Background: an optimization exercise with open tools, aiming at small area. Do not read the settings as production practice.
Where RTL was checked, it was by simulation tests only, not by an equivalence proof against the original.
Not every run is shown, and edits may drop behaviour that the tests do not exercise.
The RTL of runs 8 to 11 was laid out without a check of its function.
In runs 13 and 14 the design's own scripts or RTL, not TritonCTS, make the clock network.
The clock input has no modelled driver; a real chip could not lean on it and would need a root buffer or a full tree.
Power is estimated from default activity; no workload was simulated.

File: design/flow/run.sh
#!/bin/bash
# synth_recipe.tcl (not shown) runs the flow's synth.tcl, then flattens the netlist and writes it again
# the make line also repeats each setting of config.mk as NAME=value (left out here)
make -C /OpenROAD-flow-scripts/flow DESIGN_CONFIG=/design/flow/config.mk WORK_HOME=/design/flow/orfs CLKGATE_MAP_FILE= SYNTH_SCRIPT=/design/flow/synth_recipe.tcl finish
File: design/flow/config.mk
export PLATFORM = sky130hd
export DESIGN_NAME = bopit
export DESIGN_NICKNAME = bopit
export VERILOG_FILES = /design/flow/design.v
export SDC_FILE = /design/flow/constraint.sdc
export NUM_CORES = 4
export LEC_CHECK = 0
export CAP_MARGIN = 20
export CORE_MARGIN = 2
export CORE_UTILIZATION = 40
export SLEW_MARGIN = 20
File: design/flow/constraint.sdc
create_clock -name core_clock -period 10.0 [get_ports {clk}]
set_input_delay 2.0000 -clock core_clock [delete_from_list [all_inputs] [get_ports {clk}]]
set_output_delay 2.0000 -clock core_clock [all_outputs]
set_load 0.01 [all_outputs]
File: design/flow/design.v
`timescale 1ns / 1ps
module display7(clk, seg_number, an_number, seg, an, btnU
    );
    input clk, btnU;
    output reg [7:0] seg;
    output reg [3:0] an;
    input wire [3:0] seg_number;
    input wire [1:0] an_number;
    always @ (*)
    begin 
        case(seg_number)
            4'h0: seg = 8'b11000000;
            4'h1: seg = 8'b11111001;
            4'h2: seg = 8'b10100100;
            4'h3: seg = 8'b10110000;
            4'h4: seg = 8'b10011001;
            4'h5: seg = 8'b10010010;
            4'h6: seg = 8'b10000010;
            4'h7: seg = 8'b11111000;
            4'h8: seg = 8'b10000000;
            4'h9: seg = 8'b10010000;
            default: seg = 8'b00000000;
        endcase
        case(an_number)
            2'b00: an = 4'b0111;
            2'b01:
            begin
            an = 4'b1011;
            seg[7] = 0;
            end
            2'b10: an = 4'b1101;
            2'b11: an = 4'b1110;
            default: an = 4'b0000;
        endcase
     end 
endmodule
`timescale 1ns / 1ps
module notes(clk, rst, speaker, signal
    );
    input clk;
    input rst;
    input [1:0] signal;
    output reg speaker;
    reg [3:0] seg_number;
    reg [1:0] an_number;
    reg [7:0] counter;
    always @(posedge clk)
    begin
        if (rst)
        begin
            counter <= 0;
            speaker <= 0;
        end
        else if (signal == 2'b00)
        begin
            counter <= 0;
            speaker <= 0;
        end  
        else if (signal == 2'b01)
        begin
            if(counter==55) counter <= 0; else counter <= counter+1;
            speaker <= counter[5];
        end
        else  
        begin
            if(counter==221) counter <= 0; else counter <= counter+1;
            speaker <= counter[7];
        end
    end
endmodule
`timescale 1ns / 1ps
module randomNumber #(parameter BITS = 5)(
    input clk,
    input rst,
    output reg [4:0] data
    );
   reg [4:0] data_next;
   always @* begin
    data_next[4] = data[4]^data[1];
    data_next[3] = data[3]^data[0];
    data_next[2] = data[2]^data_next[4];
    data_next[1] = data[1]^data_next[3];
    data_next[0] = data[0]^data_next[2];
   end
   always @(posedge clk) begin
    if(rst)
        data <= 5'h1f;
    else
        data <= data_next;
   end
endmodule
`timescale 1ns / 1ps
module clock_1hz(clk, rst, clk_1hz
    );
    input clk;
    input rst;
    output clk_1hz;
    reg clk_1hz;
    reg [12:0] counter;
    always @ (posedge clk)
        if (rst)
            begin
                counter <= 0;
                clk_1hz <= 0;
            end
        else if (counter == 13'd4999)
            begin
                counter <= 0;
                clk_1hz <= 1;
            end
        else
            begin
                clk_1hz <= 0;
                counter <= counter + 1;
            end    
endmodule
`timescale 1ns / 1ps
module clock_500hz(clk, rst, clk_500hz
    );
    input clk;
    input rst;
    output clk_500hz;
    reg clk_500hz;
    reg [3:0] counter;
    always @ (posedge clk)
        begin
            if (rst)
            begin
                counter <= 0;
                clk_500hz <= 0;
            end
            else if (counter == 4'd9)
            begin
                counter <= 0;
                clk_500hz <= 1;
            end
            else
            begin
                clk_500hz <= 0;
                counter <= counter + 1;
            end    
        end
endmodule
`timescale 1ns / 1ps
module bopit(clk, rst, btnR, btnD, btnL, btnU, btnS, sw, seg, an, led, speaker 
    );
    input clk;
    input rst;
    input btnR, btnS, btnD, btnU, btnL;
    input [7:0] sw;
    output reg [7:0] led;
    output [7:0] seg;
    output [3:0] an;
    reg [3:0] seg_number;
    reg [1:0] an_number;
    wire clk_1hz;  
    wire clk_500hz;  
    wire [4:0] randomBop;  
    output wire speaker;
    reg [1:0] signal;  
    reg [7:0] ledCode;
    reg [3:0] bopCode; 
    reg [3:0] ones_seconds;
    reg [3:0] tens_seconds;
    reg [3:0] ones_score;
    reg [3:0] tens_score;
    integer an_toggle;
    integer an_index;
    integer gameOn;
    integer command_type;
    integer command_number;
    integer roundWon;
    integer roundDelay;
    integer fail_count;
    notes bop_notes(
        .clk(clk),
        .rst(rst),
        .signal(signal),
        .speaker(speaker)
    );
    randomNumber randomNum (
        .clk(clk),
        .rst(rst),
        .data(randomBop)
    );
    clock_1hz clock_1 (
		.clk(clk), 
		.rst(rst),
		.clk_1hz(clk_1hz)
	);
    clock_500hz clock_500 (
        .clk(clk),
        .rst(rst),
        .clk_500hz(clk_500hz)
    );
    display7 segmentDisplay (
            .clk(clk), 
            .seg_number(seg_number), 
            .an_number(an_number), 
            .seg(seg), 
            .an(an), 
            .btnU(btnU) 
    );
    always @ (posedge clk)
    if (rst)
    begin
        ones_seconds <= 0;
        tens_seconds <= 0;
        command_type <= 10;
        command_number <= 8;
        an_toggle <= 0;
        an_index <= 0;
        ones_score <= 0;
        tens_score <= 0;
        bopCode <= 0;
        ledCode <= 0;
        gameOn <= 1;
        roundWon <= 0;
        roundDelay <= 0;
        signal <= 0;
        fail_count <= 0;
        seg_number <= 0;
        an_number <= 0;
        led <= 0;
    end
    else
    begin
        if (btnS)
        begin
            roundWon <= 0;
            roundDelay <= 0;
            gameOn <= 1;
            ones_score <= 0;
            tens_score <= 0;
            ones_seconds <= 0;
            tens_seconds <= 0;
            bopCode <= randomBop % 12;
            fail_count <= 0;
        end
        if (!roundWon)
        begin
        case(bopCode)
            0:
            begin  
                if (sw[0])
                begin
                    roundWon <= 1;
                end
                else if(sw[7:0] || btnU || btnL || btnD || btnR)
                begin
                    gameOn <= 0;
                end
            end
            1:
            begin  
                if (sw[1])
                begin
                    roundWon <= 1;
                end
                else if(sw[7:0] || btnU || btnL || btnD || btnR)
                begin
                    gameOn <= 0;
                end
            end
            2:
            begin  
                if (sw[2])
                begin
                    roundWon <= 1;
                end
                else if(sw[7:0] || btnU || btnL || btnD || btnR)
                begin
                    gameOn <= 0;
                end
            end
            3:
            begin  
                if (sw[3])
                begin
                    roundWon <= 1;
                end
                else if(sw[7:0] || btnU || btnL || btnD || btnR)
                begin
                    gameOn <= 0;
                end
            end
            4:
            begin  
                if (sw[4])
                begin
                    roundWon <= 1;
                end
                else if(sw[7:0] || btnU || btnL || btnD || btnR)
                begin
                    gameOn <= 0;
                end
            end
            5:
            begin  
                if (sw[5])
                begin
                    roundWon <= 1;
                end
                else if(sw[7:0] || btnU || btnL || btnD || btnR)
                begin
                    gameOn <= 0;
                end
            end
            6:
            begin  
                if (sw[6])
                begin
                    roundWon <= 1;
                end
                else if(sw[7:0] || btnU || btnL || btnD || btnR)
                begin
                    gameOn <= 0;
                end
            end
            7:
            begin  
                if (sw[7])
                begin
                    roundWon <= 1;
                end
                else if(sw[7:0] || btnU || btnL || btnD || btnR)
                begin
                    gameOn <= 0;
                end
            end
            8:
            begin  
                if (btnU)
                begin
                    roundWon <= 1;
                end
                else if(sw[7:0] || btnU || btnL || btnD || btnR)
                begin
                    gameOn <= 0;
                end
            end
            9:
            begin  
                if (btnR)
                begin
                    roundWon <= 1;
                end
                else if(sw[7:0] || btnU || btnL || btnD || btnR)
                begin
                    gameOn <= 0;
                end
            end
            10:
            begin  
                if (btnD)
                begin
                    roundWon <= 1;
                end
                else if(sw[7:0] || btnU || btnL || btnD || btnR)
                begin
                    gameOn <= 0;
                end
            end
            11:
            begin  
                if (btnL)
                begin
                    roundWon <= 1;
                end
                else if(sw[7:0] || btnU || btnL || btnD || btnR)
                begin
                    gameOn <= 0;
                end
            end
        endcase
        end
        if (clk_1hz && gameOn)
        begin
            if (roundWon)
            begin
                if (roundDelay == 0)
                    signal <= 1;
                if (roundDelay == 1)
                    signal <= 0;
                if (roundDelay == 3)
                begin
                    roundWon <= 0;
                    roundDelay <= 0;
                    bopCode <= randomBop % 12;
                    if (ones_score == 4'b1001)
                    begin
                       ones_score <= 0; 
                       tens_score <= tens_score + 1;
                    end
                    else
                    begin
                       ones_score <= ones_score + 1;
                    end
                end
                else
                begin
                    roundDelay <= roundDelay + 1;
                end
                   ones_seconds <= 0;
                   tens_seconds <= 0;
            end
            else
            begin 
                ones_seconds <= ones_seconds + 1;
                if (ones_seconds == 4'b1001)
                begin
                    ones_seconds <= 0; 
                    tens_seconds <= tens_seconds + 1;
                end
            end
        end
        if (tens_seconds == 4'b0001)
        begin
            ones_seconds <= 0;
            tens_seconds <= 0;
            gameOn <= 0;
        end
        if (clk_500hz && gameOn)  
        begin
            an_index <= an_toggle % 4;
            case(an_index)
                0:
                begin
                    if (bopCode > 4'b0111)  
                    begin
                        seg_number <= 4'b1000;
                        ledCode <= 8'b00000000;
                        led [7:0] <= ledCode [7:0];
                    end
                    else  
                    begin
                        seg_number <= 4'b0101;
                        ledCode <= 8'b00000001 << (bopCode % 8);
                        led [7:0] <= ledCode [7:0];
                    end
                    an_number <= an_index;
                end
                1:
                begin
                    seg_number <= bopCode % 8; 
                    an_number <= an_index;
                end
                2:
                begin
                    seg_number <= tens_seconds;
                    an_number <= an_index;
                end
                3:
                begin
                    seg_number <= ones_seconds;
                    an_number <= an_index;                  
                end
                default:
                begin
                    seg_number <= 0;
                    an_number <= 0;
                end
            endcase
            an_toggle <= an_toggle + 1;
        end
        else if (clk_500hz && !gameOn)
        begin
            if (fail_count != 500)
            begin
                signal <= 2;
                fail_count <= fail_count + 1;
            end
            if (fail_count == 500)
                signal <= 0;
            an_index <= an_toggle % 4;
            case(an_index)
                0:
                begin
                    seg_number <= 0;
                    an_number <= an_index;
                end
                1:
                begin
                    seg_number <= 0;
                    an_number <= an_index;
                end
                2:
                begin
                    seg_number <= tens_score;
                    an_number <= an_index;
                end
                3:
                begin
                    seg_number <= ones_score;
                    an_number <= an_index;                  
                end
                default:
                begin
                    seg_number <= 0;
                    an_number <= 0;
                end
            endcase
            an_toggle <= an_toggle + 1;
        end
    end
endmodule
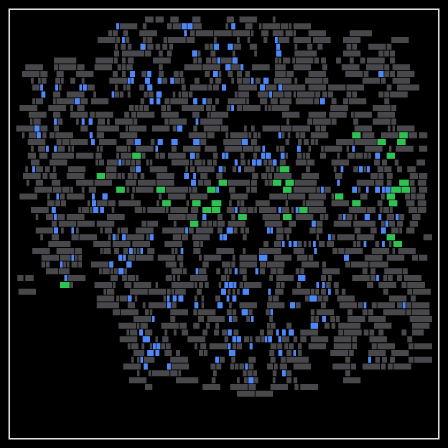
run_1/logic_types.png
family	color	cells	most used
multiplexers	green	34	mux2i_1
NAND gates	blue	211	nand2_1

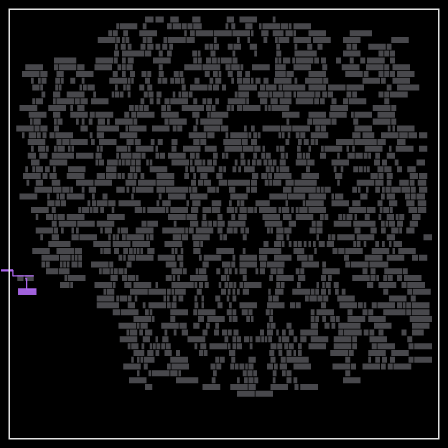
run_1/io_fan.png
port	color	bits	direction	edge	end cells	wire
speaker	purple	1	output	left	1	19.7 um

==> out/metrics.yaml, run 1 <==
syn_area_per_cell_um2: 8.56
setup_viol: 0
area_delta_synth_final_pct: 12.4
fin_ws_ns: 6.04
crit_type: "input port to flip-flop"
crit_end: "gameOn[25]"
cts_max_path_buffers: 3
crit_chain: "clkdlybuf4s50_1 -> nor4_1 -> and3_1 -> o22ai_1 -> a211oi_1 -> o31a_1 -> and2_1"
grt_pass1_wl_mm: 39.6
fin_skew_ns: 0.0131
fmax_mhz: 252
hold_path.class: "flip-flop to flip-flop"
fill_cells: 2775
io_pins: 36
final_hold_viol_count: 0
worstMarginPinSlew_ns: 1.06
grt_max_degree: 75
syn_nets: 1344
globalplace.congestion: 0.811
synth-warning-count: 6
clk_pin_slew_ns: 0.06
outcome: "timing/DRC/antenna clean"
synth.most_common_cell: "dfxtp_1"
synth_common_cells: "248 x dfxtp_1, 163 x nor2_1, 95 x nand2_1, 77 x a21oi_1, 77 x and2_1"
fin_cells: 1695
whs_ns: 0.451
start_kind: "input port"
slew_violations: 0
timing.rr.end: "fail_count[25]"
grt_overflow_total: 0
grt_pass1_vias: 8272
synth_top_area_share_pct: 44.4
multi_input_area_um2: 5830
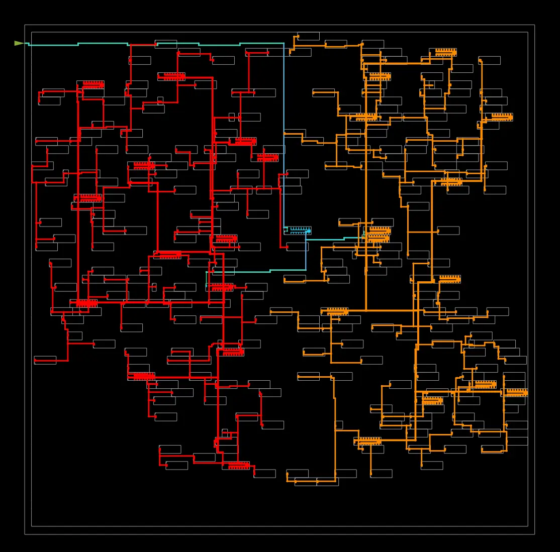
run_1/clock_tree.png
# clock sinks: 248
TritonCTS buffer count: 27
H-tree depth reported by CTS: 1
clock root buffer: clkbuf_16
Seq Cell Count: 248

==> run 1: placed cells by master, fill, tap and decap left out, types with 6 or more instances in the layout <==
cell,count
and2_1,77
clkinv_2,7
o21a_1,10
nor3b_1,6
nor4_2,7
or4_1,10
ha_1,24
clkdlybuf4s50_1,34
nand4_1,31
nand3b_1,9
a31oi_1,15
nor3_1,22
clkbuf_16,27
a21oi_1,76
xnor2_1,32
nand3_1,57
o21ai_0,53
dfxtp_1,248
or3_1,26
nor2b_1,10
nand2b_1,14
and3_1,31
nor2_1,163
nand2_1,95
a211oi_1,11
nor4_1,37
or2_2,6
inv_1,23
mux2i_1,29
xor2_1,40
==> run 1: metal layers <==
metal | vias to the layer above | share of wire, % | track usage (%)
met3 | 43 | 4.0 | 2.71
met4 | 0 | 2.7 | 4.72
met1 | 4183 | 50 | 22.3
li1 | 4564 | - | -
met5 | - | 0 | 0
met2 | 144 | 43 | 25.2
==> run 1: sequential cells by signal, indices dropped and copies added (netlist names), 3 cells and up, named ones only <==
register / flops
bopCode: 4
randomNum.data: 5
tens_seconds: 4
an_index: 3
ones_score: 4
bop_notes.counter: 8
seg: 7
seg_number: 4
clock_500.counter: 4
tens_score: 4
gameOn: 32
ones_seconds: 4
roundWon: 32
an_toggle: 32
led: 8
clock_1.counter: 13
ledCode: 8
fail_count: 32
roundDelay: 32
==> run 1: area by class of cell <==
cell class              instances  share of cell area, %
multi-input cells             960                   46.5
clock inverters                10                  0.468
clock buffers                  37                   6.08
repair buffers                 38                   2.95
flip-flops and latches        248                   39.5
well taps                     378                   3.77
inverters                      24                  0.718
==> run 1: power breakdown <==
group / total, mW / leakage [nW] / internal (mW) / switching [mW]
Combinational: 0.174 / 2.12 / 0.0682 / 0.106
Sequential: 1.04 / 2.00 / 1.01 / 0.0370
Clock: 0.921 / 0.406 / 0.531 / 0.391
==> run 1: kinds of logic after synthesis <==
| group | count (synthesis) | synth area share, % |
|---|---|---|
| AO/OA/AOI/OAI | 205 | 10.9 |
| XOR/XNOR | 72 | 5.65 |
| adder cells (fa/ha/maj) | 24 | 2.69 |
| buffers and inverters | 97 | 3.49 |
| flip-flops | 248 | 44.4 |
| multiplexers | 34 | 3.10 |
| AND/OR/NAND/NOR | 625 | 29.7 |
==> run 1: worst reg2reg max path: cells and delay by family, from the launching register on <==
kind            cells  cell delay [ns]
flops               1             0.31
simple gates        5             2.41
compound gates      2             0.37
run_1/metal_density.png
The bar under the picture is 50 um long. The die is cut into 34 by 34 equal tiles; dark blue is low, red is high, scaled to the fullest tile. Values are wire area over tile area, all layers added.
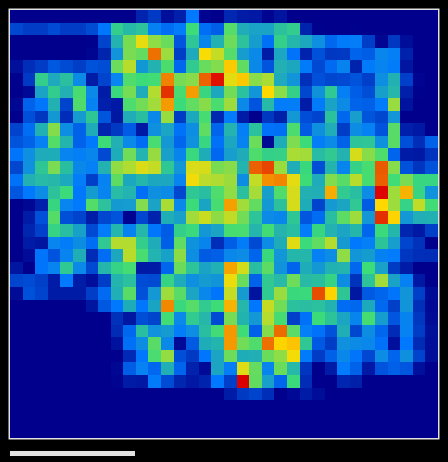

--- run 2 (changed files replaced; the others as in run 1) ---
==> design/flow/design.v <==
module display7(seg_number, an_number, seg, an);
    input wire [3:0] seg_number;
    input wire [1:0] an_number;
    output reg [7:0] seg;
    output reg [3:0] an;
    always @(*)
    begin
        case(seg_number)
            4'h0: seg = 8'b11000000;
            4'h1: seg = 8'b11111001;
            4'h2: seg = 8'b10100100;
            4'h3: seg = 8'b10110000;
            4'h4: seg = 8'b10011001;
            4'h5: seg = 8'b10010010;
            4'h6: seg = 8'b10000010;
            4'h7: seg = 8'b11111000;
            4'h8: seg = 8'b10000000;
            4'h9: seg = 8'b10010000;
            default: seg = 8'b00000000;
        endcase
        if (an_number == 2'b01)
            seg[7] = 1'b0;
        case(an_number)
            2'b00: an = 4'b0111;
            2'b01: an = 4'b1011;
            2'b10: an = 4'b1101;
            default: an = 4'b1110;
        endcase
    end
endmodule
module notes(clk, rst, speaker, signal);
    input clk;
    input rst;
    input [1:0] signal;      
    output reg speaker;
    reg [7:0] counter;
    always @(posedge clk)
    begin
        if (signal == 2'b00)
            counter <= 0;
        else if (!signal[1])
            counter <= (counter == 8'd55) ? 8'd0 : counter + 8'd1;
        else
            counter <= (counter == 8'd221) ? 8'd0 : counter + 8'd1;
        if (rst || signal == 2'b00)
            speaker <= 0;
        else if (!signal[1])
            speaker <= counter[5];
        else
            speaker <= counter[7];
    end
endmodule
module randomNumber(
    input clk,
    input rst,
    output reg [4:0] data
    );
   reg [4:0] data_next;
   always @* begin
    data_next[4] = data[4]^data[1];
    data_next[3] = data[3]^data[0];
    data_next[2] = data[2]^data_next[4];
    data_next[1] = data[1]^data_next[3];
    data_next[0] = data[0]^data_next[2];
   end
   always @(posedge clk) begin
    if(rst)
        data <= 5'h1f;
    else
        data <= data_next;
   end
endmodule
module clock_1hz(clk, rst, wrap, clk_500hz, clk_1hz);
    input clk;
    input rst;
    input wrap;
    input clk_500hz;
    output clk_1hz;
    reg [8:0] hi;
    assign clk_1hz = clk_500hz & (hi == 9'd0);
    always @(posedge clk)
        if (rst)
            hi <= 9'd0;
        else if (wrap)
            hi <= (hi == 9'd499) ? 9'd0 : hi + 9'd1;
endmodule
module clock_500hz(clk, rst, clk_500hz, wrap);
    input clk;
    input rst;
    output clk_500hz;    
    output wrap;         
    reg [3:0] lo;
    assign clk_500hz = lo[3] & lo[1];
    assign wrap = lo[3] & lo[0];
    always @(posedge clk)
        if (rst)
            lo <= 4'd0;
        else if (clk_500hz)
            lo <= 4'd1;
        else
            lo <= lo + 4'd1;
endmodule
module bopit(clk, rst, btnR, btnD, btnL, btnU, btnS, sw, seg, an, led, speaker);
    input clk;
    input rst;
    input btnR, btnS, btnD, btnU, btnL;
    input [7:0] sw;
    output [7:0] led;
    output [7:0] seg;
    output [3:0] an;
    output speaker;
    wire clk_1hz, clk_500hz, wrap;
    wire [4:0] randomBop;
    reg [1:0] signal;
    reg [3:0] seg_number;
    reg [3:0] ledCode;       
    reg [3:0] ledReg;
    reg [3:0] bopCode;
    reg [3:0] ones_seconds;
    reg tens_seconds;
    reg [3:0] ones_score;
    reg [3:0] tens_score;
    reg gameOn;
    reg roundWon;
    reg [1:0] roundDelay;
    reg [8:0] fail_count;
    reg scan_start;
    reg [1:0] scan_c;
    wire [1:0] an_number = scan_start ? 2'd0 : scan_c;
    wire [1:0] an_index = scan_start ? 2'd0 : scan_c + 2'd1;
    notes bop_notes(.clk(clk), .rst(rst), .signal(signal), .speaker(speaker));
    randomNumber randomNum(.clk(clk), .rst(rst), .data(randomBop));
    clock_500hz clock_500(.clk(clk), .rst(rst), .clk_500hz(clk_500hz), .wrap(wrap));
    clock_1hz clock_1(.clk(clk), .rst(rst), .wrap(wrap), .clk_500hz(clk_500hz), .clk_1hz(clk_1hz));
    display7 segmentDisplay(.seg_number(seg_number), .an_number(an_number), .seg(seg), .an(an));
    assign led = ledReg[3] ? 8'd0 : (8'd1 << ledReg[2:0]);
    wire [3:0] newCode = randomBop % 12;
    wire anyPress = (|sw) | btnU | btnL | btnD | btnR;
    reg correct;
    always @(*)
        case (bopCode)
            4'd8: correct = btnU;
            4'd9: correct = btnR;
            4'd10: correct = btnD;
            4'd11: correct = btnL;
            default: correct = sw[bopCode[2:0]];
        endcase
    always @(posedge clk)
    if (rst)
    begin
        ones_seconds <= 0;
        tens_seconds <= 0;
        scan_start <= 1;
        scan_c <= 2;
        ones_score <= 0;
        tens_score <= 0;
        bopCode <= 0;
        ledCode <= 4'b1000;
        gameOn <= 1;
        roundWon <= 0;
        roundDelay <= 0;
        signal <= 0;
        fail_count <= 0;
        seg_number <= 0;
        ledReg <= 4'b1000;
    end
    else
    begin
        if (btnS)
        begin
            roundWon <= 0;
            roundDelay <= 0;
            gameOn <= 1;
            ones_score <= 0;
            tens_score <= 0;
            ones_seconds <= 0;
            tens_seconds <= 0;
            bopCode <= newCode;
            fail_count <= 0;
        end
        if (!roundWon)
        begin
            if (correct)
                roundWon <= 1;
            else if (anyPress)
                gameOn <= 0;
        end
        if (clk_1hz && gameOn)
        begin
            if (roundWon)
            begin
                if (roundDelay == 0)
                    signal <= 1;
                if (roundDelay == 1)
                    signal <= 0;
                if (roundDelay == 3)
                begin
                    roundWon <= 0;
                    roundDelay <= 0;
                    bopCode <= newCode;
                    if (ones_score == 4'd9)
                    begin
                        ones_score <= 0;
                        tens_score <= tens_score + 4'd1;
                    end
                    else
                        ones_score <= ones_score + 4'd1;
                end
                else
                    roundDelay <= roundDelay + 2'd1;
                ones_seconds <= 0;
                tens_seconds <= 0;
            end
            else
            begin
                ones_seconds <= ones_seconds + 4'd1;
                if (ones_seconds == 4'd9)
                begin
                    ones_seconds <= 0;
                    tens_seconds <= 1;
                end
            end
        end
        if (tens_seconds)
        begin
            ones_seconds <= 0;
            tens_seconds <= 0;
            gameOn <= 0;
        end
        if (clk_500hz)
        begin
            scan_c <= scan_c + 2'd1;
            if (scan_c == 2'd3)
                scan_start <= 0;
            if (gameOn)
            begin
                case (an_index)
                    2'd0:
                    begin
                        seg_number <= bopCode[3] ? 4'd8 : 4'd5;
                        ledCode <= bopCode;
                        ledReg <= ledCode;
                    end
                    2'd1: seg_number <= {1'b0, bopCode[2:0]};
                    2'd2: seg_number <= 4'd0;
                    default: seg_number <= ones_seconds;
                endcase
            end
            else
            begin
                if (fail_count != 9'd500)
                begin
                    signal <= 2;
                    fail_count <= fail_count + 9'd1;
                end
                else
                    signal <= 0;
                case (an_index)
                    2'd2: seg_number <= tens_score;
                    2'd3: seg_number <= ones_score;
                    default: seg_number <= 4'd0;
                endcase
            end
        end
    end
endmodule
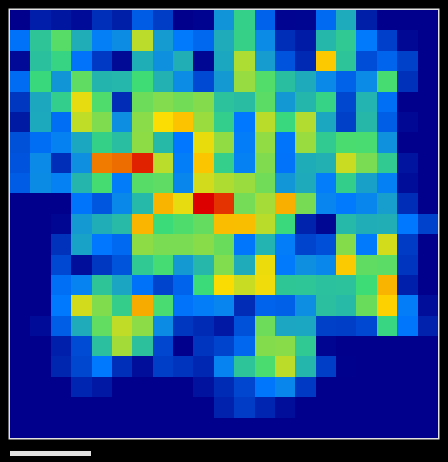
run_2/metal_density.png
The bar under the picture is 20 um long. The die is cut into 21 by 21 equal tiles; dark blue is low, red is high, scaled to the fullest tile. Values are wire area over tile area, all layers added.
densest ninth of the die	middle
mean over tiles	0.12
nearly empty tiles	25%
tiles over half the peak	21%
emptiest ninth of the die	bottom right

==> out/metrics.yaml, run 2 <==
timing.rr.end: "seg[4]"
worst-path-max-fanout: 14
grt_pass1_vias: 3149  # -62%
syn_nets: 500  # -63%
outcome: "timing/DRC/antenna clean"
cts_resized: 0
crit_end: "seg[7]"
synth_top_area_share_pct: 39.7  # -4.7 points
cts_max_path_buffers: 2  # -1
clk_pin_slew_ns: 0.08  # +0.02 ns
io_pins: 36  # unchanged
globalplace.congestion: 0.780  # -3.8%
synth-warning-count: 6  # unchanged
synth_common_cells: "82 x dfxtp_1, 71 x nor2_1, 33 x nand2_1, 25 x a21oi_1, 19 x ha_1"
grt_overflow_total: 0  # unchanged
fin_ws_ns: 5.83  # -0.205 ns
n_antenna_cell: 0
whs_ns: 0.472  # +0.0218 ns
grt_pass1_wl_mm: 14.7  # -63%
synth.most_common_cell: "dfxtp_1"
final_hold_viol_count: 0  # unchanged
start_kind: "flip-flop"
arrival_ns: 2.17
hold_path.class: "flip-flop to flip-flop"
fmax_mhz: 240  # -4.9%
fin_cells: 640  # -62%
area_delta_synth_final_pct: 16.1
grt_max_degree: 61  # -19%
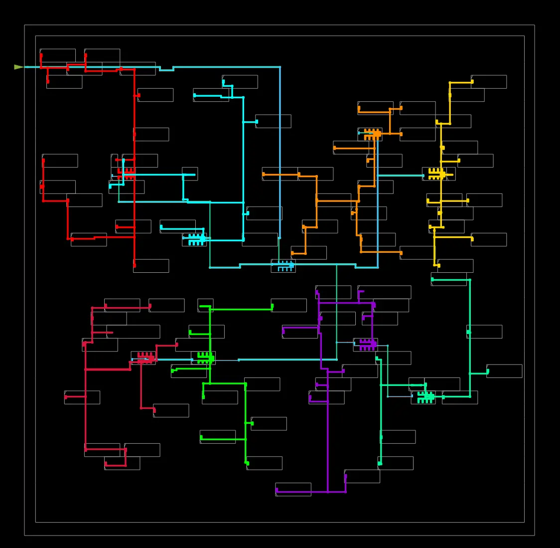
run_2/clock_tree.png
TritonCTS buffer count: 9
clock root buffer: clkbuf_8
H-tree depth reported by CTS: 3
# clock sinks: 82

==> run 2: cell count changes after synthesis, moves of 37 or more <==
cell,delta
nor2_1,-92
a21oi_1,-52
nand2_1,-62
nand3_1,-42
clkbuf_1,-57
o21ai_0,-37
dfxtp_1,-166
and2_1,-69
==> run 2: layout make-up <==
class / instances / area (um2)
fill: 992 / 5390
multi-input combinational: 351 / 2340
sequential: 82 / 1640
timing repair buffer: 36 / 353
tap: 136 / 170
clock buffer: 10 / 128
clock inverter: 6 / 91.3
inverter: 19 / 71.3
==> run 2: kinds of logic after synthesis <==
kind of cell	share of synthesized area, %
XOR/XNOR	5.51
multiplexers	5.42
AND/OR/NAND/NOR	26.1
flip-flops	39.7
AO/OA/AOI/OAI	13.7
buffers and inverters	3.73
adder cells (fa/ha/maj)	5.76
==> run 2: worst min-delay path by stage <==
stage | startpoint | end | slack (ns) | depth (start not counted)
5_1_grt | ledCode[3] | ledCode[3] | 0.52 | 1
2_1_floorplan | seg_number[0] | seg_number[0] | 0.43 | 2
3_5_place_dp | seg_number[0] | seg_number[0] | 0.46 | 2
6_report | bop_notes.counter[0] | bop_notes.counter[0] | 0.47 | 1
4_1_cts | bop_notes.counter[0] | bop_notes.counter[0] | 0.48 | 1
3_3_place_gp | ledCode[3] | ledCode[3] | 0.45 | 1
==> run 2: power breakdown <==
part	total (mW)	switching, mW	leakage, nW	internal (mW)
combinational	0.0695	0.0337	0.987	0.0358
sequential	0.366	0.0246	0.664	0.342
clock	0.265	0.123	0.110	0.142
total	0.700	0.181	1.76	0.519
==> run 2: layer usage <==
layer  GRT usage (%)  vias up  wire length, um
met1            21.1     1590             4200
met5               0        -                0
met4            5.45        0               63
met3            4.08        5              299
li1                -     1711                -
met2            25.9       39             3980
==> run 2: critical path, stage by stage, from the launching register on <==
cell and delay (ns):
dfxtp_1 0.67, or3b_2 0.50, and2_1 0.17, clkdlybuf4s50_1 0.47
run_2/sizes.png
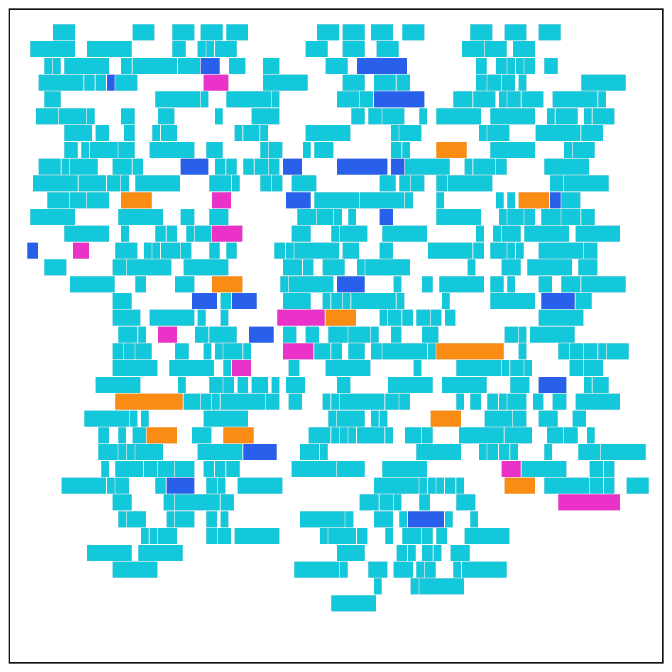

--- run 3 (diff from run 2) ---
--- a/design/flow/design.v
+++ b/design/flow/design.v
@@ -1,32 +1,22 @@
 module display7(seg_number, an_number, seg, an);
     input wire [3:0] seg_number;
     input wire [1:0] an_number;
-    output reg [7:0] seg;
-    output reg [3:0] an;
-    always @(*)
-    begin
-        case(seg_number)
-            4'h0: seg = 8'b11000000;
-            4'h1: seg = 8'b11111001;
-            4'h2: seg = 8'b10100100;
-            4'h3: seg = 8'b10110000;
-            4'h4: seg = 8'b10011001;
-            4'h5: seg = 8'b10010010;
-            4'h6: seg = 8'b10000010;
-            4'h7: seg = 8'b11111000;
-            4'h8: seg = 8'b10000000;
-            4'h9: seg = 8'b10010000;
-            default: seg = 8'b00000000;
-        endcase
-        if (an_number == 2'b01)
-            seg[7] = 1'b0;
-        case(an_number)
-            2'b00: an = 4'b0111;
-            2'b01: an = 4'b1011;
-            2'b10: an = 4'b1101;
-            default: an = 4'b1110;
-        endcase
-    end
+    output wire [7:0] seg;
+    output wire [3:0] an;
+    localparam [15:0] S0 = 16'h0012, S1 = 16'h0060, S2 = 16'h0004, S3 = 16'h0092,
+                      S4 = 16'h02ba, S5 = 16'h008e, S6 = 16'h0083, S7 = 16'h03ff;
+    assign seg[0] = S0[seg_number];
+    assign seg[1] = S1[seg_number];
+    assign seg[2] = S2[seg_number];
+    assign seg[3] = S3[seg_number];
+    assign seg[4] = S4[seg_number];
+    assign seg[5] = S5[seg_number];
+    assign seg[6] = S6[seg_number];
+    assign seg[7] = S7[seg_number] & (an_number != 2'b01);
+    assign an[3] = an_number != 2'd0;
+    assign an[2] = an_number != 2'd1;
+    assign an[1] = an_number != 2'd2;
+    assign an[0] = an_number != 2'd3;
 endmodule
 module notes(clk, rst, speaker, signal);
     input clk;
--- a/design/flow/config.mk
+++ b/design/flow/config.mk
@@ -7,5 +7,6 @@
 export LEC_CHECK = 0
 export CAP_MARGIN = 20
 export CORE_MARGIN = 2
-export CORE_UTILIZATION = 40
+export CORE_UTILIZATION = 60
+export CTS_BUF_LIST = sky130_fd_sc_hd__clkbuf_2 sky130_fd_sc_hd__clkbuf_4
 export SLEW_MARGIN = 20
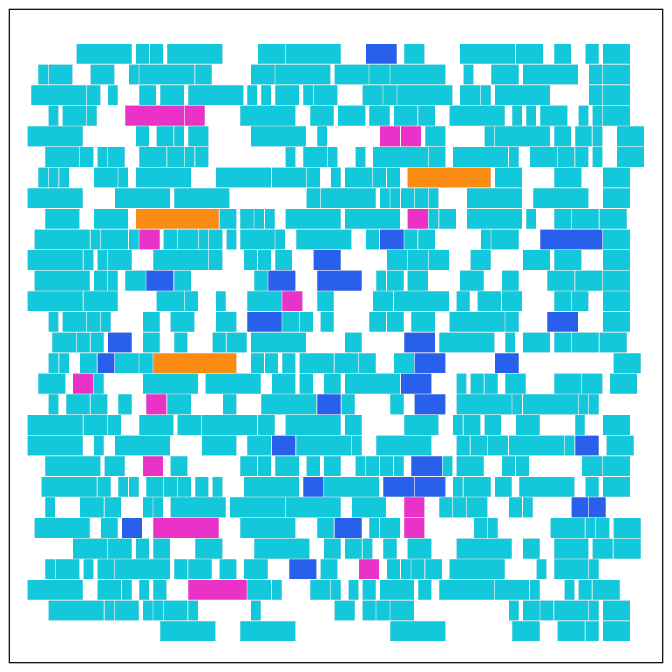
run_3/sizes.png
size	color	cells	share
_0 and _1 cells	cyan	447	91%
_3 and _4 cells	magenta	15	3.0%
_6 and larger	orange	3	0.61%
_2 cells	blue	28	5.7%

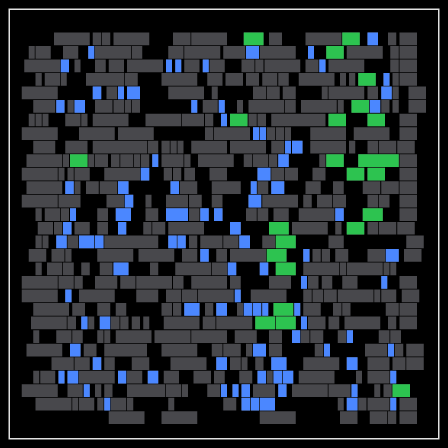
run_3/logic_types.png
final cell count without fillers: 570
most common cell after layout, fill and taps aside: dfxtp_1
fraction of area in multi-input gates: 52.5%

==> out/metrics.yaml, run 3 <==
outcome: "timing/DRC/antenna clean"
crit_slowest_cell: "dfxtp_1"
relSlewSlack_pct: 61.3
clock-sinks: 74  # -9.8%
cts_inserted_buffers: 9  # unchanged
worstMarginPinSlew_ns: 0.577
slowest_delay_ns: 0.57  # -0.10 ns
die_w_um: 86.0
yosysSeqAreaShare_pct: 36.7
clk_pin_slew_ns: 0.12  # +0.04 ns
fill_cells: 541  # -45%
drc_errors: 0
insertion_delay_ns: 0.42
required_ns: 8.00
globalplace.congestion: 0.917  # +18%
start_kind: "flip-flop"
vias_per_cell: 5.95
syn_nets: 497  # -0.60%
ant_nets: 0
setup_viol: 0
crit_chain: "or3b_2 -> a21boi_0 -> clkdlybuf4s50_1"
rsz0062_at_grt: "false"
cts_max_path_buffers: 2  # unchanged
layout_common_cells: "74 x dfxtp_1, 45 x nor2_1, 37 x nand2_1, 35 x clkdlybuf4s50_1, 29 x nand3_1"
nNetsFinal: 523
cts_htree_levels: 3  # unchanged
postSynthCellCount: 462
slew_violations: 0
whs_ns: 0.483  # +0.0102 ns
routed_wl_mm: 8.32
cap_violations: 0
synth.most_common_cell: "dfxtp_1"
grt_overflow_total: 0  # unchanged
grt_pass1_wl_mm: 14.5  # -1.5%
final_hold_viol_count: 0  # unchanged
hp-start: "bop_notes.counter[0]"
grt_max_degree: 45  # -26%
port_buffers: 35
core-area_um2: 6420
clock-root-buffer: "clkbuf_4"
hold_path.class: "flip-flop to flip-flop"
worst-path-max-fanout: 11  # -3
design_area_um2: 4560
area_delta_synth_final_pct: 13.0
fmax_mhz: 244  # +1.6%
syn_area_um2: 4040
hpwlAfterDp_mm: 5.76
arrival_ns: 2.10  # -0.07 ns
synth-warning-count: 5  # -1
die_area_um2: 7400
r2r-start: "clock_1.hi[0]"
cts_resized: 0  # unchanged
min_period_ns: 4.10
grt_pass1_vias: 3227  # +2.5%
synth_top_area_share_pct: 36.7  # -3.1 points
n_antenna_cell: 0  # unchanged
synth_common_cells: "74 x dfxtp_1, 45 x nor2_1, 37 x nand2_1, 29 x nand3_1, 28 x a21oi_1"
setup_tns_ns: 0
io_pins: 36  # unchanged
run 3: changes by cell type after synthesis, moves of 5 or more:
cell / change
clkbuf_1: +8
nor2_1: -26
inv_1: -5
nand3_1: +13
dfxtp_1: -8
a21boi_0: +5
mux2_2: +5
run 3: stage by stage:
step | cells | setup WS, ns
floorplan | 462 | 6.82
global placement | 554 | 5.87
detailed placement | 554 | 5.83
CTS | 570 | 5.89
global route | 570 | 5.78
finish | 570 | 5.90
run 3: layout make-up:
type | instances | area [um2] | area share, %
Clock buffer | 10 | 75.1 | 1.65
Tap cell | 77 | 96.3 | 2.11
Multi-Input combinational cell | 353 | 2390 | 52.5
Clock inverter | 6 | 105 | 2.30
Inverter | 14 | 52.6 | 1.15
Timing Repair Buffer | 36 | 358 | 7.85
Sequential cell | 74 | 1480 | 32.5
run 3: report_power, final:
part | switching, mW | total [mW] | leakage [nW] | internal [mW]
clock | 0.104 | 0.231 | 0.0917 | 0.128
sequential | 0.0290 | 0.340 | 0.600 | 0.311
combinational | 0.0388 | 0.0806 | 0.994 | 0.0418
total | 0.171 | 0.653 | 1.69 | 0.481
run 3: kinds of logic after synthesis:
family | synth area share [%]
and+or+nand+nor | 28.5
AOI/OAI and AO/OA | 12.9
DFF | 36.7
buffers and inverters | 4.06
xor gates and xnor gates | 5.42
muxes | 6.29
adders and majority gates | 6.20
run 3: final timing paths:
kind	cells after the start	slack (ns)	to
max	3	5.90	seg[7]
max reg2reg	6	8.01	roundDelay[0]
min	1	0.48	bop_notes.counter[0]
min reg2reg	1	0.48	bop_notes.counter[0]
run 3: metal layers:
layer  track usage (%)  part of all wire, %
met1              30.3                   46
met2              40.9                   47
met3              4.23                  5.0
met4              10.4                  1.7
met5                 0                    0
run 3: critical path: cells and delay by family, from the launching register on:
family          cells  cell delay [ns]
simple gates        1             0.49
buf+inv             1             0.49
compound gates      1             0.13
flops               1             0.57
run_3/io_fan.png
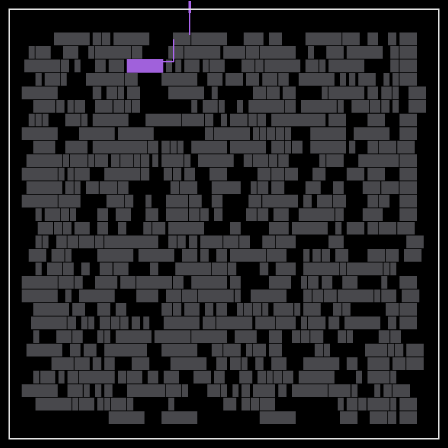

--- run 4 (diff from run 3) ---
--- a/design/flow/config.mk
+++ b/design/flow/config.mk
@@ -7,6 +7,5 @@
 export LEC_CHECK = 0
 export CAP_MARGIN = 20
 export CORE_MARGIN = 2
-export CORE_UTILIZATION = 60
-export CTS_BUF_LIST = sky130_fd_sc_hd__clkbuf_2 sky130_fd_sc_hd__clkbuf_4
+export CORE_UTILIZATION = 40
 export SLEW_MARGIN = 20
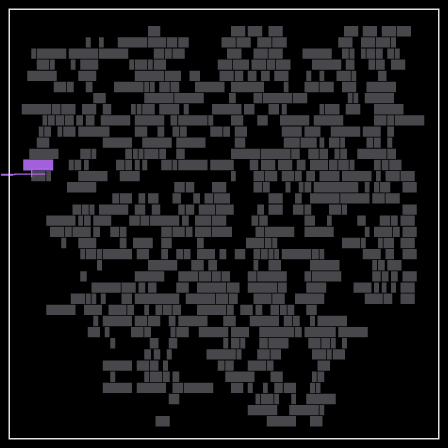
run_4/io_fan.png
port	color	bits	direction	edge	end cells	wire
speaker	purple	1	output	left	1	15.3 um

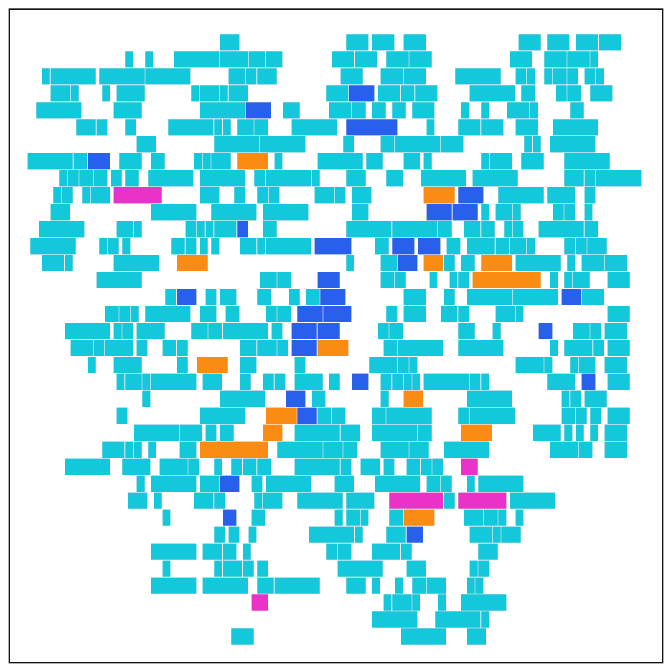
run_4/sizes.png
size	color	cells	share
_3 and _4 cells	magenta	5	1.0%
_2 cells	blue	29	5.9%
_0 and _1 cells	cyan	445	90%
_6 and larger	orange	14	2.8%

==> out/metrics.yaml, run 4 <==
outcome: "timing/DRC/antenna clean"
fill_cells: 970  # +79%
worstMarginPinSlew_ns: 0.562  # -0.0159 ns
hpwlAfterDp_mm: 6.02  # +4.4%
required_ns: 8.00  # about the same
nNetsFinal: 523  # unchanged
globalplace.congestion: 0.760  # -17%
fmax_mhz: 245  # +0.57%
grt_pass1_wl_mm: 14.5  # +0.28%
drc_errors: 0  # unchanged
cts_htree_levels: 3  # unchanged
port_buffers: 35  # unchanged
cts_inserted_buffers: 9  # unchanged
hold_path.class: "flip-flop to flip-flop"
final_hold_viol_count: 0  # unchanged
timing.rr.end: "bopCode[2]"
drt_iter0_drc: 106
rsz0062_at_grt: "false"
crit_chain: "or3b_2 -> a21boi_0 -> clkdlybuf4s50_1"
yosysSeqAreaShare_pct: 36.7  # unchanged
final_common_cell: "dfxtp_1"
postSynthCellCount: 462  # unchanged
cap_violations: 0  # unchanged
grt_pass1_vias: 3138  # -2.8%
n_antenna_cell: 0  # unchanged
die_w_um: 104  # +21%
crit_family: "flip-flops"
ant_nets: 0  # unchanged
clock-root-buffer: "clkbuf_8"
clk_pin_slew_ns: 0.09  # -0.03 ns
synth_top_area_share_pct: 36.7  # unchanged
synth-warning-count: 5  # unchanged
crit_buf_inv: 1  # unchanged
hp-start: "bop_notes.counter[0]"
worst-path-max-fanout: 11  # unchanged
setup_viol: 0  # unchanged
r2r_cells: 6  # unchanged
hold_path_end: "bop_notes.counter[0]"
cts_max_path_buffers: 2  # unchanged
core-area_um2: 9770  # +52%
reg2reg_slack_ns: 8.05  # +0.04 ns
r2r-start: "clock_1.hi[0]"
synth.most_common_cell: "dfxtp_1"
relSlewSlack_pct: 62.3  # +0.94 points
hold_depth: 1  # unchanged
syn_nets: 497  # unchanged
start_kind: "flip-flop"
vias_per_cell: 5.28  # -11%
die_area_um2: 10900  # +47%
grt_overflow_total: 0  # unchanged
clock-sinks: 74  # unchanged
crit_slowest_cell: "dfxtp_1"
setup_tns_ns: 0  # unchanged
cts_resized: 0  # unchanged
routed_wl_mm: 8.39  # +0.88%
insertion_delay_ns: 0.36  # -0.06 ns
io_pins: 36  # unchanged
min_period_ns: 4.08  # -0.0234 ns
grt_max_degree: 45  # unchanged
run 4: cell counts after synthesis:
No cell type changed its count.
run 4: final cells by class:
type	instances	area, um2	area share (%)
clock inverter	7	98.8	2.12
timing repair buffer	36	358	7.66
multi-input combinational	353	2390	51.2
inverter	14	52.6	1.12
tap	133	166	3.56
clock buffer	9	124	2.65
sequential	74	1480	31.7
run 4: how the worst max path moves through the flow:
stage / cells past startpoint / end / slack, ns / startpoint
2_1_floorplan: 3 / seg[7] / 6.82 / scan_c[0]
3_3_place_gp: 6 / clock_1.hi[7] / 5.85 / rst
3_5_place_dp: 6 / clock_1.hi[7] / 5.82 / rst
4_1_cts: 3 / seg[7] / 5.91 / scan_c[0]
5_1_grt: 5 / seg[3] / 5.84 / seg_number[0]
6_report: 3 / seg[7] / 5.92 / scan_c[0]
run 4: cells by family (layout without fill, tap and decap cells):
logic type / Yosys count / after routing / share of synthesized area [%]
and+or+nand+nor: 207 / 207 / 28.5
AOI/OAI and AO/OA: 78 / 78 / 12.9
DFF: 74 / 74 / 36.7
buffers and inverters: 35 / 66 / 4.06
xor gates and xnor gates: 25 / 25 / 5.42
muxes: 23 / 23 / 6.29
adders and majority gates: 20 / 20 / 6.20
run 4: metal layers:
metal | global-route usage [%] | wire, um | vias up
met3 | 3.51 | 296 | 14
li1 | - | - | 1710
met4 | 5.79 | 143 | 0
met1 | 20.9 | 4140 | 1529
met2 | 25.6 | 3810 | 52
met5 | 0 | 0 | -
run 4: stage by stage:
step           std cells  setup WS [ns]  instance area, um2  total power [mW]  utilization [%]
2_1_floorplan        462           6.82                4040             0.403                -
3_3_place_gp         610           5.85                4450             0.423             45.5
3_5_place_dp         610           5.82                4450             0.426             45.5
4_1_cts              626           5.91                4670             0.689             47.8
5_1_grt              626           5.84                4670             0.712             47.8
6_report             626           5.92                4670             0.681             47.8
run 4: power by group:
group / internal (mW) / switching (mW)
Clock: 0.143 / 0.119
Combinational: 0.0418 / 0.0394
Sequential: 0.311 / 0.0266
run_4/metal_density.png
The bar under the picture is 20 um long. The die is cut into 21 by 21 equal tiles; dark blue is low, red is high, scaled to the fullest tile. Values are wire area over tile area, all layers added.
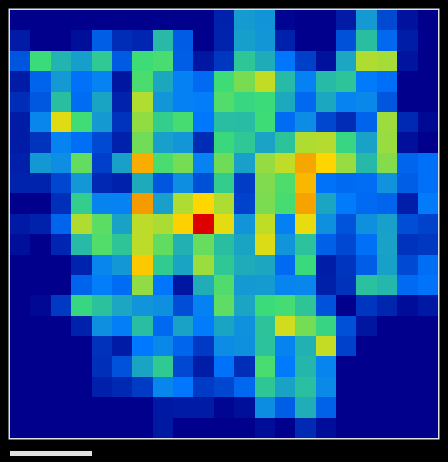

--- run 5 (diff from run 4) ---
--- a/design/flow/design.v
+++ b/design/flow/design.v
@@ -60,28 +60,28 @@
         data <= data_next;
    end
 endmodule
-module clock_1hz(clk, rst, wrap, clk_500hz, clk_1hz);
-    input clk;
-    input rst;
-    input wrap;
+module clock_1hz(clk, rst, clk_500hz, clk_1hz);
+    input clk;
+    input rst;
     input clk_500hz;
     output clk_1hz;
+    localparam [8:0] HI_FIRST = 9'b001101110;
+    localparam [8:0] HI_LAST = 9'b000110111;
     reg [8:0] hi;
-    assign clk_1hz = clk_500hz & (hi == 9'd0);
+    wire last = (hi == HI_LAST);
+    assign clk_1hz = clk_500hz & last;
     always @(posedge clk)
         if (rst)
-            hi <= 9'd0;
-        else if (wrap)
-            hi <= (hi == 9'd499) ? 9'd0 : hi + 9'd1;
-endmodule
-module clock_500hz(clk, rst, clk_500hz, wrap);
+            hi <= HI_FIRST;
+        else if (clk_500hz)
+            hi <= {hi[7:0], hi[8] ^ hi[4] ^ last};
+endmodule
+module clock_500hz(clk, rst, clk_500hz);
     input clk;
     input rst;
     output clk_500hz;    
-    output wrap;         
     reg [3:0] lo;
     assign clk_500hz = lo[3] & lo[1];
-    assign wrap = lo[3] & lo[0];
     always @(posedge clk)
         if (rst)
             lo <= 4'd0;
@@ -99,7 +99,7 @@
     output [7:0] seg;
     output [3:0] an;
     output speaker;
-    wire clk_1hz, clk_500hz, wrap;
+    wire clk_1hz, clk_500hz;
     wire [4:0] randomBop;
     reg [1:0] signal;
     reg [3:0] seg_number;
@@ -120,8 +120,8 @@
     wire [1:0] an_index = scan_start ? 2'd0 : scan_c + 2'd1;
     notes bop_notes(.clk(clk), .rst(rst), .signal(signal), .speaker(speaker));
     randomNumber randomNum(.clk(clk), .rst(rst), .data(randomBop));
-    clock_500hz clock_500(.clk(clk), .rst(rst), .clk_500hz(clk_500hz), .wrap(wrap));
-    clock_1hz clock_1(.clk(clk), .rst(rst), .wrap(wrap), .clk_500hz(clk_500hz), .clk_1hz(clk_1hz));
+    clock_500hz clock_500(.clk(clk), .rst(rst), .clk_500hz(clk_500hz));
+    clock_1hz clock_1(.clk(clk), .rst(rst), .clk_500hz(clk_500hz), .clk_1hz(clk_1hz));
     display7 segmentDisplay(.seg_number(seg_number), .an_number(an_number), .seg(seg), .an(an));
     assign led = ledReg[3] ? 8'd0 : (8'd1 << ledReg[2:0]);
     wire [3:0] newCode = randomBop % 12;
==> design/flow/flow/run.sh (new file) <==
#!/bin/bash
# The standard layout, with two changes that only affect buffering:
#  - port buffers are the smallest buffer cell (buf_1) instead of clkdlybuf4s50_1
#  - clock tree synthesis adds no dummy loads
set -euo pipefail
export BUFFER_PORTS_ARGS="-buffer_cell sky130_fd_sc_hd__buf_1"
export CTS_ARGS="-sink_clustering_enable -repair_clock_nets -dont_use_dummy_load"
bash standard.sh > standard.log 2>&1
==> design/flow/standard.sh (new file) <==
#!/bin/bash
# synth_recipe.tcl (not shown) runs the flow's synth.tcl, then flattens the netlist and writes it again
# the make line also repeats each setting of config.mk as NAME=value (left out here)
make -C /OpenROAD-flow-scripts/flow DESIGN_CONFIG=/design/flow/config.mk WORK_HOME=/design/flow/orfs CLKGATE_MAP_FILE= SYNTH_SCRIPT=/design/flow/synth_recipe.tcl "${@:-finish}"
removed: design/flow/run.sh
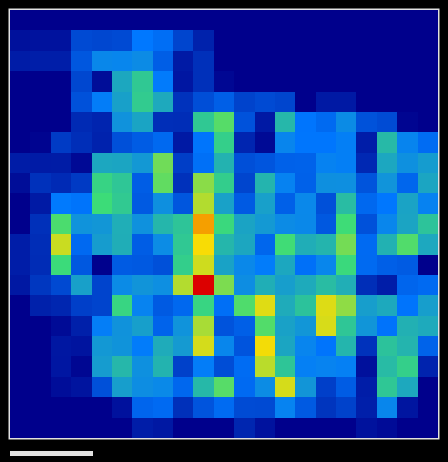
run_5/metal_density.png
The bar under the picture is 20 um long. The die is cut into 21 by 21 equal tiles; dark blue is low, red is high, scaled to the fullest tile. Values are wire area over tile area, all layers added.
tiles over half the peak	6.8%
nearly empty tiles	25%
mean over tiles	0.13
emptiest ninth of the die	top right

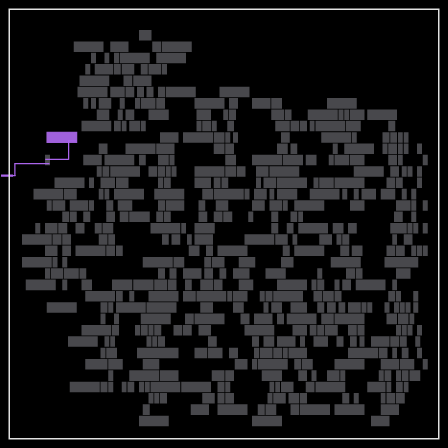
run_5/io_fan.png
port	color	bits	direction	edge	end cells	wire
speaker	purple	1	output	left	1	23.6 um

==> out/metrics.yaml, run 5 <==
crit_chain: "inv_1 -> ha_1 -> or2_2 -> a21oi_1 -> buf_1"
worstMarginPinSlew_ns: 0.811  # +0.249 ns
met2_usage_pct: 28.7  # +3.1 points
top_usage_layer: "met2"
cts_inserted_buffers: 9  # unchanged
yosysSeqAreaShare_pct: 38.1  # +1.4 points
worst-path-max-fanout: 5  # -6
highest_layer: "met4"
clock-root-buffer: "clkbuf_8"
cts_htree_levels: 3  # unchanged
wl_met3_um: 334  # +13%
hpwlAfterDp_mm: 5.99  # -0.35%
fmax_mhz: 272  # +11%
cap_violations: 0  # unchanged
ant_nets: 0  # unchanged
clock-sinks: 74  # unchanged
synth_top_area_share_pct: 38.1  # +1.4 points
rsz0062_at_grt: "false"
setup_viol: 0  # unchanged
setup_tns_ns: 0  # unchanged
grt_max_degree: 48  # +6.7%
die_w_um: 103  # -1.8%
fin_ws_ns: 6.32  # +0.396 ns
dp_slack_ns: 6.14  # +0.323 ns
min_period_ns: 3.68  # -0.396 ns
wl_met2_mm: 3.89  # +2.0%
vias_per_cell: 5.37  # +1.7%
outcome: "timing/DRC/antenna clean"
drc_errors: 0  # unchanged
clk_pin_slew_ns: 0.08  # about the same
cts_resized: 0  # unchanged
io_pins: 36  # unchanged
drt_iter0_drc: 171  # +61%
fill_cells: 936  # -3.5%
nNetsFinal: 514  # -1.7%
met1_length_mm: 4.07  # -1.7%
n_antenna_cell: 0  # unchanged
globalplace.congestion: 0.809  # +6.6%
crit_slowest_cell: "dfxtp_1"
start_kind: "flip-flop"
die_area_um2: 10500  # -3.5%
synth.most_common_cell: "dfxtp_1"
final_common_cell: "dfxtp_1"
cts_max_path_buffers: 2  # unchanged
syn_nets: 489  # -1.6%
grt_pass1_wl_mm: 14.1  # -3.0%
hold_path.class: "flip-flop to flip-flop"
routed_wl_mm: 8.44  # +0.58%
synth_common_cells: "74 x dfxtp_1, 48 x nand2_1, 38 x nor2_1, 33 x a21oi_1, 24 x nand3_1"
port_buffers: 35  # unchanged
final_hold_viol_count: 0  # unchanged
postSynthCellCount: 456  # -1.3%
run 5: changes by cell type after synthesis, moves of 5 or more:
cell	delta
mux2i_1	+5
nand3_1	-5
nor2_1	-7
a21oi_1	+5
xor2_1	-5
nand2_1	+11
run 5: worst max-delay path: cells and delay by family (launching register included):
kind	cells	cell delay [ns]
buffers and inverters	2	0.29
adder cells (fa/ha/maj)	1	0.20
AND/OR/NAND/NOR	1	0.27
flip-flops	1	0.43
AO/OA/AOI/OAI	1	0.16
run 5: layout make-up:
class	count	area (um2)	area share, %
Timing Repair Buffer	36	140	3.31
Tap cell	129	161	3.82
Multi-Input combinational cell	344	2260	53.5
Inverter	16	60.1	1.42
Clock buffer	9	124	2.93
Sequential cell	74	1480	35.0
run 5: kinds of logic after synthesis:
| logic type | count (synthesis) | share of synthesized area, % |
|---|---|---|
| and+or+nand+nor | 201 | 28.1 |
| muxes | 24 | 6.66 |
| DFF | 74 | 38.1 |
| adders and majority gates | 18 | 5.79 |
| AOI/OAI and AO/OA | 84 | 13.7 |
| xor gates and xnor gates | 17 | 3.83 |
| buffers and inverters | 38 | 3.79 |
run 5: worst paths after layout:
path,end,depth (start not counted),slack [ns],start
worst min register to register,bop_notes.counter[0],1,0.47,bop_notes.counter[0]
worst min-delay path,bop_notes.counter[0],1,0.47,bop_notes.counter[0]
worst max-delay path,seg[5],5,6.32,seg_number[1]
worst max register to register,seg_number[3],5,7.60,scan_c[0]
run 5: through the flow:
| stage | cells | utilization [%] | instance area, um2 | power [mW] | hold WS, ns |
|---|---|---|---|---|---|
| floorplan | 456 | - | 3890 | 0.401 | 0.433 |
| global placement | 599 | 44.0 | 4110 | 0.419 | 0.450 |
| detailed placement | 599 | 44.0 | 4110 | 0.420 | 0.463 |
| CTS | 608 | 45.3 | 4230 | 0.596 | 0.481 |
| global route | 608 | 45.3 | 4230 | 0.619 | 0.494 |
| finish | 608 | 45.3 | 4230 | 0.589 | 0.468 |
run 5: power by group:
part,switching (mW),internal [mW],leakage (nW)
registers,0.0262,0.311,0.600
logic,0.0380,0.0389,0.853
clock network,0.0948,0.0804,0.0647
total,0.159,0.430,1.52
run_5/logic_types.png
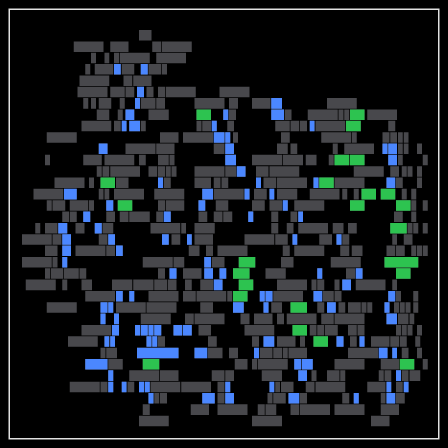

--- run 6 (diff from run 5) ---
==> design/flow/flow/run.sh (replaced) <==
#!/bin/bash
# The standard layout (standard.sh) with these changes:
#  - synthesis is synth_recipe.tcl unchanged except that the abc pass uses
#    flow/abc_deep.script (area-oriented) instead of ORFS's speed script
#  - port buffers are buf_1 instead of clkdlybuf4s50_1
#  - clock tree synthesis adds no dummy loads
# Every tool's output is in standard.log and under orfs/logs/.
set -euo pipefail
W=$PWD
export OWN_ABC_SCRIPT=$W/flow/abc_deep.script
sed "s|^source \$::env(SCRIPTS_DIR)/synth.tcl|source $W/flow/abc_hook.tcl\nsource \$::env(SCRIPTS_DIR)/synth.tcl|" synth_recipe.tcl > own_synth.tcl
grep -q abc_hook own_synth.tcl
sed "s|/synth_recipe.tcl|/own_synth.tcl|" standard.sh > own_standard.sh
grep -q own_synth.tcl own_standard.sh
export BUFFER_PORTS_ARGS="-buffer_cell sky130_fd_sc_hd__buf_1"
export CTS_ARGS="-sink_clustering_enable -repair_clock_nets -dont_use_dummy_load ${OWN_CTS_EXTRA:-}"
bash own_standard.sh > standard.log 2>&1
==> design/flow/flow/abc_deep.script (new file) <==
strash
&get -n
&st
&deepsyn -T 40
&dch -f
&nf -R 1000
&put
topo
==> design/flow/flow/abc_hook.tcl (new file) <==
# Run Yosys's abc pass with this flow's area-oriented ABC script in place of
# the one ORFS picks; every other argument (liberty, dont_use, constraints)
# stays as ORFS gives it. Only combinational logic goes through abc.
proc abc {args} {
  set i [lsearch -exact $args -script]
  if { $i >= 0 } {
    lset args [expr { $i + 1 }] $::env(OWN_ABC_SCRIPT)
  }
  yosys abc {*}$args
}
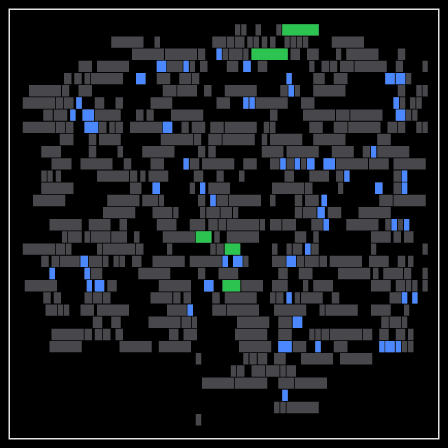
run_6/logic_types.png
family	color	cells
multiplexers	green	5
NAND gates	blue	57

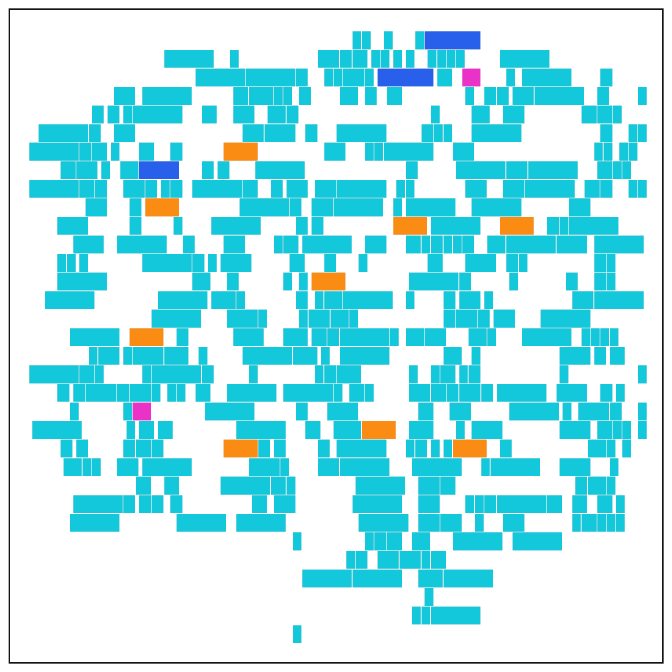
run_6/sizes.png
size	color	cells	share
_2 cells	blue	3	0.71%
_0 and _1 cells	cyan	409	97%
_6 and larger	orange	9	2.1%
_3 and _4 cells	magenta	2	0.47%

==> out/metrics.yaml, run 6 <==
clock-root-buffer: "clkbuf_8"
synth_common_cells: "74 x dfxtp_1, 42 x nor2_1, 35 x nand2_1, 27 x nor3_1, 26 x a21oi_1"
synth_top_area_share_pct: 44.2  # +6.1 points
cts_inserted_buffers: 9  # unchanged
io_pins: 36  # unchanged
syn_nets: 411  # -16%
outcome: "timing/DRC/antenna clean"
ant_nets: 0  # unchanged
vias_per_cell: 5.40  # +0.59%
crit_slowest_cell: "nor3_1"
grt_pass1_wl_mm: 11.2  # -20%
die_area_um2: 9130  # -13%
finalPower_mw: 0.588  # -0.14%
setup_tns_ns: 0  # unchanged
utilization_pct: 46.0  # +0.64 points
hold_path_end: "ledReg[3]"
grt_max_degree: 28  # -42%
hold_depth: 2  # +1
drt_iter0_drc: 103  # -40%
setup_viol: 0  # unchanged
hold_path.class: "flip-flop to flip-flop"
final_hold_viol_count: 0  # unchanged
worst-path-max-fanout: 27  # +22
r2r_cells: 10  # +5
hpwlAfterDp_mm: 5.01  # -16%
crit_chain: "buf_1 -> buf_4 -> or2_0 -> nor3_1 -> nor2_1 -> a22o_1"
n_antenna_cell: 0  # unchanged
cts_max_path_buffers: 2  # unchanged
timing.rr.end: "tens_score[0]"
clock-sinks: 74  # unchanged
cts_htree_levels: 3  # unchanged
nNetsFinal: 458  # -11%
port_buffers: 35  # unchanged
fin_ws_ns: 6.08  # -0.242 ns
start_kind: "input port"
fill_cells: 831  # -11%
routed_wl_mm: 6.74  # -20%
min_period_ns: 3.92  # +0.242 ns
final_common_cell: "dfxtp_1"
rsz0062_at_grt: "false"
met2_usage_pct: 25.9  # -2.8 points
fmax_mhz: 255  # -6.2%
yosysSeqAreaShare_pct: 44.2  # +6.1 points
dp_slack_ns: 5.73  # -0.410 ns
[run 6: cell count changes in the layout (fill, tap and decap cells not counted), moves of 6 or more]
| cell | before | now |
|---|---|---|
| o21ai_0 | 12 | 18 |
| nand2_1 | 48 | 35 |
| a21oi_1 | 33 | 26 |
| clkinv_1 | 1 | 19 |
| inv_1 | 15 | 0 |
| nand3_1 | 24 | 6 |
| nor3_1 | 10 | 27 |
| mux2i_1 | 18 | 2 |
| a22o_1 | 0 | 14 |
| nand3b_1 | 10 | 2 |
[run 6: cell type report]
class                   instances  area, um2  share of cell area [%]
multi-input cells             284       1800                    48.0
flip-flops and latches         74       1480                    39.4
repair buffers                 37        146                    3.89
well taps                     105        131                    3.50
clock buffers                   9        124                    3.30
inverters                      19       71.3                    1.90
[run 6: critical path, delay by kind of cell]
family | cells | cell delay, ns
AOI/OAI and AO/OA | 1 | 0.25
buffers and inverters | 2 | 0.28
and+or+nand+nor | 3 | 1.60
[run 6: metal layers]
metal  up-vias  part of all wire (%)
met5         -                     0
met4         0                   1.2
met3        10                   4.4
met2        56                    47
met1      1305                    48
li1       1482                     -
[run 6: where the power goes]
part           total, mW  leakage [nW]  switching (mW)  internal (mW)
logic             0.0794         0.692          0.0415         0.0379
clock network      0.170        0.0647          0.0894         0.0802
registers          0.339         0.600          0.0259          0.313
total              0.588          1.36           0.157          0.432
[run 6: worst max-delay path by stage]
| stage | startpoint | depth (start not counted) | endpoint | slack (ns) |
|---|---|---|---|---|
| after floorplan | rst | 4 | ledCode[0] | 6.43 |
| after global placement | rst | 6 | ledReg[1] | 5.80 |
| after detailed placement | rst | 6 | ledCode[1] | 5.73 |
| after CTS | rst | 6 | ledCode[0] | 6.10 |
| after global routing | rst | 6 | ledCode[0] | 5.85 |
| final | rst | 6 | ledCode[0] | 6.08 |
[run 6: cells by family (layout without fill, tap and decap cells)]
| logic type | count (synthesis) | after routing | share of synthesized area (%) |
|---|---|---|---|
| DFF | 74 | 74 | 44.2 |
| buffers and inverters | 20 | 65 | 2.24 |
| adders and majority gates | 18 | 18 | 6.72 |
| AOI/OAI and AO/OA | 96 | 96 | 19.5 |
| xor gates and xnor gates | 9 | 9 | 2.35 |
| muxes | 5 | 5 | 2.28 |
| and+or+nand+nor | 156 | 156 | 22.8 |
run_6/placement.png
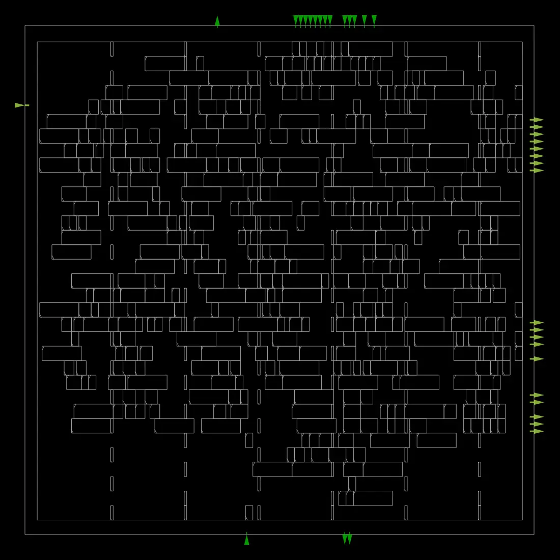

--- run 7 (diff from run 6) ---
==> design/flow/flow/run.sh (replaced) <==
#!/bin/bash
# The standard layout (standard.sh) with these changes:
#  - synthesis is synth_recipe.tcl unchanged except that the abc pass uses
#    flow/abc_deep.script (area-oriented) instead of ORFS's speed script, and
#    adders are left to abc instead of being mapped to half/full adder cells
#  - port buffers are buf_1 instead of clkdlybuf4s50_1
#  - clock tree synthesis adds no dummy loads and clusters all registers
#    under few clkbuf_8 buffers
# Every tool's output is in standard.log and under orfs/logs/.
set -euo pipefail
W=$PWD
export OWN_ABC_SCRIPT=$W/flow/abc_deep.script
sed "s|^source \$::env(SCRIPTS_DIR)/synth.tcl|source $W/flow/abc_hook.tcl\nsource \$::env(SCRIPTS_DIR)/synth.tcl|" synth_recipe.tcl > own_synth.tcl
grep -q abc_hook own_synth.tcl
sed "s|/synth_recipe.tcl|/own_synth.tcl|; s|CLKGATE_MAP_FILE= |CLKGATE_MAP_FILE= ADDER_MAP_FILE= |" standard.sh > own_standard.sh
grep -q "ADDER_MAP_FILE= " own_standard.sh
grep -q own_synth.tcl own_standard.sh
export BUFFER_PORTS_ARGS="-buffer_cell sky130_fd_sc_hd__buf_1"
export CTS_ARGS="-sink_clustering_enable -repair_clock_nets -dont_use_dummy_load -buf_list sky130_fd_sc_hd__clkbuf_8 -sink_clustering_size 100 -sink_clustering_max_diameter 500"
bash own_standard.sh > standard.log 2>&1
==> design/flow/flow/abc_deep.script (replaced) <==
strash
&get -n
&st
&deepsyn -T 40
&dch -f
&nf -R 1000
&put
mfs3 -a
topo
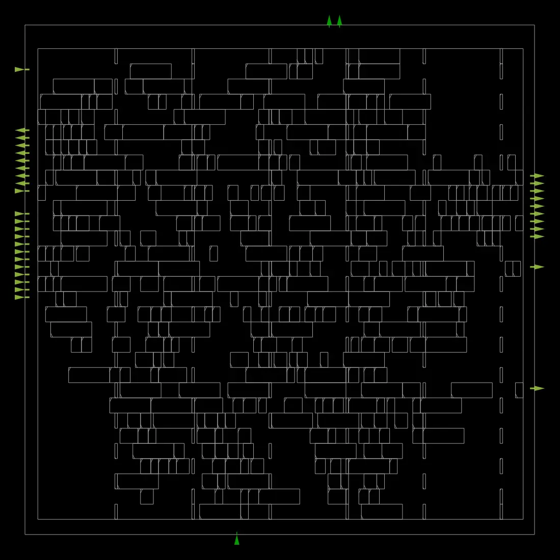
run_7/placement.png
final cell count without fillers: 494
fill cell count: 709
Seq Cell Count: 74
n_taps: 99
Rows: 31

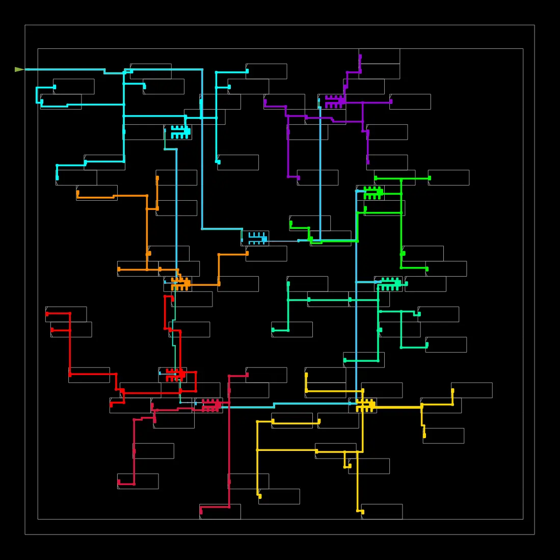
run_7/clock_tree.png
# clock sinks: 74

==> out/metrics.yaml, run 7 <==
drt_iter0_drc: 140  # +36%
crit_slowest_cell: "buf_1"
setup_tns_ns: 0  # unchanged
clock-root-buffer: "clkbuf_8"
fmax_mhz: 245  # -3.9%
crit_buf_inv: 2  # unchanged
grt_pass1_vias: 2397
crit_family: "buffers and inverters"
cts_htree_levels: 3  # unchanged
hold_depth: 2  # unchanged
rsz0062_at_grt: "false"
ff_latch_area_um2: 1480  # unchanged
ys_seq_elements: 74
r2r_cells: 13  # +3
fin_ws_ns: 5.92  # -0.160 ns
hold_path.class: "flip-flop to flip-flop"
synth_common_cells: "74 x dfxtp_1, 47 x nor2_1, 32 x nand2_1, 31 x a21oi_1, 27 x nor3_1"
cts_max_path_buffers: 2  # unchanged
cp-end-kind: "flip-flop"
hpwlAfterDp_mm: 4.72  # -5.7%
ant_nets: 0  # unchanged
min_period_ns: 4.08  # +0.160 ns
finalPower_mw: 0.582  # -1.0%
vias_per_cell: 5.40  # about the same
top_regs: "clock_1.hi: 9 flops, fail_count: 9 flops, bop_notes.counter: 8 flops"
utilization_pct: 46.7  # +0.76 points
path_depth: 7  # +1
final_common_cell: "dfxtp_1"
cts_inserted_buffers: 9  # unchanged
setup_viol: 0  # unchanged
nNetsFinal: 412  # -10%
design_area_um2: 3430
grt_pass1_wl_mm: 11.3  # +0.37%
die_area_um2: 8330  # -8.8%
io_pins: 36  # unchanged
dp_slack_ns: 5.57  # -0.168 ns
final_hold_viol_count: 0  # unchanged
start_kind: "input port"
routed_wl_mm: 6.52  # -3.3%
slew_violations: 0
synth_top_area_share_pct: 48.6  # +4.4 points
port_buffers: 35  # unchanged
n_antenna_cell: 0  # unchanged
yosysSeqAreaShare_pct: 48.6  # +4.4 points
crit_chain: "buf_1 -> clkinv_1 -> nand3_1 -> nor2_1 -> o21ai_0 -> and2_0 -> nor3_1"
fin_skew_ns: 0.0181
drc_errors: 0
syn_nets: 366  # -11%
cap_violations: 0
outcome: "timing/DRC/antenna clean"
multi_input_area_um2: 1510  # -16%
worst-path-max-fanout: 18  # -33%
grt_max_degree: 19  # -32%
[run 7: cell types whose count changed after synthesis, moves of 4 or more]
| cell | change |
|---|---|
| and3_1 | +6 |
| nand3_1 | +4 |
| ha_1 | -18 |
| clkinv_1 | -4 |
| o21a_1 | +5 |
| a21oi_1 | +5 |
| nor2_1 | +5 |
| nand2b_1 | -6 |
[run 7: kinds of logic (layout without fill, tap and decap cells)]
kind of cell / count (synthesis) / in the layout / synth area share, %
AOI/OAI and AO/OA: 91 / 91 / 19.5
xor gates and xnor gates: 12 / 12 / 3.45
buffers and inverters: 15 / 59 / 1.85
DFF: 74 / 74 / 48.6
muxes: 4 / 4 / 2.55
and+or+nand+nor: 155 / 155 / 24.0
[run 7: area by class of cell]
class                   count  area share (%)
repair buffers             35            3.83
flip-flops and latches     74            43.2
clock buffers               9            3.62
multi-input cells         262            44.0
well taps                  99            3.62
inverters                  15            1.64
[run 7: through the flow]
step                instances  hold slack [ns]
floorplan                 351            0.421
global placement          485            0.438
detailed placement        485            0.440
CTS                       494            0.452
global route              494            0.468
finish                    494            0.447
[run 7: metal layers]
metal / track usage, % / part of all wire, % / wire (um)
met3: 2.99 / 4.3 / 278
met5: 0 / 0 / 0
met4: 7.95 / 1.9 / 121
met1: 23.4 / 52 / 3380
met2: 24.8 / 42 / 2740
[run 7: worst register-to-register path: stages, from the launching register on]
cell	delay, ns
dfxtp_1	0.53
nand3_1	0.24
nor2_1	0.15
nand3_1	0.07
nor4_1	0.62
nand2_1	0.29
clkinv_1	0.14
and3_1	0.26
and2_0	0.28
and2_0	0.34
and3_1	0.24
nand2_1	0.09
xor2_1	0.13
nor2_1	0.05
[run 7: where the power goes]
| group | internal, mW | total [mW] | switching (mW) |
|---|---|---|---|
| clock | 0.0803 | 0.174 | 0.0940 |
| combinational | 0.0329 | 0.0667 | 0.0338 |
| sequential | 0.314 | 0.341 | 0.0273 |
[run 7: path summary, 6_finish.rpt]
check,endpoint,slack (ns),start
worst min register to register,ledCode[3],0.45,ledCode[3]
worst min-delay path,ledCode[3],0.45,ledCode[3]
worst max register to register,tens_score[3],6.42,gameOn
worst max-delay path,fail_count[6],5.92,rst
run_7/logic_types.png
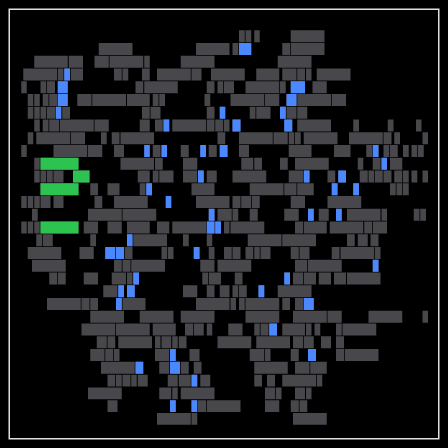

--- run 8 (diff from run 7) ---
--- a/design/flow/design.v
+++ b/design/flow/design.v
@@ -79,16 +79,15 @@
 module clock_500hz(clk, rst, clk_500hz);
     input clk;
     input rst;
-    output clk_500hz;    
+    output clk_500hz;
     reg [3:0] lo;
-    assign clk_500hz = lo[3] & lo[1];
+    wire fb = lo[3] ? (lo[1] & ~lo[2]) : (lo[1] | lo[2] | ~lo[0]);
+    assign clk_500hz = lo[1] & ~lo[2] & ~lo[3];
     always @(posedge clk)
         if (rst)
-            lo <= 4'd0;
-        else if (clk_500hz)
-            lo <= 4'd1;
+            lo <= 4'd10;
         else
-            lo <= lo + 4'd1;
+            lo <= {lo[2:0], fb};
 endmodule
 module bopit(clk, rst, btnR, btnD, btnL, btnU, btnS, sw, seg, an, led, speaker);
     input clk;
--- a/design/flow/flow/run.sh
+++ b/design/flow/flow/run.sh
@@ -4,8 +4,8 @@
 #    flow/abc_deep.script (area-oriented) instead of ORFS's speed script, and
 #    adders are left to abc instead of being mapped to half/full adder cells
 #  - port buffers are buf_1 instead of clkdlybuf4s50_1
-#  - clock tree synthesis adds no dummy loads and clusters all registers
-#    under few clkbuf_8 buffers
+#  - clock tree synthesis adds no dummy loads; the tree has
+#    with a clkbuf_8 root and clkbuf_4 leaves
 # Every tool's output is in standard.log and under orfs/logs/.
 set -euo pipefail
 W=$PWD
@@ -16,5 +16,5 @@
 grep -q "ADDER_MAP_FILE= " own_standard.sh
 grep -q own_synth.tcl own_standard.sh
 export BUFFER_PORTS_ARGS="-buffer_cell sky130_fd_sc_hd__buf_1"
-export CTS_ARGS="-sink_clustering_enable -repair_clock_nets -dont_use_dummy_load -buf_list sky130_fd_sc_hd__clkbuf_8 -sink_clustering_size 100 -sink_clustering_max_diameter 500"
+export CTS_ARGS="-sink_clustering_enable -repair_clock_nets -dont_use_dummy_load -root_buf sky130_fd_sc_hd__clkbuf_8 -buf_list sky130_fd_sc_hd__clkbuf_4"
 bash own_standard.sh > standard.log 2>&1
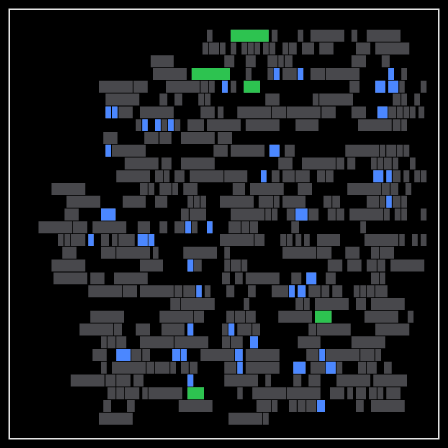
run_8/logic_types.png
family	color	cells	most used
NAND gates	blue	43	nand2_1
multiplexers	green	5	mux2i_1

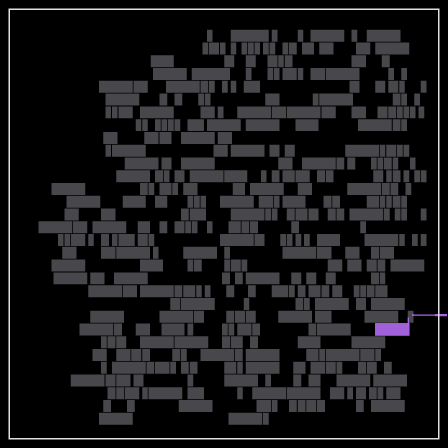
run_8/io_fan.png
port	color	bits	direction	edge	end cells	wire
speaker	purple	1	output	right	1	6.70 um

==> out/metrics.yaml, run 8 <==
pg_clk_mw: 0.175  # about the same
crit_family: "simple AND/OR/NAND/NOR gates"
yosysSeqAreaShare_pct: 48.7  # +0.12 points
hold_path.class: "flip-flop to flip-flop"
finalPower_mw: 0.632  # +8.6%
grt_max_degree: 22  # +3
cts_inserted_buffers: 9  # unchanged
reg2reg_slack_ns: 6.43  # about the same
cap_violations: 0  # unchanged
largestPowerGroup: "sequential cells"
ff_latch_area_um2: 1480  # unchanged
io_pins: 36  # unchanged
crit_buf_inv: 3  # +1
p_comb_share_pct: 15.6  # +4.1 points
hp-start: "clock_500.lo[2]"
outcome: "timing/DRC/antenna clean"
internal_power_mw: 0.451  # +5.5%
worst-path-max-fanout: 9  # -9
drt_iter0_drc: 118  # -16%
min_period_ns: 3.97  # -0.117 ns
setup_viol: 0  # unchanged
powerSeq_mw: 0.359  # +5%
vias_per_cell: 5.33  # -1.3%
drc_errors: 0  # unchanged
fmax_mhz: 252  # +2.9%
synth_common_cells: "74 x dfxtp_1, 50 x nor2_1, 26 x nand2_1, 26 x nor3_1, 22 x a21oi_1"
cts_max_path_buffers: 2  # unchanged
==> run 8: cell count changes in the layout (fill, tap and decap cells not counted), moves of 4 or more <==
cell | before | now
a21oi_1 | 31 | 22
nand2_1 | 32 | 26
a21o_1 | 0 | 5
a221oi_1 | 4 | 9
nand3_1 | 10 | 5
and2_0 | 7 | 3
and3_1 | 12 | 8
==> run 8: final cells by class <==
type | count | share of cell area [%]
clock buffers | 9 | 3.62
multi-input cells | 255 | 44.2
well taps | 99 | 3.62
repair buffers | 36 | 4.05
flip-flops and latches | 74 | 43.2
inverters | 12 | 1.31
==> run 8: kinds of logic after synthesis <==
group / after synthesis / synth area share, %
flops: 74 / 48.7
mux: 5 / 2.47
buf+inv: 12 / 1.48
compound gates: 89 / 20.0
xor+xnor: 12 / 3.46
simple gates: 149 / 23.8
==> run 8: stage by stage <==
| stage | std cells | area, um2 | setup slack, ns |
|---|---|---|---|
| finish | 485 | 3430 | 6.03 |
| detailed placement | 476 | 3300 | 6.06 |
| global route | 485 | 3430 | 5.79 |
| floorplan | 341 | 3040 | 6.56 |
| global placement | 476 | 3300 | 6.15 |
| CTS | 485 | 3430 | 6.03 |
==> run 8: worst max-delay path by stage <==
stage	from	endpoint	slack [ns]	cells past startpoint
floorplan	rst	tens_score[3]	6.56	7
global placement	rst	tens_score[3]	6.15	9
detailed placement	rst	tens_score[3]	6.06	9
CTS	scan_c[0]	an[1]	6.03	5
global route	scan_c[0]	an[1]	5.79	5
finish	scan_c[0]	an[1]	6.03	5
==> run 8: routing by layer <==
layer	vias to the layer above	share of wire (%)	track usage, %
li1	1349	-	-
met1	1181	54	22.6
met2	47	41	22.2
met3	10	4.1	2.99
met4	0	1.5	7.07
met5	-	0	0
==> run 8: worst register-to-register path, cell delays in order, from the launching register on <==
cell and delay, ns:
dfxtp_1 0.30, clkinv_1 0.06, nand2_1 0.12, nor2_1 0.56
nand2_1 0.25, nor3_1 0.40, nand2_1 0.21, nor3_1 0.42
nand2_1 0.17, or2_0 0.26, nor2b_1 0.18, and2_0 0.26
a31o_1 0.19, a21oi_1 0.06
--- run 9 (diff from run 8) ---
--- a/design/flow/flow/run.sh
+++ b/design/flow/flow/run.sh
@@ -5,7 +5,7 @@
 #    adders are left to abc instead of being mapped to half/full adder cells
 #  - port buffers are buf_1 instead of clkdlybuf4s50_1
 #  - clock tree synthesis adds no dummy loads; the tree has
-#    with a clkbuf_8 root and clkbuf_4 leaves
+#    with a clkbuf_8 root and clkbuf_2 leaves
 # Every tool's output is in standard.log and under orfs/logs/.
 set -euo pipefail
 W=$PWD
@@ -16,5 +16,5 @@
 grep -q "ADDER_MAP_FILE= " own_standard.sh
 grep -q own_synth.tcl own_standard.sh
 export BUFFER_PORTS_ARGS="-buffer_cell sky130_fd_sc_hd__buf_1"
-export CTS_ARGS="-sink_clustering_enable -repair_clock_nets -dont_use_dummy_load -root_buf sky130_fd_sc_hd__clkbuf_8 -buf_list sky130_fd_sc_hd__clkbuf_4"
+export CTS_ARGS="-sink_clustering_enable -repair_clock_nets -dont_use_dummy_load -root_buf sky130_fd_sc_hd__clkbuf_8 -buf_list sky130_fd_sc_hd__clkbuf_2"
 bash own_standard.sh > standard.log 2>&1
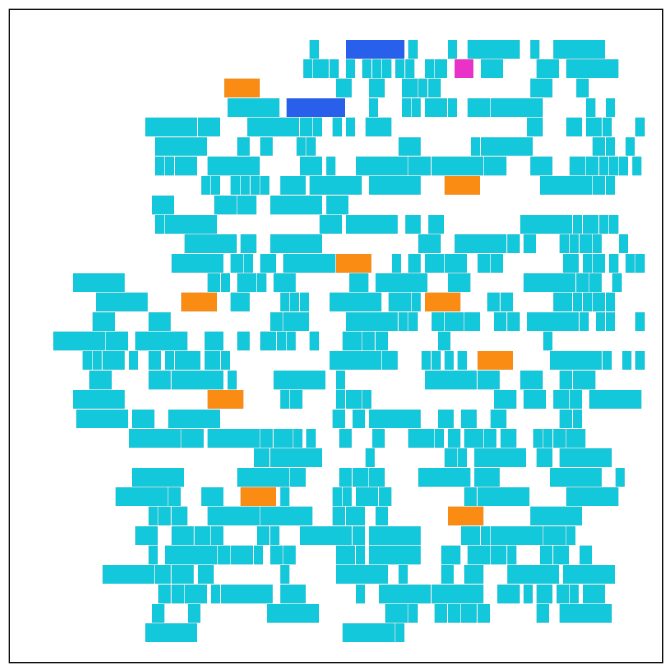
run_9/sizes.png
size	color	cells	share
_3 and _4 cells	magenta	1	0.26%
_2 cells	blue	2	0.52%
_6 and larger	orange	9	2.3%
_0 and _1 cells	cyan	374	97%

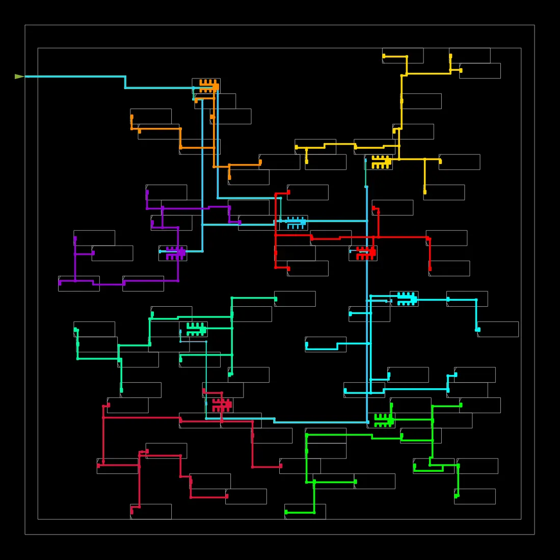
run_9/clock_tree.png

==> out/metrics.yaml, run 9 <==
p_comb_share_pct: 15.6  # about the same
port_buffers: 35
outcome: "timing/DRC/antenna clean"
p_leak_nw: 1.21
cts_max_path_buffers: 2  # unchanged
hold_path.class: "flip-flop to flip-flop"
syn_area_per_cell_um2: 8.91
setup_tns_ns: 0
synth_common_cells: "74 x dfxtp_1, 50 x nor2_1, 26 x nand2_1, 26 x nor3_1, 22 x a21oi_1"
grt_overflow_total: 0
cts_htree_levels: 3
yosysSeqAreaShare_pct: 48.7  # unchanged
ant_nets: 0
cts_inserted_buffers: 9  # unchanged
drt_iter0_drc: 118  # unchanged
ctsHoldBuffers: 0
worst-path-max-fanout: 9  # unchanged
cts_setup_buffers: 0
placed_cells: 476  # unchanged
internal_power_mw: 0.451  # unchanged
postSynthCellCount: 341
dp_slack_ns: 6.06  # unchanged
fin_ws_ns: 6.03  # unchanged
vias_per_cell: 5.33  # unchanged
ys_async_sr_fraction_pct: 0
fin_cells: 485  # unchanged
yosysUniqueCellTypes: 42
net-switching-power_mw: 0.182
drc_errors: 0  # unchanged
r2r-start: "clock_500.lo[2]"
grt_max_degree: 22  # unchanged
setup_viol: 0  # unchanged
grt_pass1_wl_mm: 10.6
top_regs: "clock_1.hi: 9 flops, fail_count: 9 flops, bop_notes.counter: 8 flops"
reg2reg_slack_ns: 6.43  # about the same
hp-start: "clock_500.lo[2]"
globalplace.congestion: 0.751
min_period_ns: 3.97  # unchanged
fmax_mhz: 252  # unchanged
grt_use_total_pct: 15.6
io_pins: 36  # unchanged
cap_violations: 0  # unchanged
clock-root-buffer: "clkbuf_8"
==> run 9: cell counts in the layout (fill, tap and decap cells not counted) <==
No cell type changed its count.
==> run 9: cell families (layout without fill, tap and decap cells) <==
| logic type | Yosys count | in the layout | share of synthesized area, % |
|---|---|---|---|
| flops | 74 | 74 | 48.7 |
| simple gates | 149 | 149 | 23.8 |
| xor+xnor | 12 | 12 | 3.46 |
| compound gates | 89 | 89 | 20.0 |
| mux | 5 | 5 | 2.47 |
| buf+inv | 12 | 57 | 1.48 |
==> run 9: metal layers <==
metal	vias to the layer above	share of wire, %	global-route usage [%]	wire [um]
li1	1349	-	-	-
met1	1181	54	22.6	3260
met2	47	41	22.2	2500
met3	10	4.1	2.99	249
met4	0	1.5	7.07	89
met5	-	0	0	0
==> run 9: layout make-up <==
class / count / area [um2]
inverter: 12 / 45.0
timing repair buffer: 36 / 139
multi-input combinational: 255 / 1510
tap: 99 / 124
sequential: 74 / 1480
clock buffer: 9 / 124
fill: 752 / 3870
==> run 9: worst max path at each step <==
stage,depth (start not counted),from,slack (ns),end
6_report,5,scan_c[0],6.03,an[1]
2_1_floorplan,7,rst,6.56,tens_score[3]
4_1_cts,5,scan_c[0],6.03,an[1]
5_1_grt,5,scan_c[0],5.79,an[1]
3_5_place_dp,9,rst,6.06,tens_score[3]
3_3_place_gp,9,rst,6.15,tens_score[3]
==> run 9: metrics by stage <==
stage	power, mW	hold WS [ns]	util (%)	area, um2
3_5_place_dp	0.465	0.436	45.3	3300
2_1_floorplan	0.434	0.416	-	3040
5_1_grt	0.672	0.465	47.0	3430
4_1_cts	0.638	0.448	47.0	3430
3_3_place_gp	0.464	0.440	45.3	3300
6_report	0.632	0.443	47.0	3430
==> run 9: power by group through the flow <==
| stage | registers (mW) | clock network, mW | logic [mW] |
|---|---|---|---|
| 6_report | 0.359 | 0.175 | 0.0986 |
| 5_1_grt | 0.366 | 0.192 | 0.114 |
| 4_1_cts | 0.360 | 0.179 | 0.0995 |
| 3_5_place_dp | 0.366 | 0 | 0.0987 |
| 3_3_place_gp | 0.366 | 0 | 0.0985 |
| 2_1_floorplan | 0.355 | 0 | 0.0785 |
==> run 9: critical path, cell delays in order, from the launching register on <==
cell and delay (ns):
dfxtp_1 0.37, a21oi_1 0.28, clkinv_1 0.19, nor2_1 0.50
clkinv_1 0.14, buf_1 0.15
run_9/metal_density.png
The bar under the picture is 20 um long. The die is cut into 18 by 18 equal tiles; dark blue is low, red is high, scaled to the fullest tile. Values are wire area over tile area, all layers added.
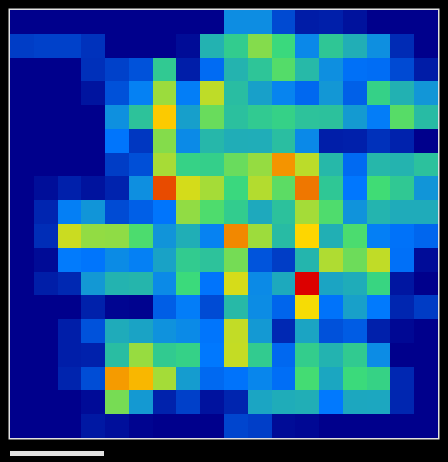

--- run 10 (diff from run 9) ---
--- a/design/flow/flow/run.sh
+++ b/design/flow/flow/run.sh
@@ -16,5 +16,5 @@
 grep -q "ADDER_MAP_FILE= " own_standard.sh
 grep -q own_synth.tcl own_standard.sh
 export BUFFER_PORTS_ARGS="-buffer_cell sky130_fd_sc_hd__buf_1"
-export CTS_ARGS="-sink_clustering_enable -repair_clock_nets -dont_use_dummy_load -root_buf sky130_fd_sc_hd__clkbuf_8 -buf_list sky130_fd_sc_hd__clkbuf_2"
+export CTS_ARGS="-sink_clustering_enable -repair_clock_nets -dont_use_dummy_load -root_buf sky130_fd_sc_hd__clkbuf_4 -tree_buf sky130_fd_sc_hd__clkbuf_2 -buf_list sky130_fd_sc_hd__clkbuf_2"
 bash own_standard.sh > standard.log 2>&1
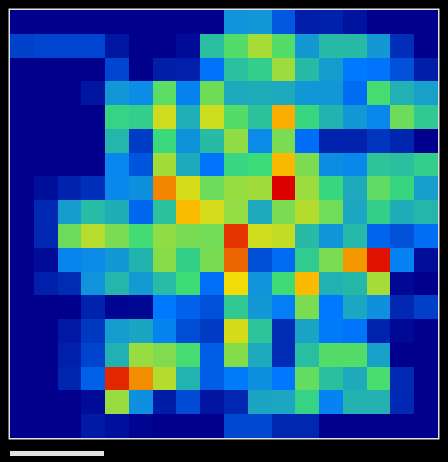
run_10/metal_density.png
The bar under the picture is 20 um long. The die is cut into 18 by 18 equal tiles; dark blue is low, red is high, scaled to the fullest tile. Values are wire area over tile area, all layers added.
emptiest ninth of the die	top left
fullest tile	0.41
nearly empty tiles	23%
mean over tiles	0.12

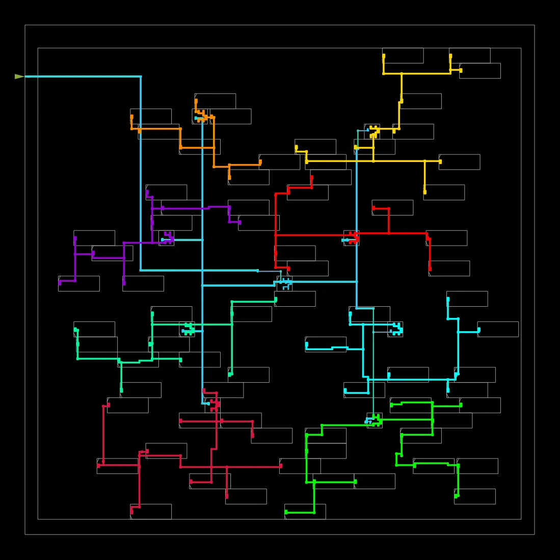
run_10/clock_tree.png
clock root buffer: clkbuf_4

==> out/metrics.yaml, run 10 <==
arrival_ns: 2.04
synth_common_cells: "74 x dfxtp_1, 50 x nor2_1, 26 x nand2_1, 26 x nor3_1, 22 x a21oi_1"
ctsHoldBuffers: 0  # unchanged
crit_slowest_cell: "nor2_1"
cts_inserted_buffers: 9  # unchanged
ant_nets: 0  # unchanged
grt_max_degree: 22  # unchanged
cap_violations: 0  # unchanged
die_area_um2: 8310
synth-main-ff-cell: "dfxtp_1"
setup_tns_ns: 0  # unchanged
cts_htree_levels: 3  # unchanged
layout_common_cells: "74 x dfxtp_1, 50 x nor2_1, 35 x buf_1, 26 x nand2_1, 26 x nor3_1"
synth.most_common_cell: "dfxtp_1"
top_regs: "clock_1.hi: 9 flops, fail_count: 9 flops, bop_notes.counter: 8 flops"
syn_area_per_cell_um2: 8.91  # unchanged
drive_gt1_share_pct: 3.11
hold_path.class: "flip-flop to flip-flop"
drc_errors: 0  # unchanged
postSynthCellCount: 341  # unchanged
crit_family: "buffers and inverters"
grt_overflow_total: 0  # unchanged
grt_pass1_wl_mm: 10.7  # +0.53%
drt_iter0_drc: 129  # +9.3%
worst-path-max-fanout: 9  # unchanged
port_buffers: 35  # unchanged
routed_wl_mm: 6.12
rows: 31
slowest_delay_ns: 0.49  # about the same
p_leak_nw: 1.18  # -1.9%
ys_async_sr_fraction_pct: 0  # unchanged
area_delta_synth_final_pct: 10.9
start_kind: "flip-flop"
n_antenna_cell: 0
yosysSeqAreaShare_pct: 48.7  # unchanged
vias_per_cell: 5.38  # +0.85%
outcome: "timing/DRC/antenna clean"
grt_use_total_pct: 15.7  # +0.17 points
min_period_ns: 4.04  # +0.0726 ns
io_pins: 36  # unchanged
finalPower_mw: 0.588  # -7.0%
cts_setup_buffers: 0  # unchanged
final_common_cell: "dfxtp_1"
cts_max_path_buffers: 2  # unchanged
crit_buf_inv: 3  # unchanged
fmax_mhz: 248  # -1.8%
reg2reg_slack_ns: 6.41  # -0.02 ns
globalplace.congestion: 0.751  # unchanged
cp_common_cell: "clkinv_1"
syn_area_um2: 3040
## run 10: cell types whose count changed in the layout (fill, tap and decap cells not counted)
cell	before	now
clkbuf_8	9	0
clkbuf_4	0	9
## run 10: cells by family (layout without fill, tap and decap cells)
logic type                count (synthesis)  in the layout  synth area share [%]
AOI/OAI and AO/OA                        89             89                  20.0
xor gates and xnor gates                 12             12                  3.46
buffers and inverters                    12             57                  1.48
DFF                                      74             74                  48.7
muxes                                     5              5                  2.47
and+or+nand+nor                         149            149                  23.8
## run 10: path summary, 6_finish.rpt
check / startpoint / cells after the start / endpoint
worst max register to register: clock_500.lo[2] / 13 / tens_score[2]
worst max-delay path: scan_c[0] / 5 / an[1]
worst min-delay path: clock_500.lo[0] / 1 / clock_500.lo[1]
worst min register to register: clock_500.lo[0] / 1 / clock_500.lo[1]
## run 10: per-stage QoR
| stage | setup slack [ns] | instances | instance area, um2 | util, % | hold WS [ns] |
|---|---|---|---|---|---|
| floorplan | 6.56 | 341 | 3040 | - | 0.416 |
| global placement | 6.15 | 476 | 3300 | 45.3 | 0.440 |
| detailed placement | 6.06 | 476 | 3300 | 45.3 | 0.436 |
| CTS | 5.93 | 485 | 3370 | 46.2 | 0.453 |
| global route | 5.70 | 485 | 3370 | 46.2 | 0.471 |
| finish | 5.96 | 485 | 3370 | 46.2 | 0.444 |
## run 10: routing by layer
metal	global-route usage [%]	wire length, um	vias up
li1	-	-	1350
met1	22.5	3290	1204
met2	22.7	2520	44
met3	2.99	198	11
met4	7.58	114	0
met5	0	0	-
## run 10: where the power goes
group          internal (mW)  switching [mW]  total (mW)
sequential             0.324          0.0358       0.359
combinational         0.0466          0.0521      0.0987
clock                 0.0419          0.0885       0.130
total                  0.412           0.176       0.588
## run 10: cell type report
class                   count  area [um2]
well taps                  99         124
flip-flops and latches     74        1480
repair buffers             36         139
multi-input cells         255        1510
inverters                  12        45.0
fillers                   757        3920
clock buffers               9        67.6
run_10/placement.png
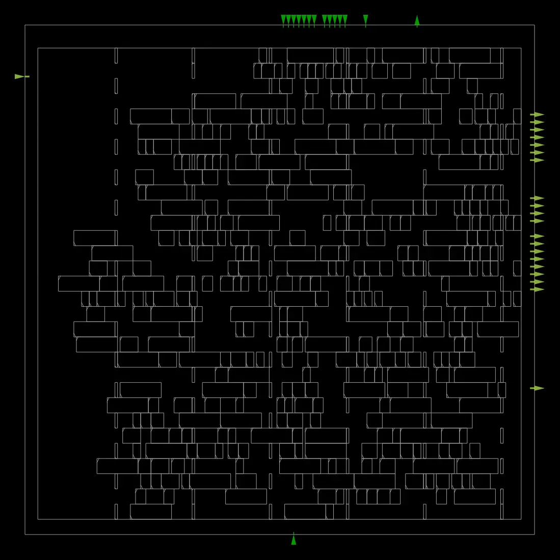

--- run 11 (diff from run 10) ---
--- a/design/flow/flow/run.sh
+++ b/design/flow/flow/run.sh
@@ -5,7 +5,7 @@
 #    adders are left to abc instead of being mapped to half/full adder cells
 #  - port buffers are buf_1 instead of clkdlybuf4s50_1
 #  - clock tree synthesis adds no dummy loads; the tree has
-#    with a clkbuf_8 root and clkbuf_2 leaves
+#    with a clkbuf_8 root and clkbuf_4 leaves
 # Every tool's output is in standard.log and under orfs/logs/.
 set -euo pipefail
 W=$PWD
@@ -16,5 +16,5 @@
 grep -q "ADDER_MAP_FILE= " own_standard.sh
 grep -q own_synth.tcl own_standard.sh
 export BUFFER_PORTS_ARGS="-buffer_cell sky130_fd_sc_hd__buf_1"
-export CTS_ARGS="-sink_clustering_enable -repair_clock_nets -dont_use_dummy_load -root_buf sky130_fd_sc_hd__clkbuf_4 -tree_buf sky130_fd_sc_hd__clkbuf_2 -buf_list sky130_fd_sc_hd__clkbuf_2"
+export CTS_ARGS="-sink_clustering_enable -repair_clock_nets -dont_use_dummy_load -root_buf sky130_fd_sc_hd__clkbuf_8 -tree_buf sky130_fd_sc_hd__clkbuf_4 -buf_list sky130_fd_sc_hd__clkbuf_4"
 bash own_standard.sh > standard.log 2>&1
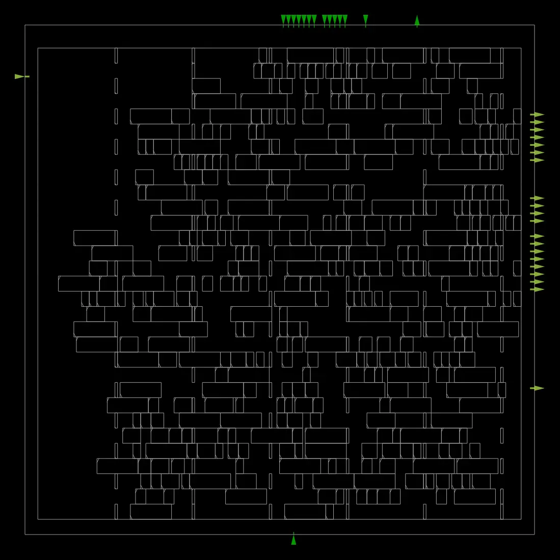
run_11/placement.png
core area: 7290 um2
final cell count without fillers: 485
fill cell count: 752
Seq area share: 43.2%
utilization after layout: 47.0%

==> out/metrics.yaml, run 11 <==
outcome: "timing/DRC/antenna clean"
r2r-start: "clock_500.lo[2]"
crit_family: "simple AND/OR/NAND/NOR gates"
timing.rr.end: "tens_score[3]"
placed_cells: 476  # unchanged
vias_per_cell: 5.33  # -0.84%
area_delta_synth_final_pct: 12.7
p_leak_nw: 1.21  # +2.0%
top_regs: "clock_1.hi: 9 flops, fail_count: 9 flops, bop_notes.counter: 8 flops"
die_area_um2: 8310  # unchanged
n_antenna_cell: 0  # unchanged
syn_area_per_cell_um2: 8.91  # unchanged
seqPwrFrac_pct: 56.8  # -4.3 points
p_comb_share_pct: 15.6  # -1.2 points
min_period_ns: 3.97  # -0.0726 ns
drc_errors: 0  # unchanged
clock-root-buffer: "clkbuf_8"
globalplace.congestion: 0.751  # unchanged
dp_slack_ns: 6.06  # unchanged
hold_path_end: "clock_500.lo[3]"
rows: 31  # unchanged
start_kind: "flip-flop"
cp_common_cell: "clkinv_1"
cts_max_path_buffers: 2  # unchanged
port_buffers: 35  # unchanged
hp-start: "clock_500.lo[2]"
crit_buf_inv: 3  # unchanged
hold_path.class: "flip-flop to flip-flop"
ctsHoldBuffers: 0  # unchanged
reg2reg_slack_ns: 6.43  # +0.02 ns
grt_pass1_wl_mm: 10.6  # -0.52%
cap_violations: 0  # unchanged
ant_nets: 0  # unchanged
synth-main-ff-cell: "dfxtp_1"
slowest_delay_ns: 0.50  # about the same
synth_common_cells: "74 x dfxtp_1, 50 x nor2_1, 26 x nand2_1, 26 x nor3_1, 22 x a21oi_1"
grt_use_total_pct: 15.6  # -0.17 points
postSynthCellCount: 341  # unchanged
synth.most_common_cell: "dfxtp_1"
p_sw_share_pct: 28.7  # -1.2 points
fmax_mhz: 252  # +1.8%
io_pins: 36  # unchanged
yosysSeqAreaShare_pct: 48.7  # unchanged
crit_slowest_cell: "nor2_1"
setup_tns_ns: 0  # unchanged
layout_common_cells: "74 x dfxtp_1, 50 x nor2_1, 35 x buf_1, 26 x nand2_1, 26 x nor3_1"
design_area_um2: 3430  # +1.7%
cts_htree_levels: 3  # unchanged
ff_latch_area_um2: 1480  # unchanged
dpl-instance-area_um2: 3300  # unchanged
fin_ws_ns: 6.03  # +0.0726 ns
net-switching-power_mw: 0.182  # +3.1%
multi_input_area_um2: 1510  # unchanged
drive_gt1_share_pct: 3.11  # unchanged
arrival_ns: 1.97  # -0.07 ns
final_common_cell: "dfxtp_1"
==> run 11: cell type report <==
class	count	share of cell area [%]
Multi-Input combinational cell	255	44.2
Sequential cell	74	43.2
Timing Repair Buffer	36	4.05
Clock buffer	9	3.62
Tap cell	99	3.62
Inverter	12	1.31
==> run 11: how the worst max path moves through the flow <==
stage | startpoint | cells after the start | end
detailed placement | rst | 9 | tens_score[3]
finish | scan_c[0] | 5 | an[1]
floorplan | rst | 7 | tens_score[3]
global route | scan_c[0] | 5 | an[1]
global placement | rst | 9 | tens_score[3]
CTS | scan_c[0] | 5 | an[1]
==> run 11: layer usage <==
layer / wire length (um) / global-route usage, %
met1: 3260 / 22.6
met3: 249 / 2.99
met4: 89 / 7.07
met5: 0 / 0
met2: 2500 / 22.2
==> run 11: worst register-to-register path, cell delays in order (launching register included) <==
cell and delay [ns]:
dfxtp_1 0.30, clkinv_1 0.06, nand2_1 0.12, nor2_1 0.56, nand2_1 0.25, nor3_1 0.40
nand2_1 0.21, nor3_1 0.42, nand2_1 0.17, or2_0 0.26, nor2b_1 0.18, and2_0 0.26
a31o_1 0.19, a21oi_1 0.06
==> run 11: power by group through the flow <==
| stage | sequential, mW | combinational (mW) | clock [mW] |
|---|---|---|---|
| after global placement | 0.366 | 0.0985 | 0 |
| after CTS | 0.360 | 0.0995 | 0.179 |
| after detailed placement | 0.366 | 0.0987 | 0 |
| final | 0.359 | 0.0986 | 0.175 |
| after floorplan | 0.355 | 0.0785 | 0 |
| after global routing | 0.366 | 0.114 | 0.192 |
==> run 11: cell families after synthesis <==
group                  synth area share (%)
AO/OA/AOI/OAI                          20.0
XOR/XNOR                               3.46
buffers and inverters                  1.48
flip-flops                             48.7
multiplexers                           2.47
AND/OR/NAND/NOR                        23.8
--- run 12 (diff from run 11) ---
--- a/design/flow/design.v
+++ b/design/flow/design.v
@@ -106,7 +106,7 @@
     reg [3:0] ledReg;
     reg [3:0] bopCode;
     reg [3:0] ones_seconds;
-    reg tens_seconds;
+    wire timeout = ones_seconds[3] & ones_seconds[1];
     reg [3:0] ones_score;
     reg [3:0] tens_score;
     reg gameOn;
@@ -138,7 +138,6 @@
     if (rst)
     begin
         ones_seconds <= 0;
-        tens_seconds <= 0;
         scan_start <= 1;
         scan_c <= 2;
         ones_score <= 0;
@@ -163,7 +162,6 @@
             ones_score <= 0;
             tens_score <= 0;
             ones_seconds <= 0;
-            tens_seconds <= 0;
             bopCode <= newCode;
             fail_count <= 0;
         end
@@ -198,22 +196,13 @@
                 else
                     roundDelay <= roundDelay + 2'd1;
                 ones_seconds <= 0;
-                tens_seconds <= 0;
             end
             else
-            begin
                 ones_seconds <= ones_seconds + 4'd1;
-                if (ones_seconds == 4'd9)
-                begin
-                    ones_seconds <= 0;
-                    tens_seconds <= 1;
-                end
-            end
-        end
-        if (tens_seconds)
+        end
+        if (timeout)
         begin
             ones_seconds <= 0;
-            tens_seconds <= 0;
             gameOn <= 0;
         end
         if (clk_500hz)
--- a/design/flow/flow/run.sh
+++ b/design/flow/flow/run.sh
@@ -4,8 +4,7 @@
 #    flow/abc_deep.script (area-oriented) instead of ORFS's speed script, and
 #    adders are left to abc instead of being mapped to half/full adder cells
 #  - port buffers are buf_1 instead of clkdlybuf4s50_1
-#  - clock tree synthesis adds no dummy loads; the tree has
-#    with a clkbuf_8 root and clkbuf_4 leaves
+#  - clock tree synthesis adds no dummy loads and uses only clkbuf_8
 # Every tool's output is in standard.log and under orfs/logs/.
 set -euo pipefail
 W=$PWD
@@ -16,5 +15,5 @@
 grep -q "ADDER_MAP_FILE= " own_standard.sh
 grep -q own_synth.tcl own_standard.sh
 export BUFFER_PORTS_ARGS="-buffer_cell sky130_fd_sc_hd__buf_1"
-export CTS_ARGS="-sink_clustering_enable -repair_clock_nets -dont_use_dummy_load -root_buf sky130_fd_sc_hd__clkbuf_8 -tree_buf sky130_fd_sc_hd__clkbuf_4 -buf_list sky130_fd_sc_hd__clkbuf_4"
+export CTS_ARGS="-sink_clustering_enable -repair_clock_nets -dont_use_dummy_load -root_buf sky130_fd_sc_hd__clkbuf_8 -buf_list sky130_fd_sc_hd__clkbuf_8"
 bash own_standard.sh > standard.log 2>&1
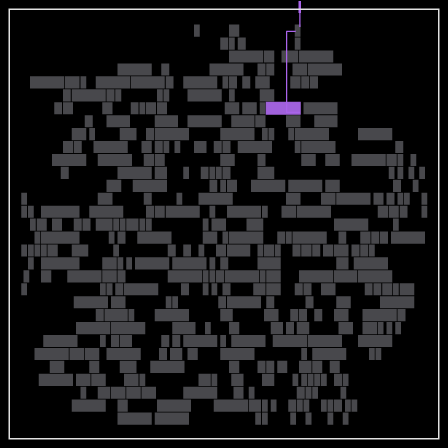
run_12/io_fan.png
port	color	bits	direction	edge	end cells	wire
speaker	purple	1	output	top	1	24.9 um

==> out/metrics.yaml, run 12 <==
outcome: "timing/DRC/antenna clean"
synth-main-ff-cell: "dfxtp_1"
synth_compound_area_share_pct: 19.7  # -0.35 points
ctsHoldBuffers: 0  # unchanged
die_w_um: 90.0
p_leak_nw: 1.16  # -3.6%
rows: 31  # unchanged
syn_area_per_cell_um2: 9.05  # +1.6%
ant_nets: 0  # unchanged
yosysSeqAreaShare_pct: 49.4  # +0.62 points
cap_violations: 0  # unchanged
fill_cells: 746  # -0.80%
fin_ws_ns: 5.98  # -0.0552 ns
die_area_um2: 8110  # -2.5%
grt_use_total_pct: 16.4  # +0.85 points
synthSimpleGateAreaFrac_pct: 23.3  # -0.47 points
hold_path.class: "flip-flop to flip-flop"
top_regs: "clock_1.hi: 9 flops, fail_count: 9 flops, bop_notes.counter: 8 flops"
globalplace.congestion: 0.763  # +1.5%
drc_errors: 0  # unchanged
powerDensity_nw_per_um2: 176
io_pins: 36  # unchanged
synth.most_common_cell: "dfxtp_1"
cts_htree_levels: 3  # unchanged
start_kind: "flip-flop"
final_common_cell: "dfxtp_1"
dp_slack_ns: 6.18  # +0.122 ns
ys_async_sr_fraction_pct: 0
fin_cells: 471  # -2.9%
arrival_ns: 2.02  # +0.05 ns
synth_xor_xnor_area_share_pct: 3.85  # +0.39 points
crit_buf_inv: 2  # -1
drive_gt1_share_pct: 3.49  # +0.39 points
synth_top_family_by_area: "simple AND/OR/NAND/NOR gates"
synth_common_cells: "73 x dfxtp_1, 48 x nor2_1, 29 x nor3_1, 22 x a21oi_1, 21 x nand2_1"
grt_pass1_wl_mm: 10.9  # +2.5%
cts_max_path_buffers: 2  # unchanged
min_period_ns: 4.02  # +0.0552 ns
grt_max_degree: 22
worst-path-max-fanout: 9
crit_slowest_cell: "nor3b_1"
hpwlAfterDp_mm: 4.60
synth_mux_area_share_pct: 2.62  # +0.15 points
slowest_delay_ns: 0.87  # +0.37 ns
fmax_mhz: 249  # -1.4%
synthAdderAreaFrac_pct: 0  # unchanged
n_antenna_cell: 0  # unchanged
vias_per_cell: 5.39  # +1.1%
clock-root-buffer: "clkbuf_8"
placed_cells: 462  # -2.9%
crit_type: "flip-flop to primary output"
core-area_um2: 7210  # -1.1%
port_buffers: 35  # unchanged
synth-warning-count: 5
crit_family: "simple AND/OR/NAND/NOR gates"
setup_tns_ns: 0  # unchanged
postSynthCellCount: 327  # -4.1%
layout_common_cells: "73 x dfxtp_1, 48 x nor2_1, 35 x buf_1, 29 x nor3_1, 22 x a21oi_1"
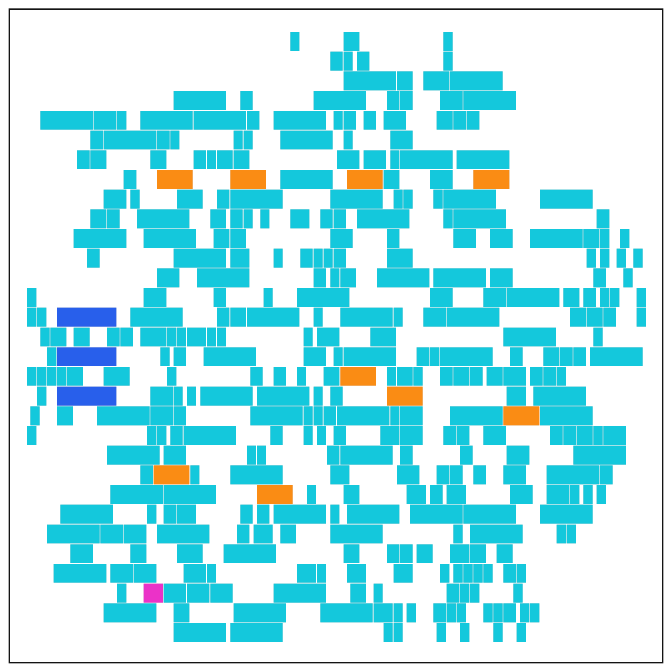
run_12/sizes.png
P&R area growth vs syn: 13.1%
finished layout cell area: 3350 um2
bufs w/o clock: 36

-- run 12: per-stage QoR --
| stage | cell area, um2 | hold slack, ns | util [%] |
|---|---|---|---|
| 6_report | 3350 | 0.449 | 46.4 |
| 5_1_grt | 3350 | 0.475 | 46.4 |
| 4_1_cts | 3350 | 0.447 | 46.4 |
| 3_5_place_dp | 3220 | 0.445 | 44.7 |
| 3_3_place_gp | 3220 | 0.422 | 44.7 |
| 2_1_floorplan | 2960 | 0.416 | - |
-- run 12: tightest hold or removal path: stages, from the launching register on --
cell,delay [ns]
dfxtp_1,0.31
clkinv_1,0.07
nand2_1,0.05
-- run 12: report_power, final --
| group | leakage [nW] | switching [mW] | internal (mW) | total, mW |
|---|---|---|---|---|
| logic | 0.506 | 0.0440 | 0.0359 | 0.0799 |
| clock network | 0.0647 | 0.0891 | 0.0803 | 0.169 |
| registers | 0.594 | 0.0277 | 0.313 | 0.341 |
| total | 1.16 | 0.161 | 0.429 | 0.590 |
-- run 12: worst paths after layout --
path	slack (ns)	startpoint	depth (start not counted)	to
worst min register to register	0.45	clock_500.lo[2]	2	clock_500.lo[3]
worst max register to register	6.93	clock_500.lo[2]	13	tens_score[3]
worst max-delay path	5.98	scan_c[1]	3	an[1]
worst min-delay path	0.45	clock_500.lo[2]	2	clock_500.lo[3]
-- run 12: final cells by class --
cell class	instances	area [um2]	share of cell area (%)
Timing Repair Buffer	36	139	4.15
Clock buffer	9	124	3.70
Multi-Input combinational cell	245	1470	43.8
Inverter	9	33.8	1.01
Tap cell	99	124	3.70
Sequential cell	73	1460	43.7
-- run 12: per-layer routing --
metal,up-vias,global-route usage [%],wire length (um)
li1,1296,-,-
met2,47,25.2,2780
met4,0,4.62,78
met1,1191,22.3,3120
met3,6,5.20,274
met5,-,0,0
-- run 12: logic make-up (layout without fill, tap and decap cells) --
group                  after synthesis  in the layout
multiplexers                         4              4
XOR/XNOR                            13             13
buffers and inverters                9             54
flip-flops                          73             73
AND/OR/NAND/NOR                    142            142
AO/OA/AOI/OAI                       86             86
run_12/metal_density.png
The bar under the picture is 20 um long. The die is cut into 18 by 18 equal tiles; dark blue is low, red is high, scaled to the fullest tile. Values are wire area over tile area, all layers added.
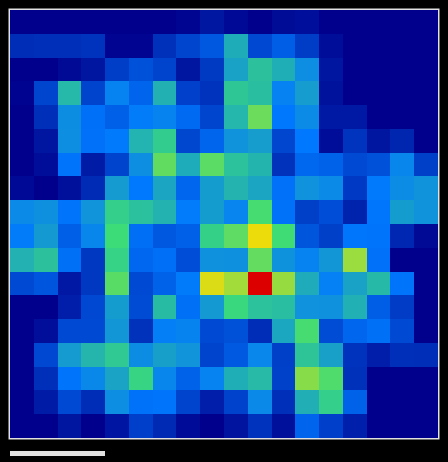

--- run 13 (diff from run 12) ---
--- a/design/flow/flow/run.sh
+++ b/design/flow/flow/run.sh
@@ -4,8 +4,11 @@
 #    flow/abc_deep.script (area-oriented) instead of ORFS's speed script, and
 #    adders are left to abc instead of being mapped to half/full adder cells
 #  - port buffers are buf_1 instead of clkdlybuf4s50_1
-#  - clock tree synthesis adds no dummy loads and uses only clkbuf_8
-# Every tool's output is in standard.log and under orfs/logs/.
+#  - clock tree synthesis adds no dummy loads and uses only clkbuf_8; after
+#    it, flow/reclk.tcl replaces that tree with 3 clkbuf_16 driven by the
+#    clock port, one per third of the registers (see reclk.tcl)
+# Every tool's output is in standard.log, reclk.log, standard_finish.log and
+# under orfs/logs/.
 set -euo pipefail
 W=$PWD
 export OWN_ABC_SCRIPT=$W/flow/abc_deep.script
@@ -16,4 +19,15 @@
 grep -q own_synth.tcl own_standard.sh
 export BUFFER_PORTS_ARGS="-buffer_cell sky130_fd_sc_hd__buf_1"
 export CTS_ARGS="-sink_clustering_enable -repair_clock_nets -dont_use_dummy_load -root_buf sky130_fd_sc_hd__clkbuf_8 -buf_list sky130_fd_sc_hd__clkbuf_8"
-bash own_standard.sh > standard.log 2>&1
+bash own_standard.sh cts > standard.log 2>&1
+R=orfs/results/$FLOW_PLATFORM/bopit/base
+cat > reclk_run.tcl <<EOT
+read_liberty $FLOW_HOME/platforms/$FLOW_PLATFORM/lib/sky130_fd_sc_hd__tt_025C_1v80.lib
+read_db $R/4_1_cts.odb
+read_sdc $R/4_cts.sdc
+source $W/flow/reclk.tcl
+write_db $R/4_1_cts.odb
+EOT
+RECLK_NB=3 RECLK_BUF=sky130_fd_sc_hd__clkbuf_16 RECLK_PORT=clk openroad -no_init -exit reclk_run.tcl > reclk.log 2>&1
+grep -q "reclk: " reclk.log
+bash own_standard.sh finish > standard_finish.log 2>&1
==> design/flow/flow/reclk.tcl (new file) <==
# Replace the clock tree that CTS built (an H-tree of 9 clkbuf_8) with a
# single level: the clock port drives RECLK_NB clkbuf_16 buffers, each
# driving the registers of one vertical strip of the core. The strips hold
# equal numbers of registers and each buffer sits at its registers' centroid,
# so every register's clock passes through exactly one equal buffer.
source $::env(FLOW_HOME)/platforms/$::env(FLOW_PLATFORM)/setRC.tcl
set nb $::env(RECLK_NB)
set block [ord::get_db_block]
set master [[ord::get_db] findMaster $::env(RECLK_BUF)]
set clk_net [$block findNet $::env(RECLK_PORT)]

set old_nets {}
foreach inst [$block getInsts] {
  if { [string match "sky130_fd_sc_hd__clkbuf_*" [[$inst getMaster] getName]] } {
    set x [[$inst findITerm X] getNet]
    if { $x != "NULL" } { lappend old_nets $x }
    foreach it [$inst getITerms] { $it disconnect }
    odb::dbInst_destroy $inst
  }
}
set sinks {}
foreach inst [$block getInsts] {
  set it [$inst findITerm CLK]
  if { $it != "NULL" } {
    lassign [$inst getLocation] x y
    lappend sinks [list $x $y $it]
  }
}
set sinks [lsort -integer -index 0 $sinks]
set n [llength $sinks]
puts "reclk: $n register clock pins, $nb buffers"
for { set g 0 } { $g < $nb } { incr g } {
  set grp [lrange $sinks [expr { $g * $n / $nb }] [expr { ($g + 1) * $n / $nb - 1 }]]
  set sx 0
  set sy 0
  foreach s $grp {
    incr sx [lindex $s 0]
    incr sy [lindex $s 1]
  }
  set b [odb::dbInst_create $block $master "clkbuf_own_$g"]
  $b setLocation [expr { $sx / [llength $grp] }] [expr { $sy / [llength $grp] }]
  $b setPlacementStatus PLACED
  set net [odb::dbNet_create $block "clknet_own_$g"]
  $net setSigType CLOCK
  [$b findITerm A] connect $clk_net
  [$b findITerm X] connect $net
  foreach s $grp {
    set it [lindex $s 2]
    $it disconnect
    $it connect $net
  }
}
foreach net $old_nets {
  if { [llength [$net getITerms]] == 0 && [llength [$net getBTerms]] == 0 } { odb::dbNet_destroy $net }
}
detailed_placement
check_placement
estimate_parasitics -placement
set_propagated_clock [all_clocks]
report_clock_skew
report_worst_slack -max
report_worst_slack -min
report_check_types -max_slew -max_capacitance -violators
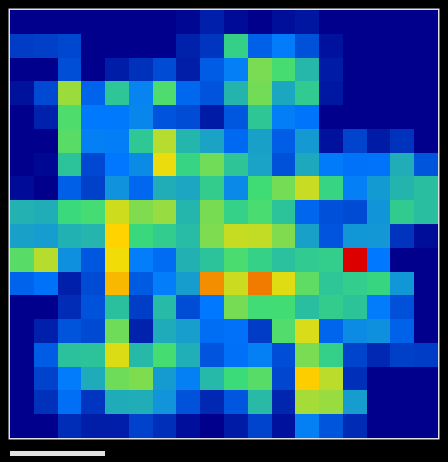
run_13/metal_density.png
The bar under the picture is 20 um long. The die is cut into 18 by 18 equal tiles; dark blue is low, red is high, scaled to the fullest tile. Values are wire area over tile area, all layers added.
GRT Util Overall: 15.6%
Post-Route WL: 6.16 mm
WL/cell: 13.2 um
Via Count: 2523

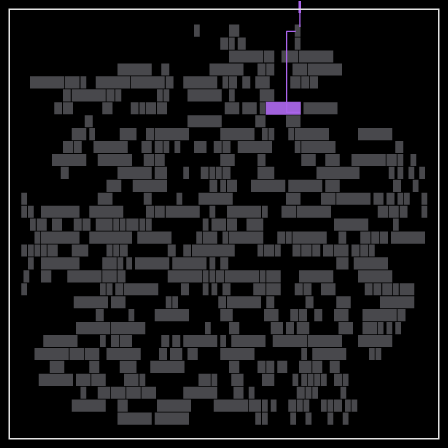
run_13/io_fan.png
buffers added on ports: 35
# IOs: 36

==> out/metrics.yaml, run 13 <==
reg2reg_slack_ns: 6.93  # about the same
ys_async_sr_fraction_pct: 0  # unchanged
hp-start: "clock_500.lo[0]"
placed_cells: 462  # unchanged
p_leak_nw: 1.14  # -2.4%
powerDensity_nw_per_um2: 165  # -6.4%
crit_family: "simple AND/OR/NAND/NOR gates"
synth_mux_area_share_pct: 2.62  # unchanged
utilization_pct: 45.7  # -0.68 points
whs_ns: 0.457  # +0.00838 ns
syn_area_per_cell_um2: 9.05  # unchanged
crit_buf_inv: 2  # unchanged
setup_tns_ns: 0  # unchanged
timing.rr.end: "tens_score[3]"
drive_gt1_share_pct: 1.91  # -1.6 points
cp-startpoint: "scan_c[1]"
fmax_mhz: 261  # +4.9%
hold_depth: 1  # -1
fin_cells: 465  # -1.3%
synth_xor_xnor_area_share_pct: 3.85  # unchanged
synth-warning-count: 5  # unchanged
top_regs: "clock_1.hi: 9 flops, fail_count: 9 flops, bop_notes.counter: 8 flops"
die_area_um2: 8110  # unchanged
min_period_ns: 3.84  # -0.186 ns
core-area_um2: 7210  # unchanged
synth_common_cells: "73 x dfxtp_1, 48 x nor2_1, 29 x nor3_1, 22 x a21oi_1, 21 x nand2_1"
die_w_um: 90.0  # unchanged
synth-main-ff-cell: "dfxtp_1"
grt_max_degree: 26  # +18%
outcome: "timing/DRC/antenna clean"
vias_per_cell: 5.43  # +0.61%
n_antenna_cell: 0  # unchanged
worst-path-max-fanout: 9  # unchanged
fin_ws_ns: 6.16  # +0.186 ns
synthSimpleGateAreaFrac_pct: 23.3  # unchanged
ant_nets: 0  # unchanged
synth.most_common_cell: "dfxtp_1"
arrival_ns: 1.84  # -0.18 ns
hpwlAfterDp_mm: 4.60  # unchanged
final_common_cell: "dfxtp_1"
[run 13: worst reg2reg max path, delay by kind of cell (launching register included)]
| kind | cells | cell delay (ns) |
|---|---|---|
| and+or+nand+nor | 10 | 2.34 |
| DFF | 1 | 0.31 |
| buffers and inverters | 2 | 0.17 |
| xor gates and xnor gates | 1 | 0.13 |
[run 13: how the worst max path moves through the flow]
stage	end	cells after the start	slack (ns)
2_1_floorplan	an[1]	2	6.72
3_3_place_gp	fail_count[2]	6	6.32
3_5_place_dp	fail_count[6]	6	6.18
4_1_cts	an[1]	3	5.98
5_1_grt	an[1]	3	5.97
6_report	an[1]	3	6.16
[run 13: kinds of logic after synthesis]
kind of cell    after synthesis
flops                        73
buf+inv                       9
xor+xnor                     13
simple gates                142
mux                           4
compound gates               86
[run 13: through the flow]
| stage | power [mW] | cell area [um2] |
|---|---|---|
| 2_1_floorplan | 0.399 | 2960 |
| 3_3_place_gp | 0.425 | 3220 |
| 4_1_cts | 0.597 | 3350 |
| 3_5_place_dp | 0.426 | 3220 |
| 6_report | 0.544 | 3300 |
| 5_1_grt | 0.578 | 3300 |
[run 13: final cells by class]
cell class / instances / area (um2)
tap: 99 / 124
fill: 747 / 3920
timing repair buffer: 36 / 139
buffer: 3 / 75.1
multi-input combinational: 245 / 1470
sequential: 73 / 1460
inverter: 9 / 33.8
[run 13: routing by layer]
layer  track usage [%]  vias up  share of wire, %
met4              3.21        0              0.62
li1                  -     1287                 -
met1              22.2     1180                50
met5                 0        -                 0
met3              2.51        2               3.4
met2              25.0       54                45
[run 13: power by group]
| group | internal, mW | switching, mW |
|---|---|---|
| clock | 0.0549 | 0.0688 |
| sequential | 0.313 | 0.0278 |
| combinational | 0.0359 | 0.0442 |
| total | 0.403 | 0.141 |
run_13/logic_types.png
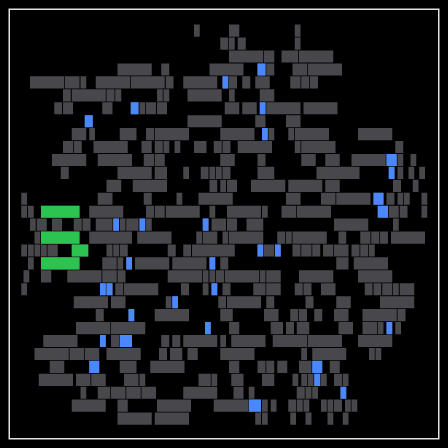

--- run 14 (diff from run 13) ---
--- a/design/flow/design.v
+++ b/design/flow/design.v
@@ -60,21 +60,32 @@
         data <= data_next;
    end
 endmodule
-module clock_1hz(clk, rst, clk_500hz, clk_1hz);
+module clock_1hz(clk, rst, clk_500hz, clk_1hz, scan, start);
     input clk;
     input rst;
     input clk_500hz;
     output clk_1hz;
-    localparam [8:0] HI_FIRST = 9'b001101110;
-    localparam [8:0] HI_LAST = 9'b000110111;
-    reg [8:0] hi;
-    wire last = (hi == HI_LAST);
-    assign clk_1hz = clk_500hz & last;
+    output reg [1:0] scan;
+    output start;
+    localparam [6:0] HH_START = 7'b0101010;
+    localparam [6:0] HH_LAST = 7'b1101010;
+    reg [6:0] hh;
+    wire last = (hh == HH_LAST);
+    assign start = (hh == HH_START);
+    assign clk_1hz = clk_500hz & (scan == 2'd1) & last;
     always @(posedge clk)
         if (rst)
-            hi <= HI_FIRST;
-        else if (clk_500hz)
-            hi <= {hi[7:0], hi[8] ^ hi[4] ^ last};
+        begin
+            scan <= 2'd2;
+            hh <= HH_START;
+        end
+        else
+        begin
+            if (clk_500hz)
+                scan <= scan + 2'd1;
+            if (clk_500hz && scan == 2'd3)
+                hh <= {hh[5:0], hh[6] ^ hh[0] ^ last};
+        end
 endmodule
 module clock_500hz(clk, rst, clk_500hz);
     input clk;
@@ -113,14 +124,14 @@
     reg roundWon;
     reg [1:0] roundDelay;
     reg [8:0] fail_count;
-    reg scan_start;
-    reg [1:0] scan_c;
+    wire scan_start;
+    wire [1:0] scan_c;
     wire [1:0] an_number = scan_start ? 2'd0 : scan_c;
     wire [1:0] an_index = scan_start ? 2'd0 : scan_c + 2'd1;
     notes bop_notes(.clk(clk), .rst(rst), .signal(signal), .speaker(speaker));
     randomNumber randomNum(.clk(clk), .rst(rst), .data(randomBop));
     clock_500hz clock_500(.clk(clk), .rst(rst), .clk_500hz(clk_500hz));
-    clock_1hz clock_1(.clk(clk), .rst(rst), .clk_500hz(clk_500hz), .clk_1hz(clk_1hz));
+    clock_1hz clock_1(.clk(clk), .rst(rst), .clk_500hz(clk_500hz), .clk_1hz(clk_1hz), .scan(scan_c), .start(scan_start));
     display7 segmentDisplay(.seg_number(seg_number), .an_number(an_number), .seg(seg), .an(an));
     assign led = ledReg[3] ? 8'd0 : (8'd1 << ledReg[2:0]);
     wire [3:0] newCode = randomBop % 12;
@@ -138,8 +149,6 @@
     if (rst)
     begin
         ones_seconds <= 0;
-        scan_start <= 1;
-        scan_c <= 2;
         ones_score <= 0;
         tens_score <= 0;
         bopCode <= 0;
@@ -207,9 +216,6 @@
         end
         if (clk_500hz)
         begin
-            scan_c <= scan_c + 2'd1;
-            if (scan_c == 2'd3)
-                scan_start <= 0;
             if (gameOn)
             begin
                 case (an_index)
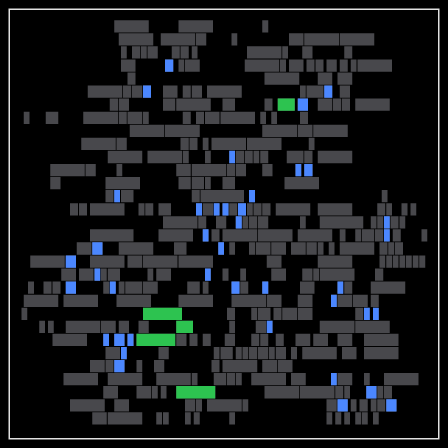
run_14/logic_types.png
final cell count without fillers: 462
fraction of area in multi-input gates: 44.8%

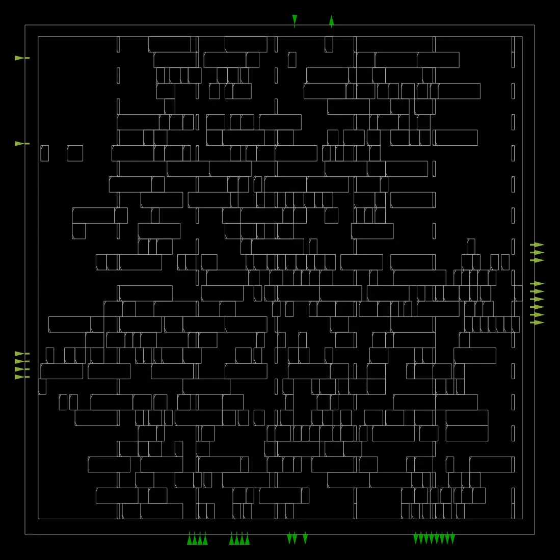
run_14/placement.png
Seq area share: 43.2%
Seq Cell Count: 70
core area: 7140 um2
utilization after layout: 45.4%
fill cell count: 717

==> out/metrics.yaml, run 14 <==
seqPwrFrac_pct: 60.3  # -2.2 points
synth-main-ff-cell: "dfxtp_1"
worst-path-max-fanout: 6  # -3
finalPower_mw: 0.551  # +1.2%
outcome: "timing/DRC/antenna clean"
vias_per_cell: 5.21  # -4.0%
grt_max_degree: 35  # +35%
crit_end: "seg[7]"
fmax_mhz: 256  # -1.7%
internal_power_mw: 0.402  # -0.44%
synth-warning-count: 5  # unchanged
arrival_ns: 1.90  # +0.06 ns
cp-startpoint: "clock_1.hh[2]"
setup_tns_ns: 0  # unchanged
io_pins: 36  # unchanged
die_area_um2: 7930  # -2.1%
drive_gt1_share_pct: 2.20  # +0.29 points
synth.most_common_cell: "dfxtp_1"
die_w_um: 89.1  # -1.1%
hpwlAfterDp_mm: 4.34  # -5.5%
crit_buf_inv: 1  # -1
top_regs: "fail_count: 9 flops, bop_notes.counter: 8 flops, clock_1.hh: 7 flops"
final_common_cell: "dfxtp_1"
p_leak_nw: 1.13  # -0.92%
path_depth: 7  # +4
net-switching-power_mw: 0.149  # +6.1%
crit_family: "simple AND/OR/NAND/NOR gates"
power_frac_clock_pct: 22.8  # about the same
powerDensity_nw_per_um2: 170  # +3.0%
syn_area_per_cell_um2: 8.96  # -0.99%
routedWlPerCell_um: 12.8  # -3.1%
fin_ws_ns: 6.10  # -0.0681 ns
ys_async_sr_fraction_pct: 0  # unchanged
p_comb_share_pct: 16.9  # +2.2 points
grt_use_total_pct: 15.5  # -0.043 points
via_count: 2407  # -4.6%
timing.rr.end: "tens_score[3]"
min_period_ns: 3.90  # +0.0681 ns
routed_wl_mm: 5.92  # -3.8%
[run 14: changes by cell type after synthesis, moves of 4 or more]
cell	delta
nor2_1	-5
or2_0	+4
and3_1	-5
nand2_1	+4
nor3_1	-4
[run 14: power groups by stage]
stage          registers [mW]  clock network [mW]  logic, mW
6_report                0.332               0.126     0.0931
5_1_grt                 0.337               0.140      0.106
4_1_cts                 0.332               0.175     0.0937
3_5_place_dp            0.338                   0     0.0933
3_3_place_gp            0.338                   0     0.0923
2_1_floorplan           0.329                   0     0.0727
[run 14: per-stage QoR]
stage | instances | cell area [um2]
2_1_floorplan | 323 | 2900
3_3_place_gp | 459 | 3170
3_5_place_dp | 459 | 3170
4_1_cts | 468 | 3290
5_1_grt | 462 | 3240
6_report | 462 | 3240
[run 14: worst min path at each step]
stage / startpoint / endpoint / slack (ns) / cells after the start
finish: clock_500.lo[2] / clock_500.lo[3] / 0.46 / 1
global route: clock_500.lo[2] / clock_500.lo[3] / 0.48 / 1
CTS: clock_500.lo[2] / clock_500.lo[3] / 0.46 / 1
detailed placement: clock_500.lo[2] / clock_500.lo[3] / 0.44 / 1
global placement: clock_500.lo[2] / clock_500.lo[3] / 0.43 / 1
floorplan: clock_500.lo[0] / clock_500.lo[1] / 0.42 / 1
[run 14: logic make-up after synthesis]
kind of cell / synth area share (%)
AND/OR/NAND/NOR: 23.3
AO/OA/AOI/OAI: 20.2
flip-flops: 48.4
XOR/XNOR: 3.63
buffers and inverters: 1.43
multiplexers: 3.02
[run 14: final cells by class]
| cell class | instances | area (um2) |
|---|---|---|
| well taps | 99 | 124 |
| fillers | 717 | 3900 |
| plain buffers | 3 | 75.1 |
| multi-input cells | 242 | 1450 |
| flip-flops and latches | 70 | 1400 |
| inverters | 11 | 41.3 |
| repair buffers | 37 | 146 |
[run 14: routing by layer]
metal  up-vias  GRT usage [%]  share of wire [%]  routed length, um
li1       1263              -                  -                  -
met1      1106           22.5                 51               3040
met2        33           24.4                 45               2670
met3         5           2.68                2.6                153
met4         0           3.39                1.0                 60
met5         -              0                  0                  0
[run 14: worst register-to-register path, delay by kind of cell (launching register included)]
family | cells | cell delay [ns]
simple gates | 15 | 2.82
compound gates | 2 | 0.40
flops | 1 | 0.38
buf+inv | 1 | 0.15

## afterwards: timing with drivers on the ports
The results above use ideal ports. As a check the final layouts listed here were re-extracted and re-timed, cells and wires unchanged.
Step 1, drivers: a clkbuf_16 drives clk and a buf_2 each remaining input, both assumed.
Step 2 also shifts input and output timing later by t, the mid clock arrival at the registers, as if the neighbouring blocks saw the same clock.
Three values: ideal ports, drivers, drivers and shift; two values: the first two.
run	shift t [ns]	slack for setup (ns)	hold WS [ns]	clock arrival spread, ns	worst slew at a driven data input, ns
run 1	0.573	6.038 / 6.061 / 5.488	0.451 / 0.451 / 0.451	0.013 / 0.013	0.04
run 2	0.388	5.833 / 5.801 / 5.655	0.472 / 0.472 / 0.472	0.009 / 0.010	0.04
run 3	0.440	5.898 / 5.872 / 5.846	0.483 / 0.483 / 0.483	0.012 / 0.012	0.04
run 4	0.387	5.922 / 5.888 / 5.850	0.479 / 0.479 / 0.479	0.017 / 0.018	0.03
run 5	0.365	6.318 / 6.285 / 6.147	0.468 / 0.468 / 0.468	0.026 / 0.026	0.03
run 6	0.358	6.076 / 6.084 / 5.726	0.458 / 0.458 / 0.458	0.020 / 0.020	0.03
run 7	0.367	5.915 / 5.911 / 5.552	0.447 / 0.447 / 0.447	0.019 / 0.018	0.03
run 8	0.362	6.032 / 6.005 / 6.052	0.443 / 0.443 / 0.443	0.021 / 0.020	0.03
run 9	0.362	6.032 / 6.005 / 6.052	0.443 / 0.443 / 0.443	0.021 / 0.020	0.03
run 10	0.423	5.960 / 5.932 / 6.053	0.444 / 0.444 / 0.444	0.037 / 0.038	0.03
run 11	0.362	6.032 / 6.005 / 6.052	0.443 / 0.443 / 0.443	0.021 / 0.020	0.03
run 12	0.358	5.977 / 5.946 / 6.177	0.449 / 0.449 / 0.449	0.017 / 0.017	0.03
run 13	0.211	6.164 / 6.104 / 6.202	0.457 / 0.457 / 0.457	0.007 / 0.008	0.03
run 14	0.211	6.095 / 6.036 / 6.162	0.460 / 0.460 / 0.460	0.010 / 0.010	0.03
After both steps every run listed still meets setup and hold. For run 1, which loses most, drivers alone change the setup slack by +0.023 ns; drivers and shift together by -0.550 ns.
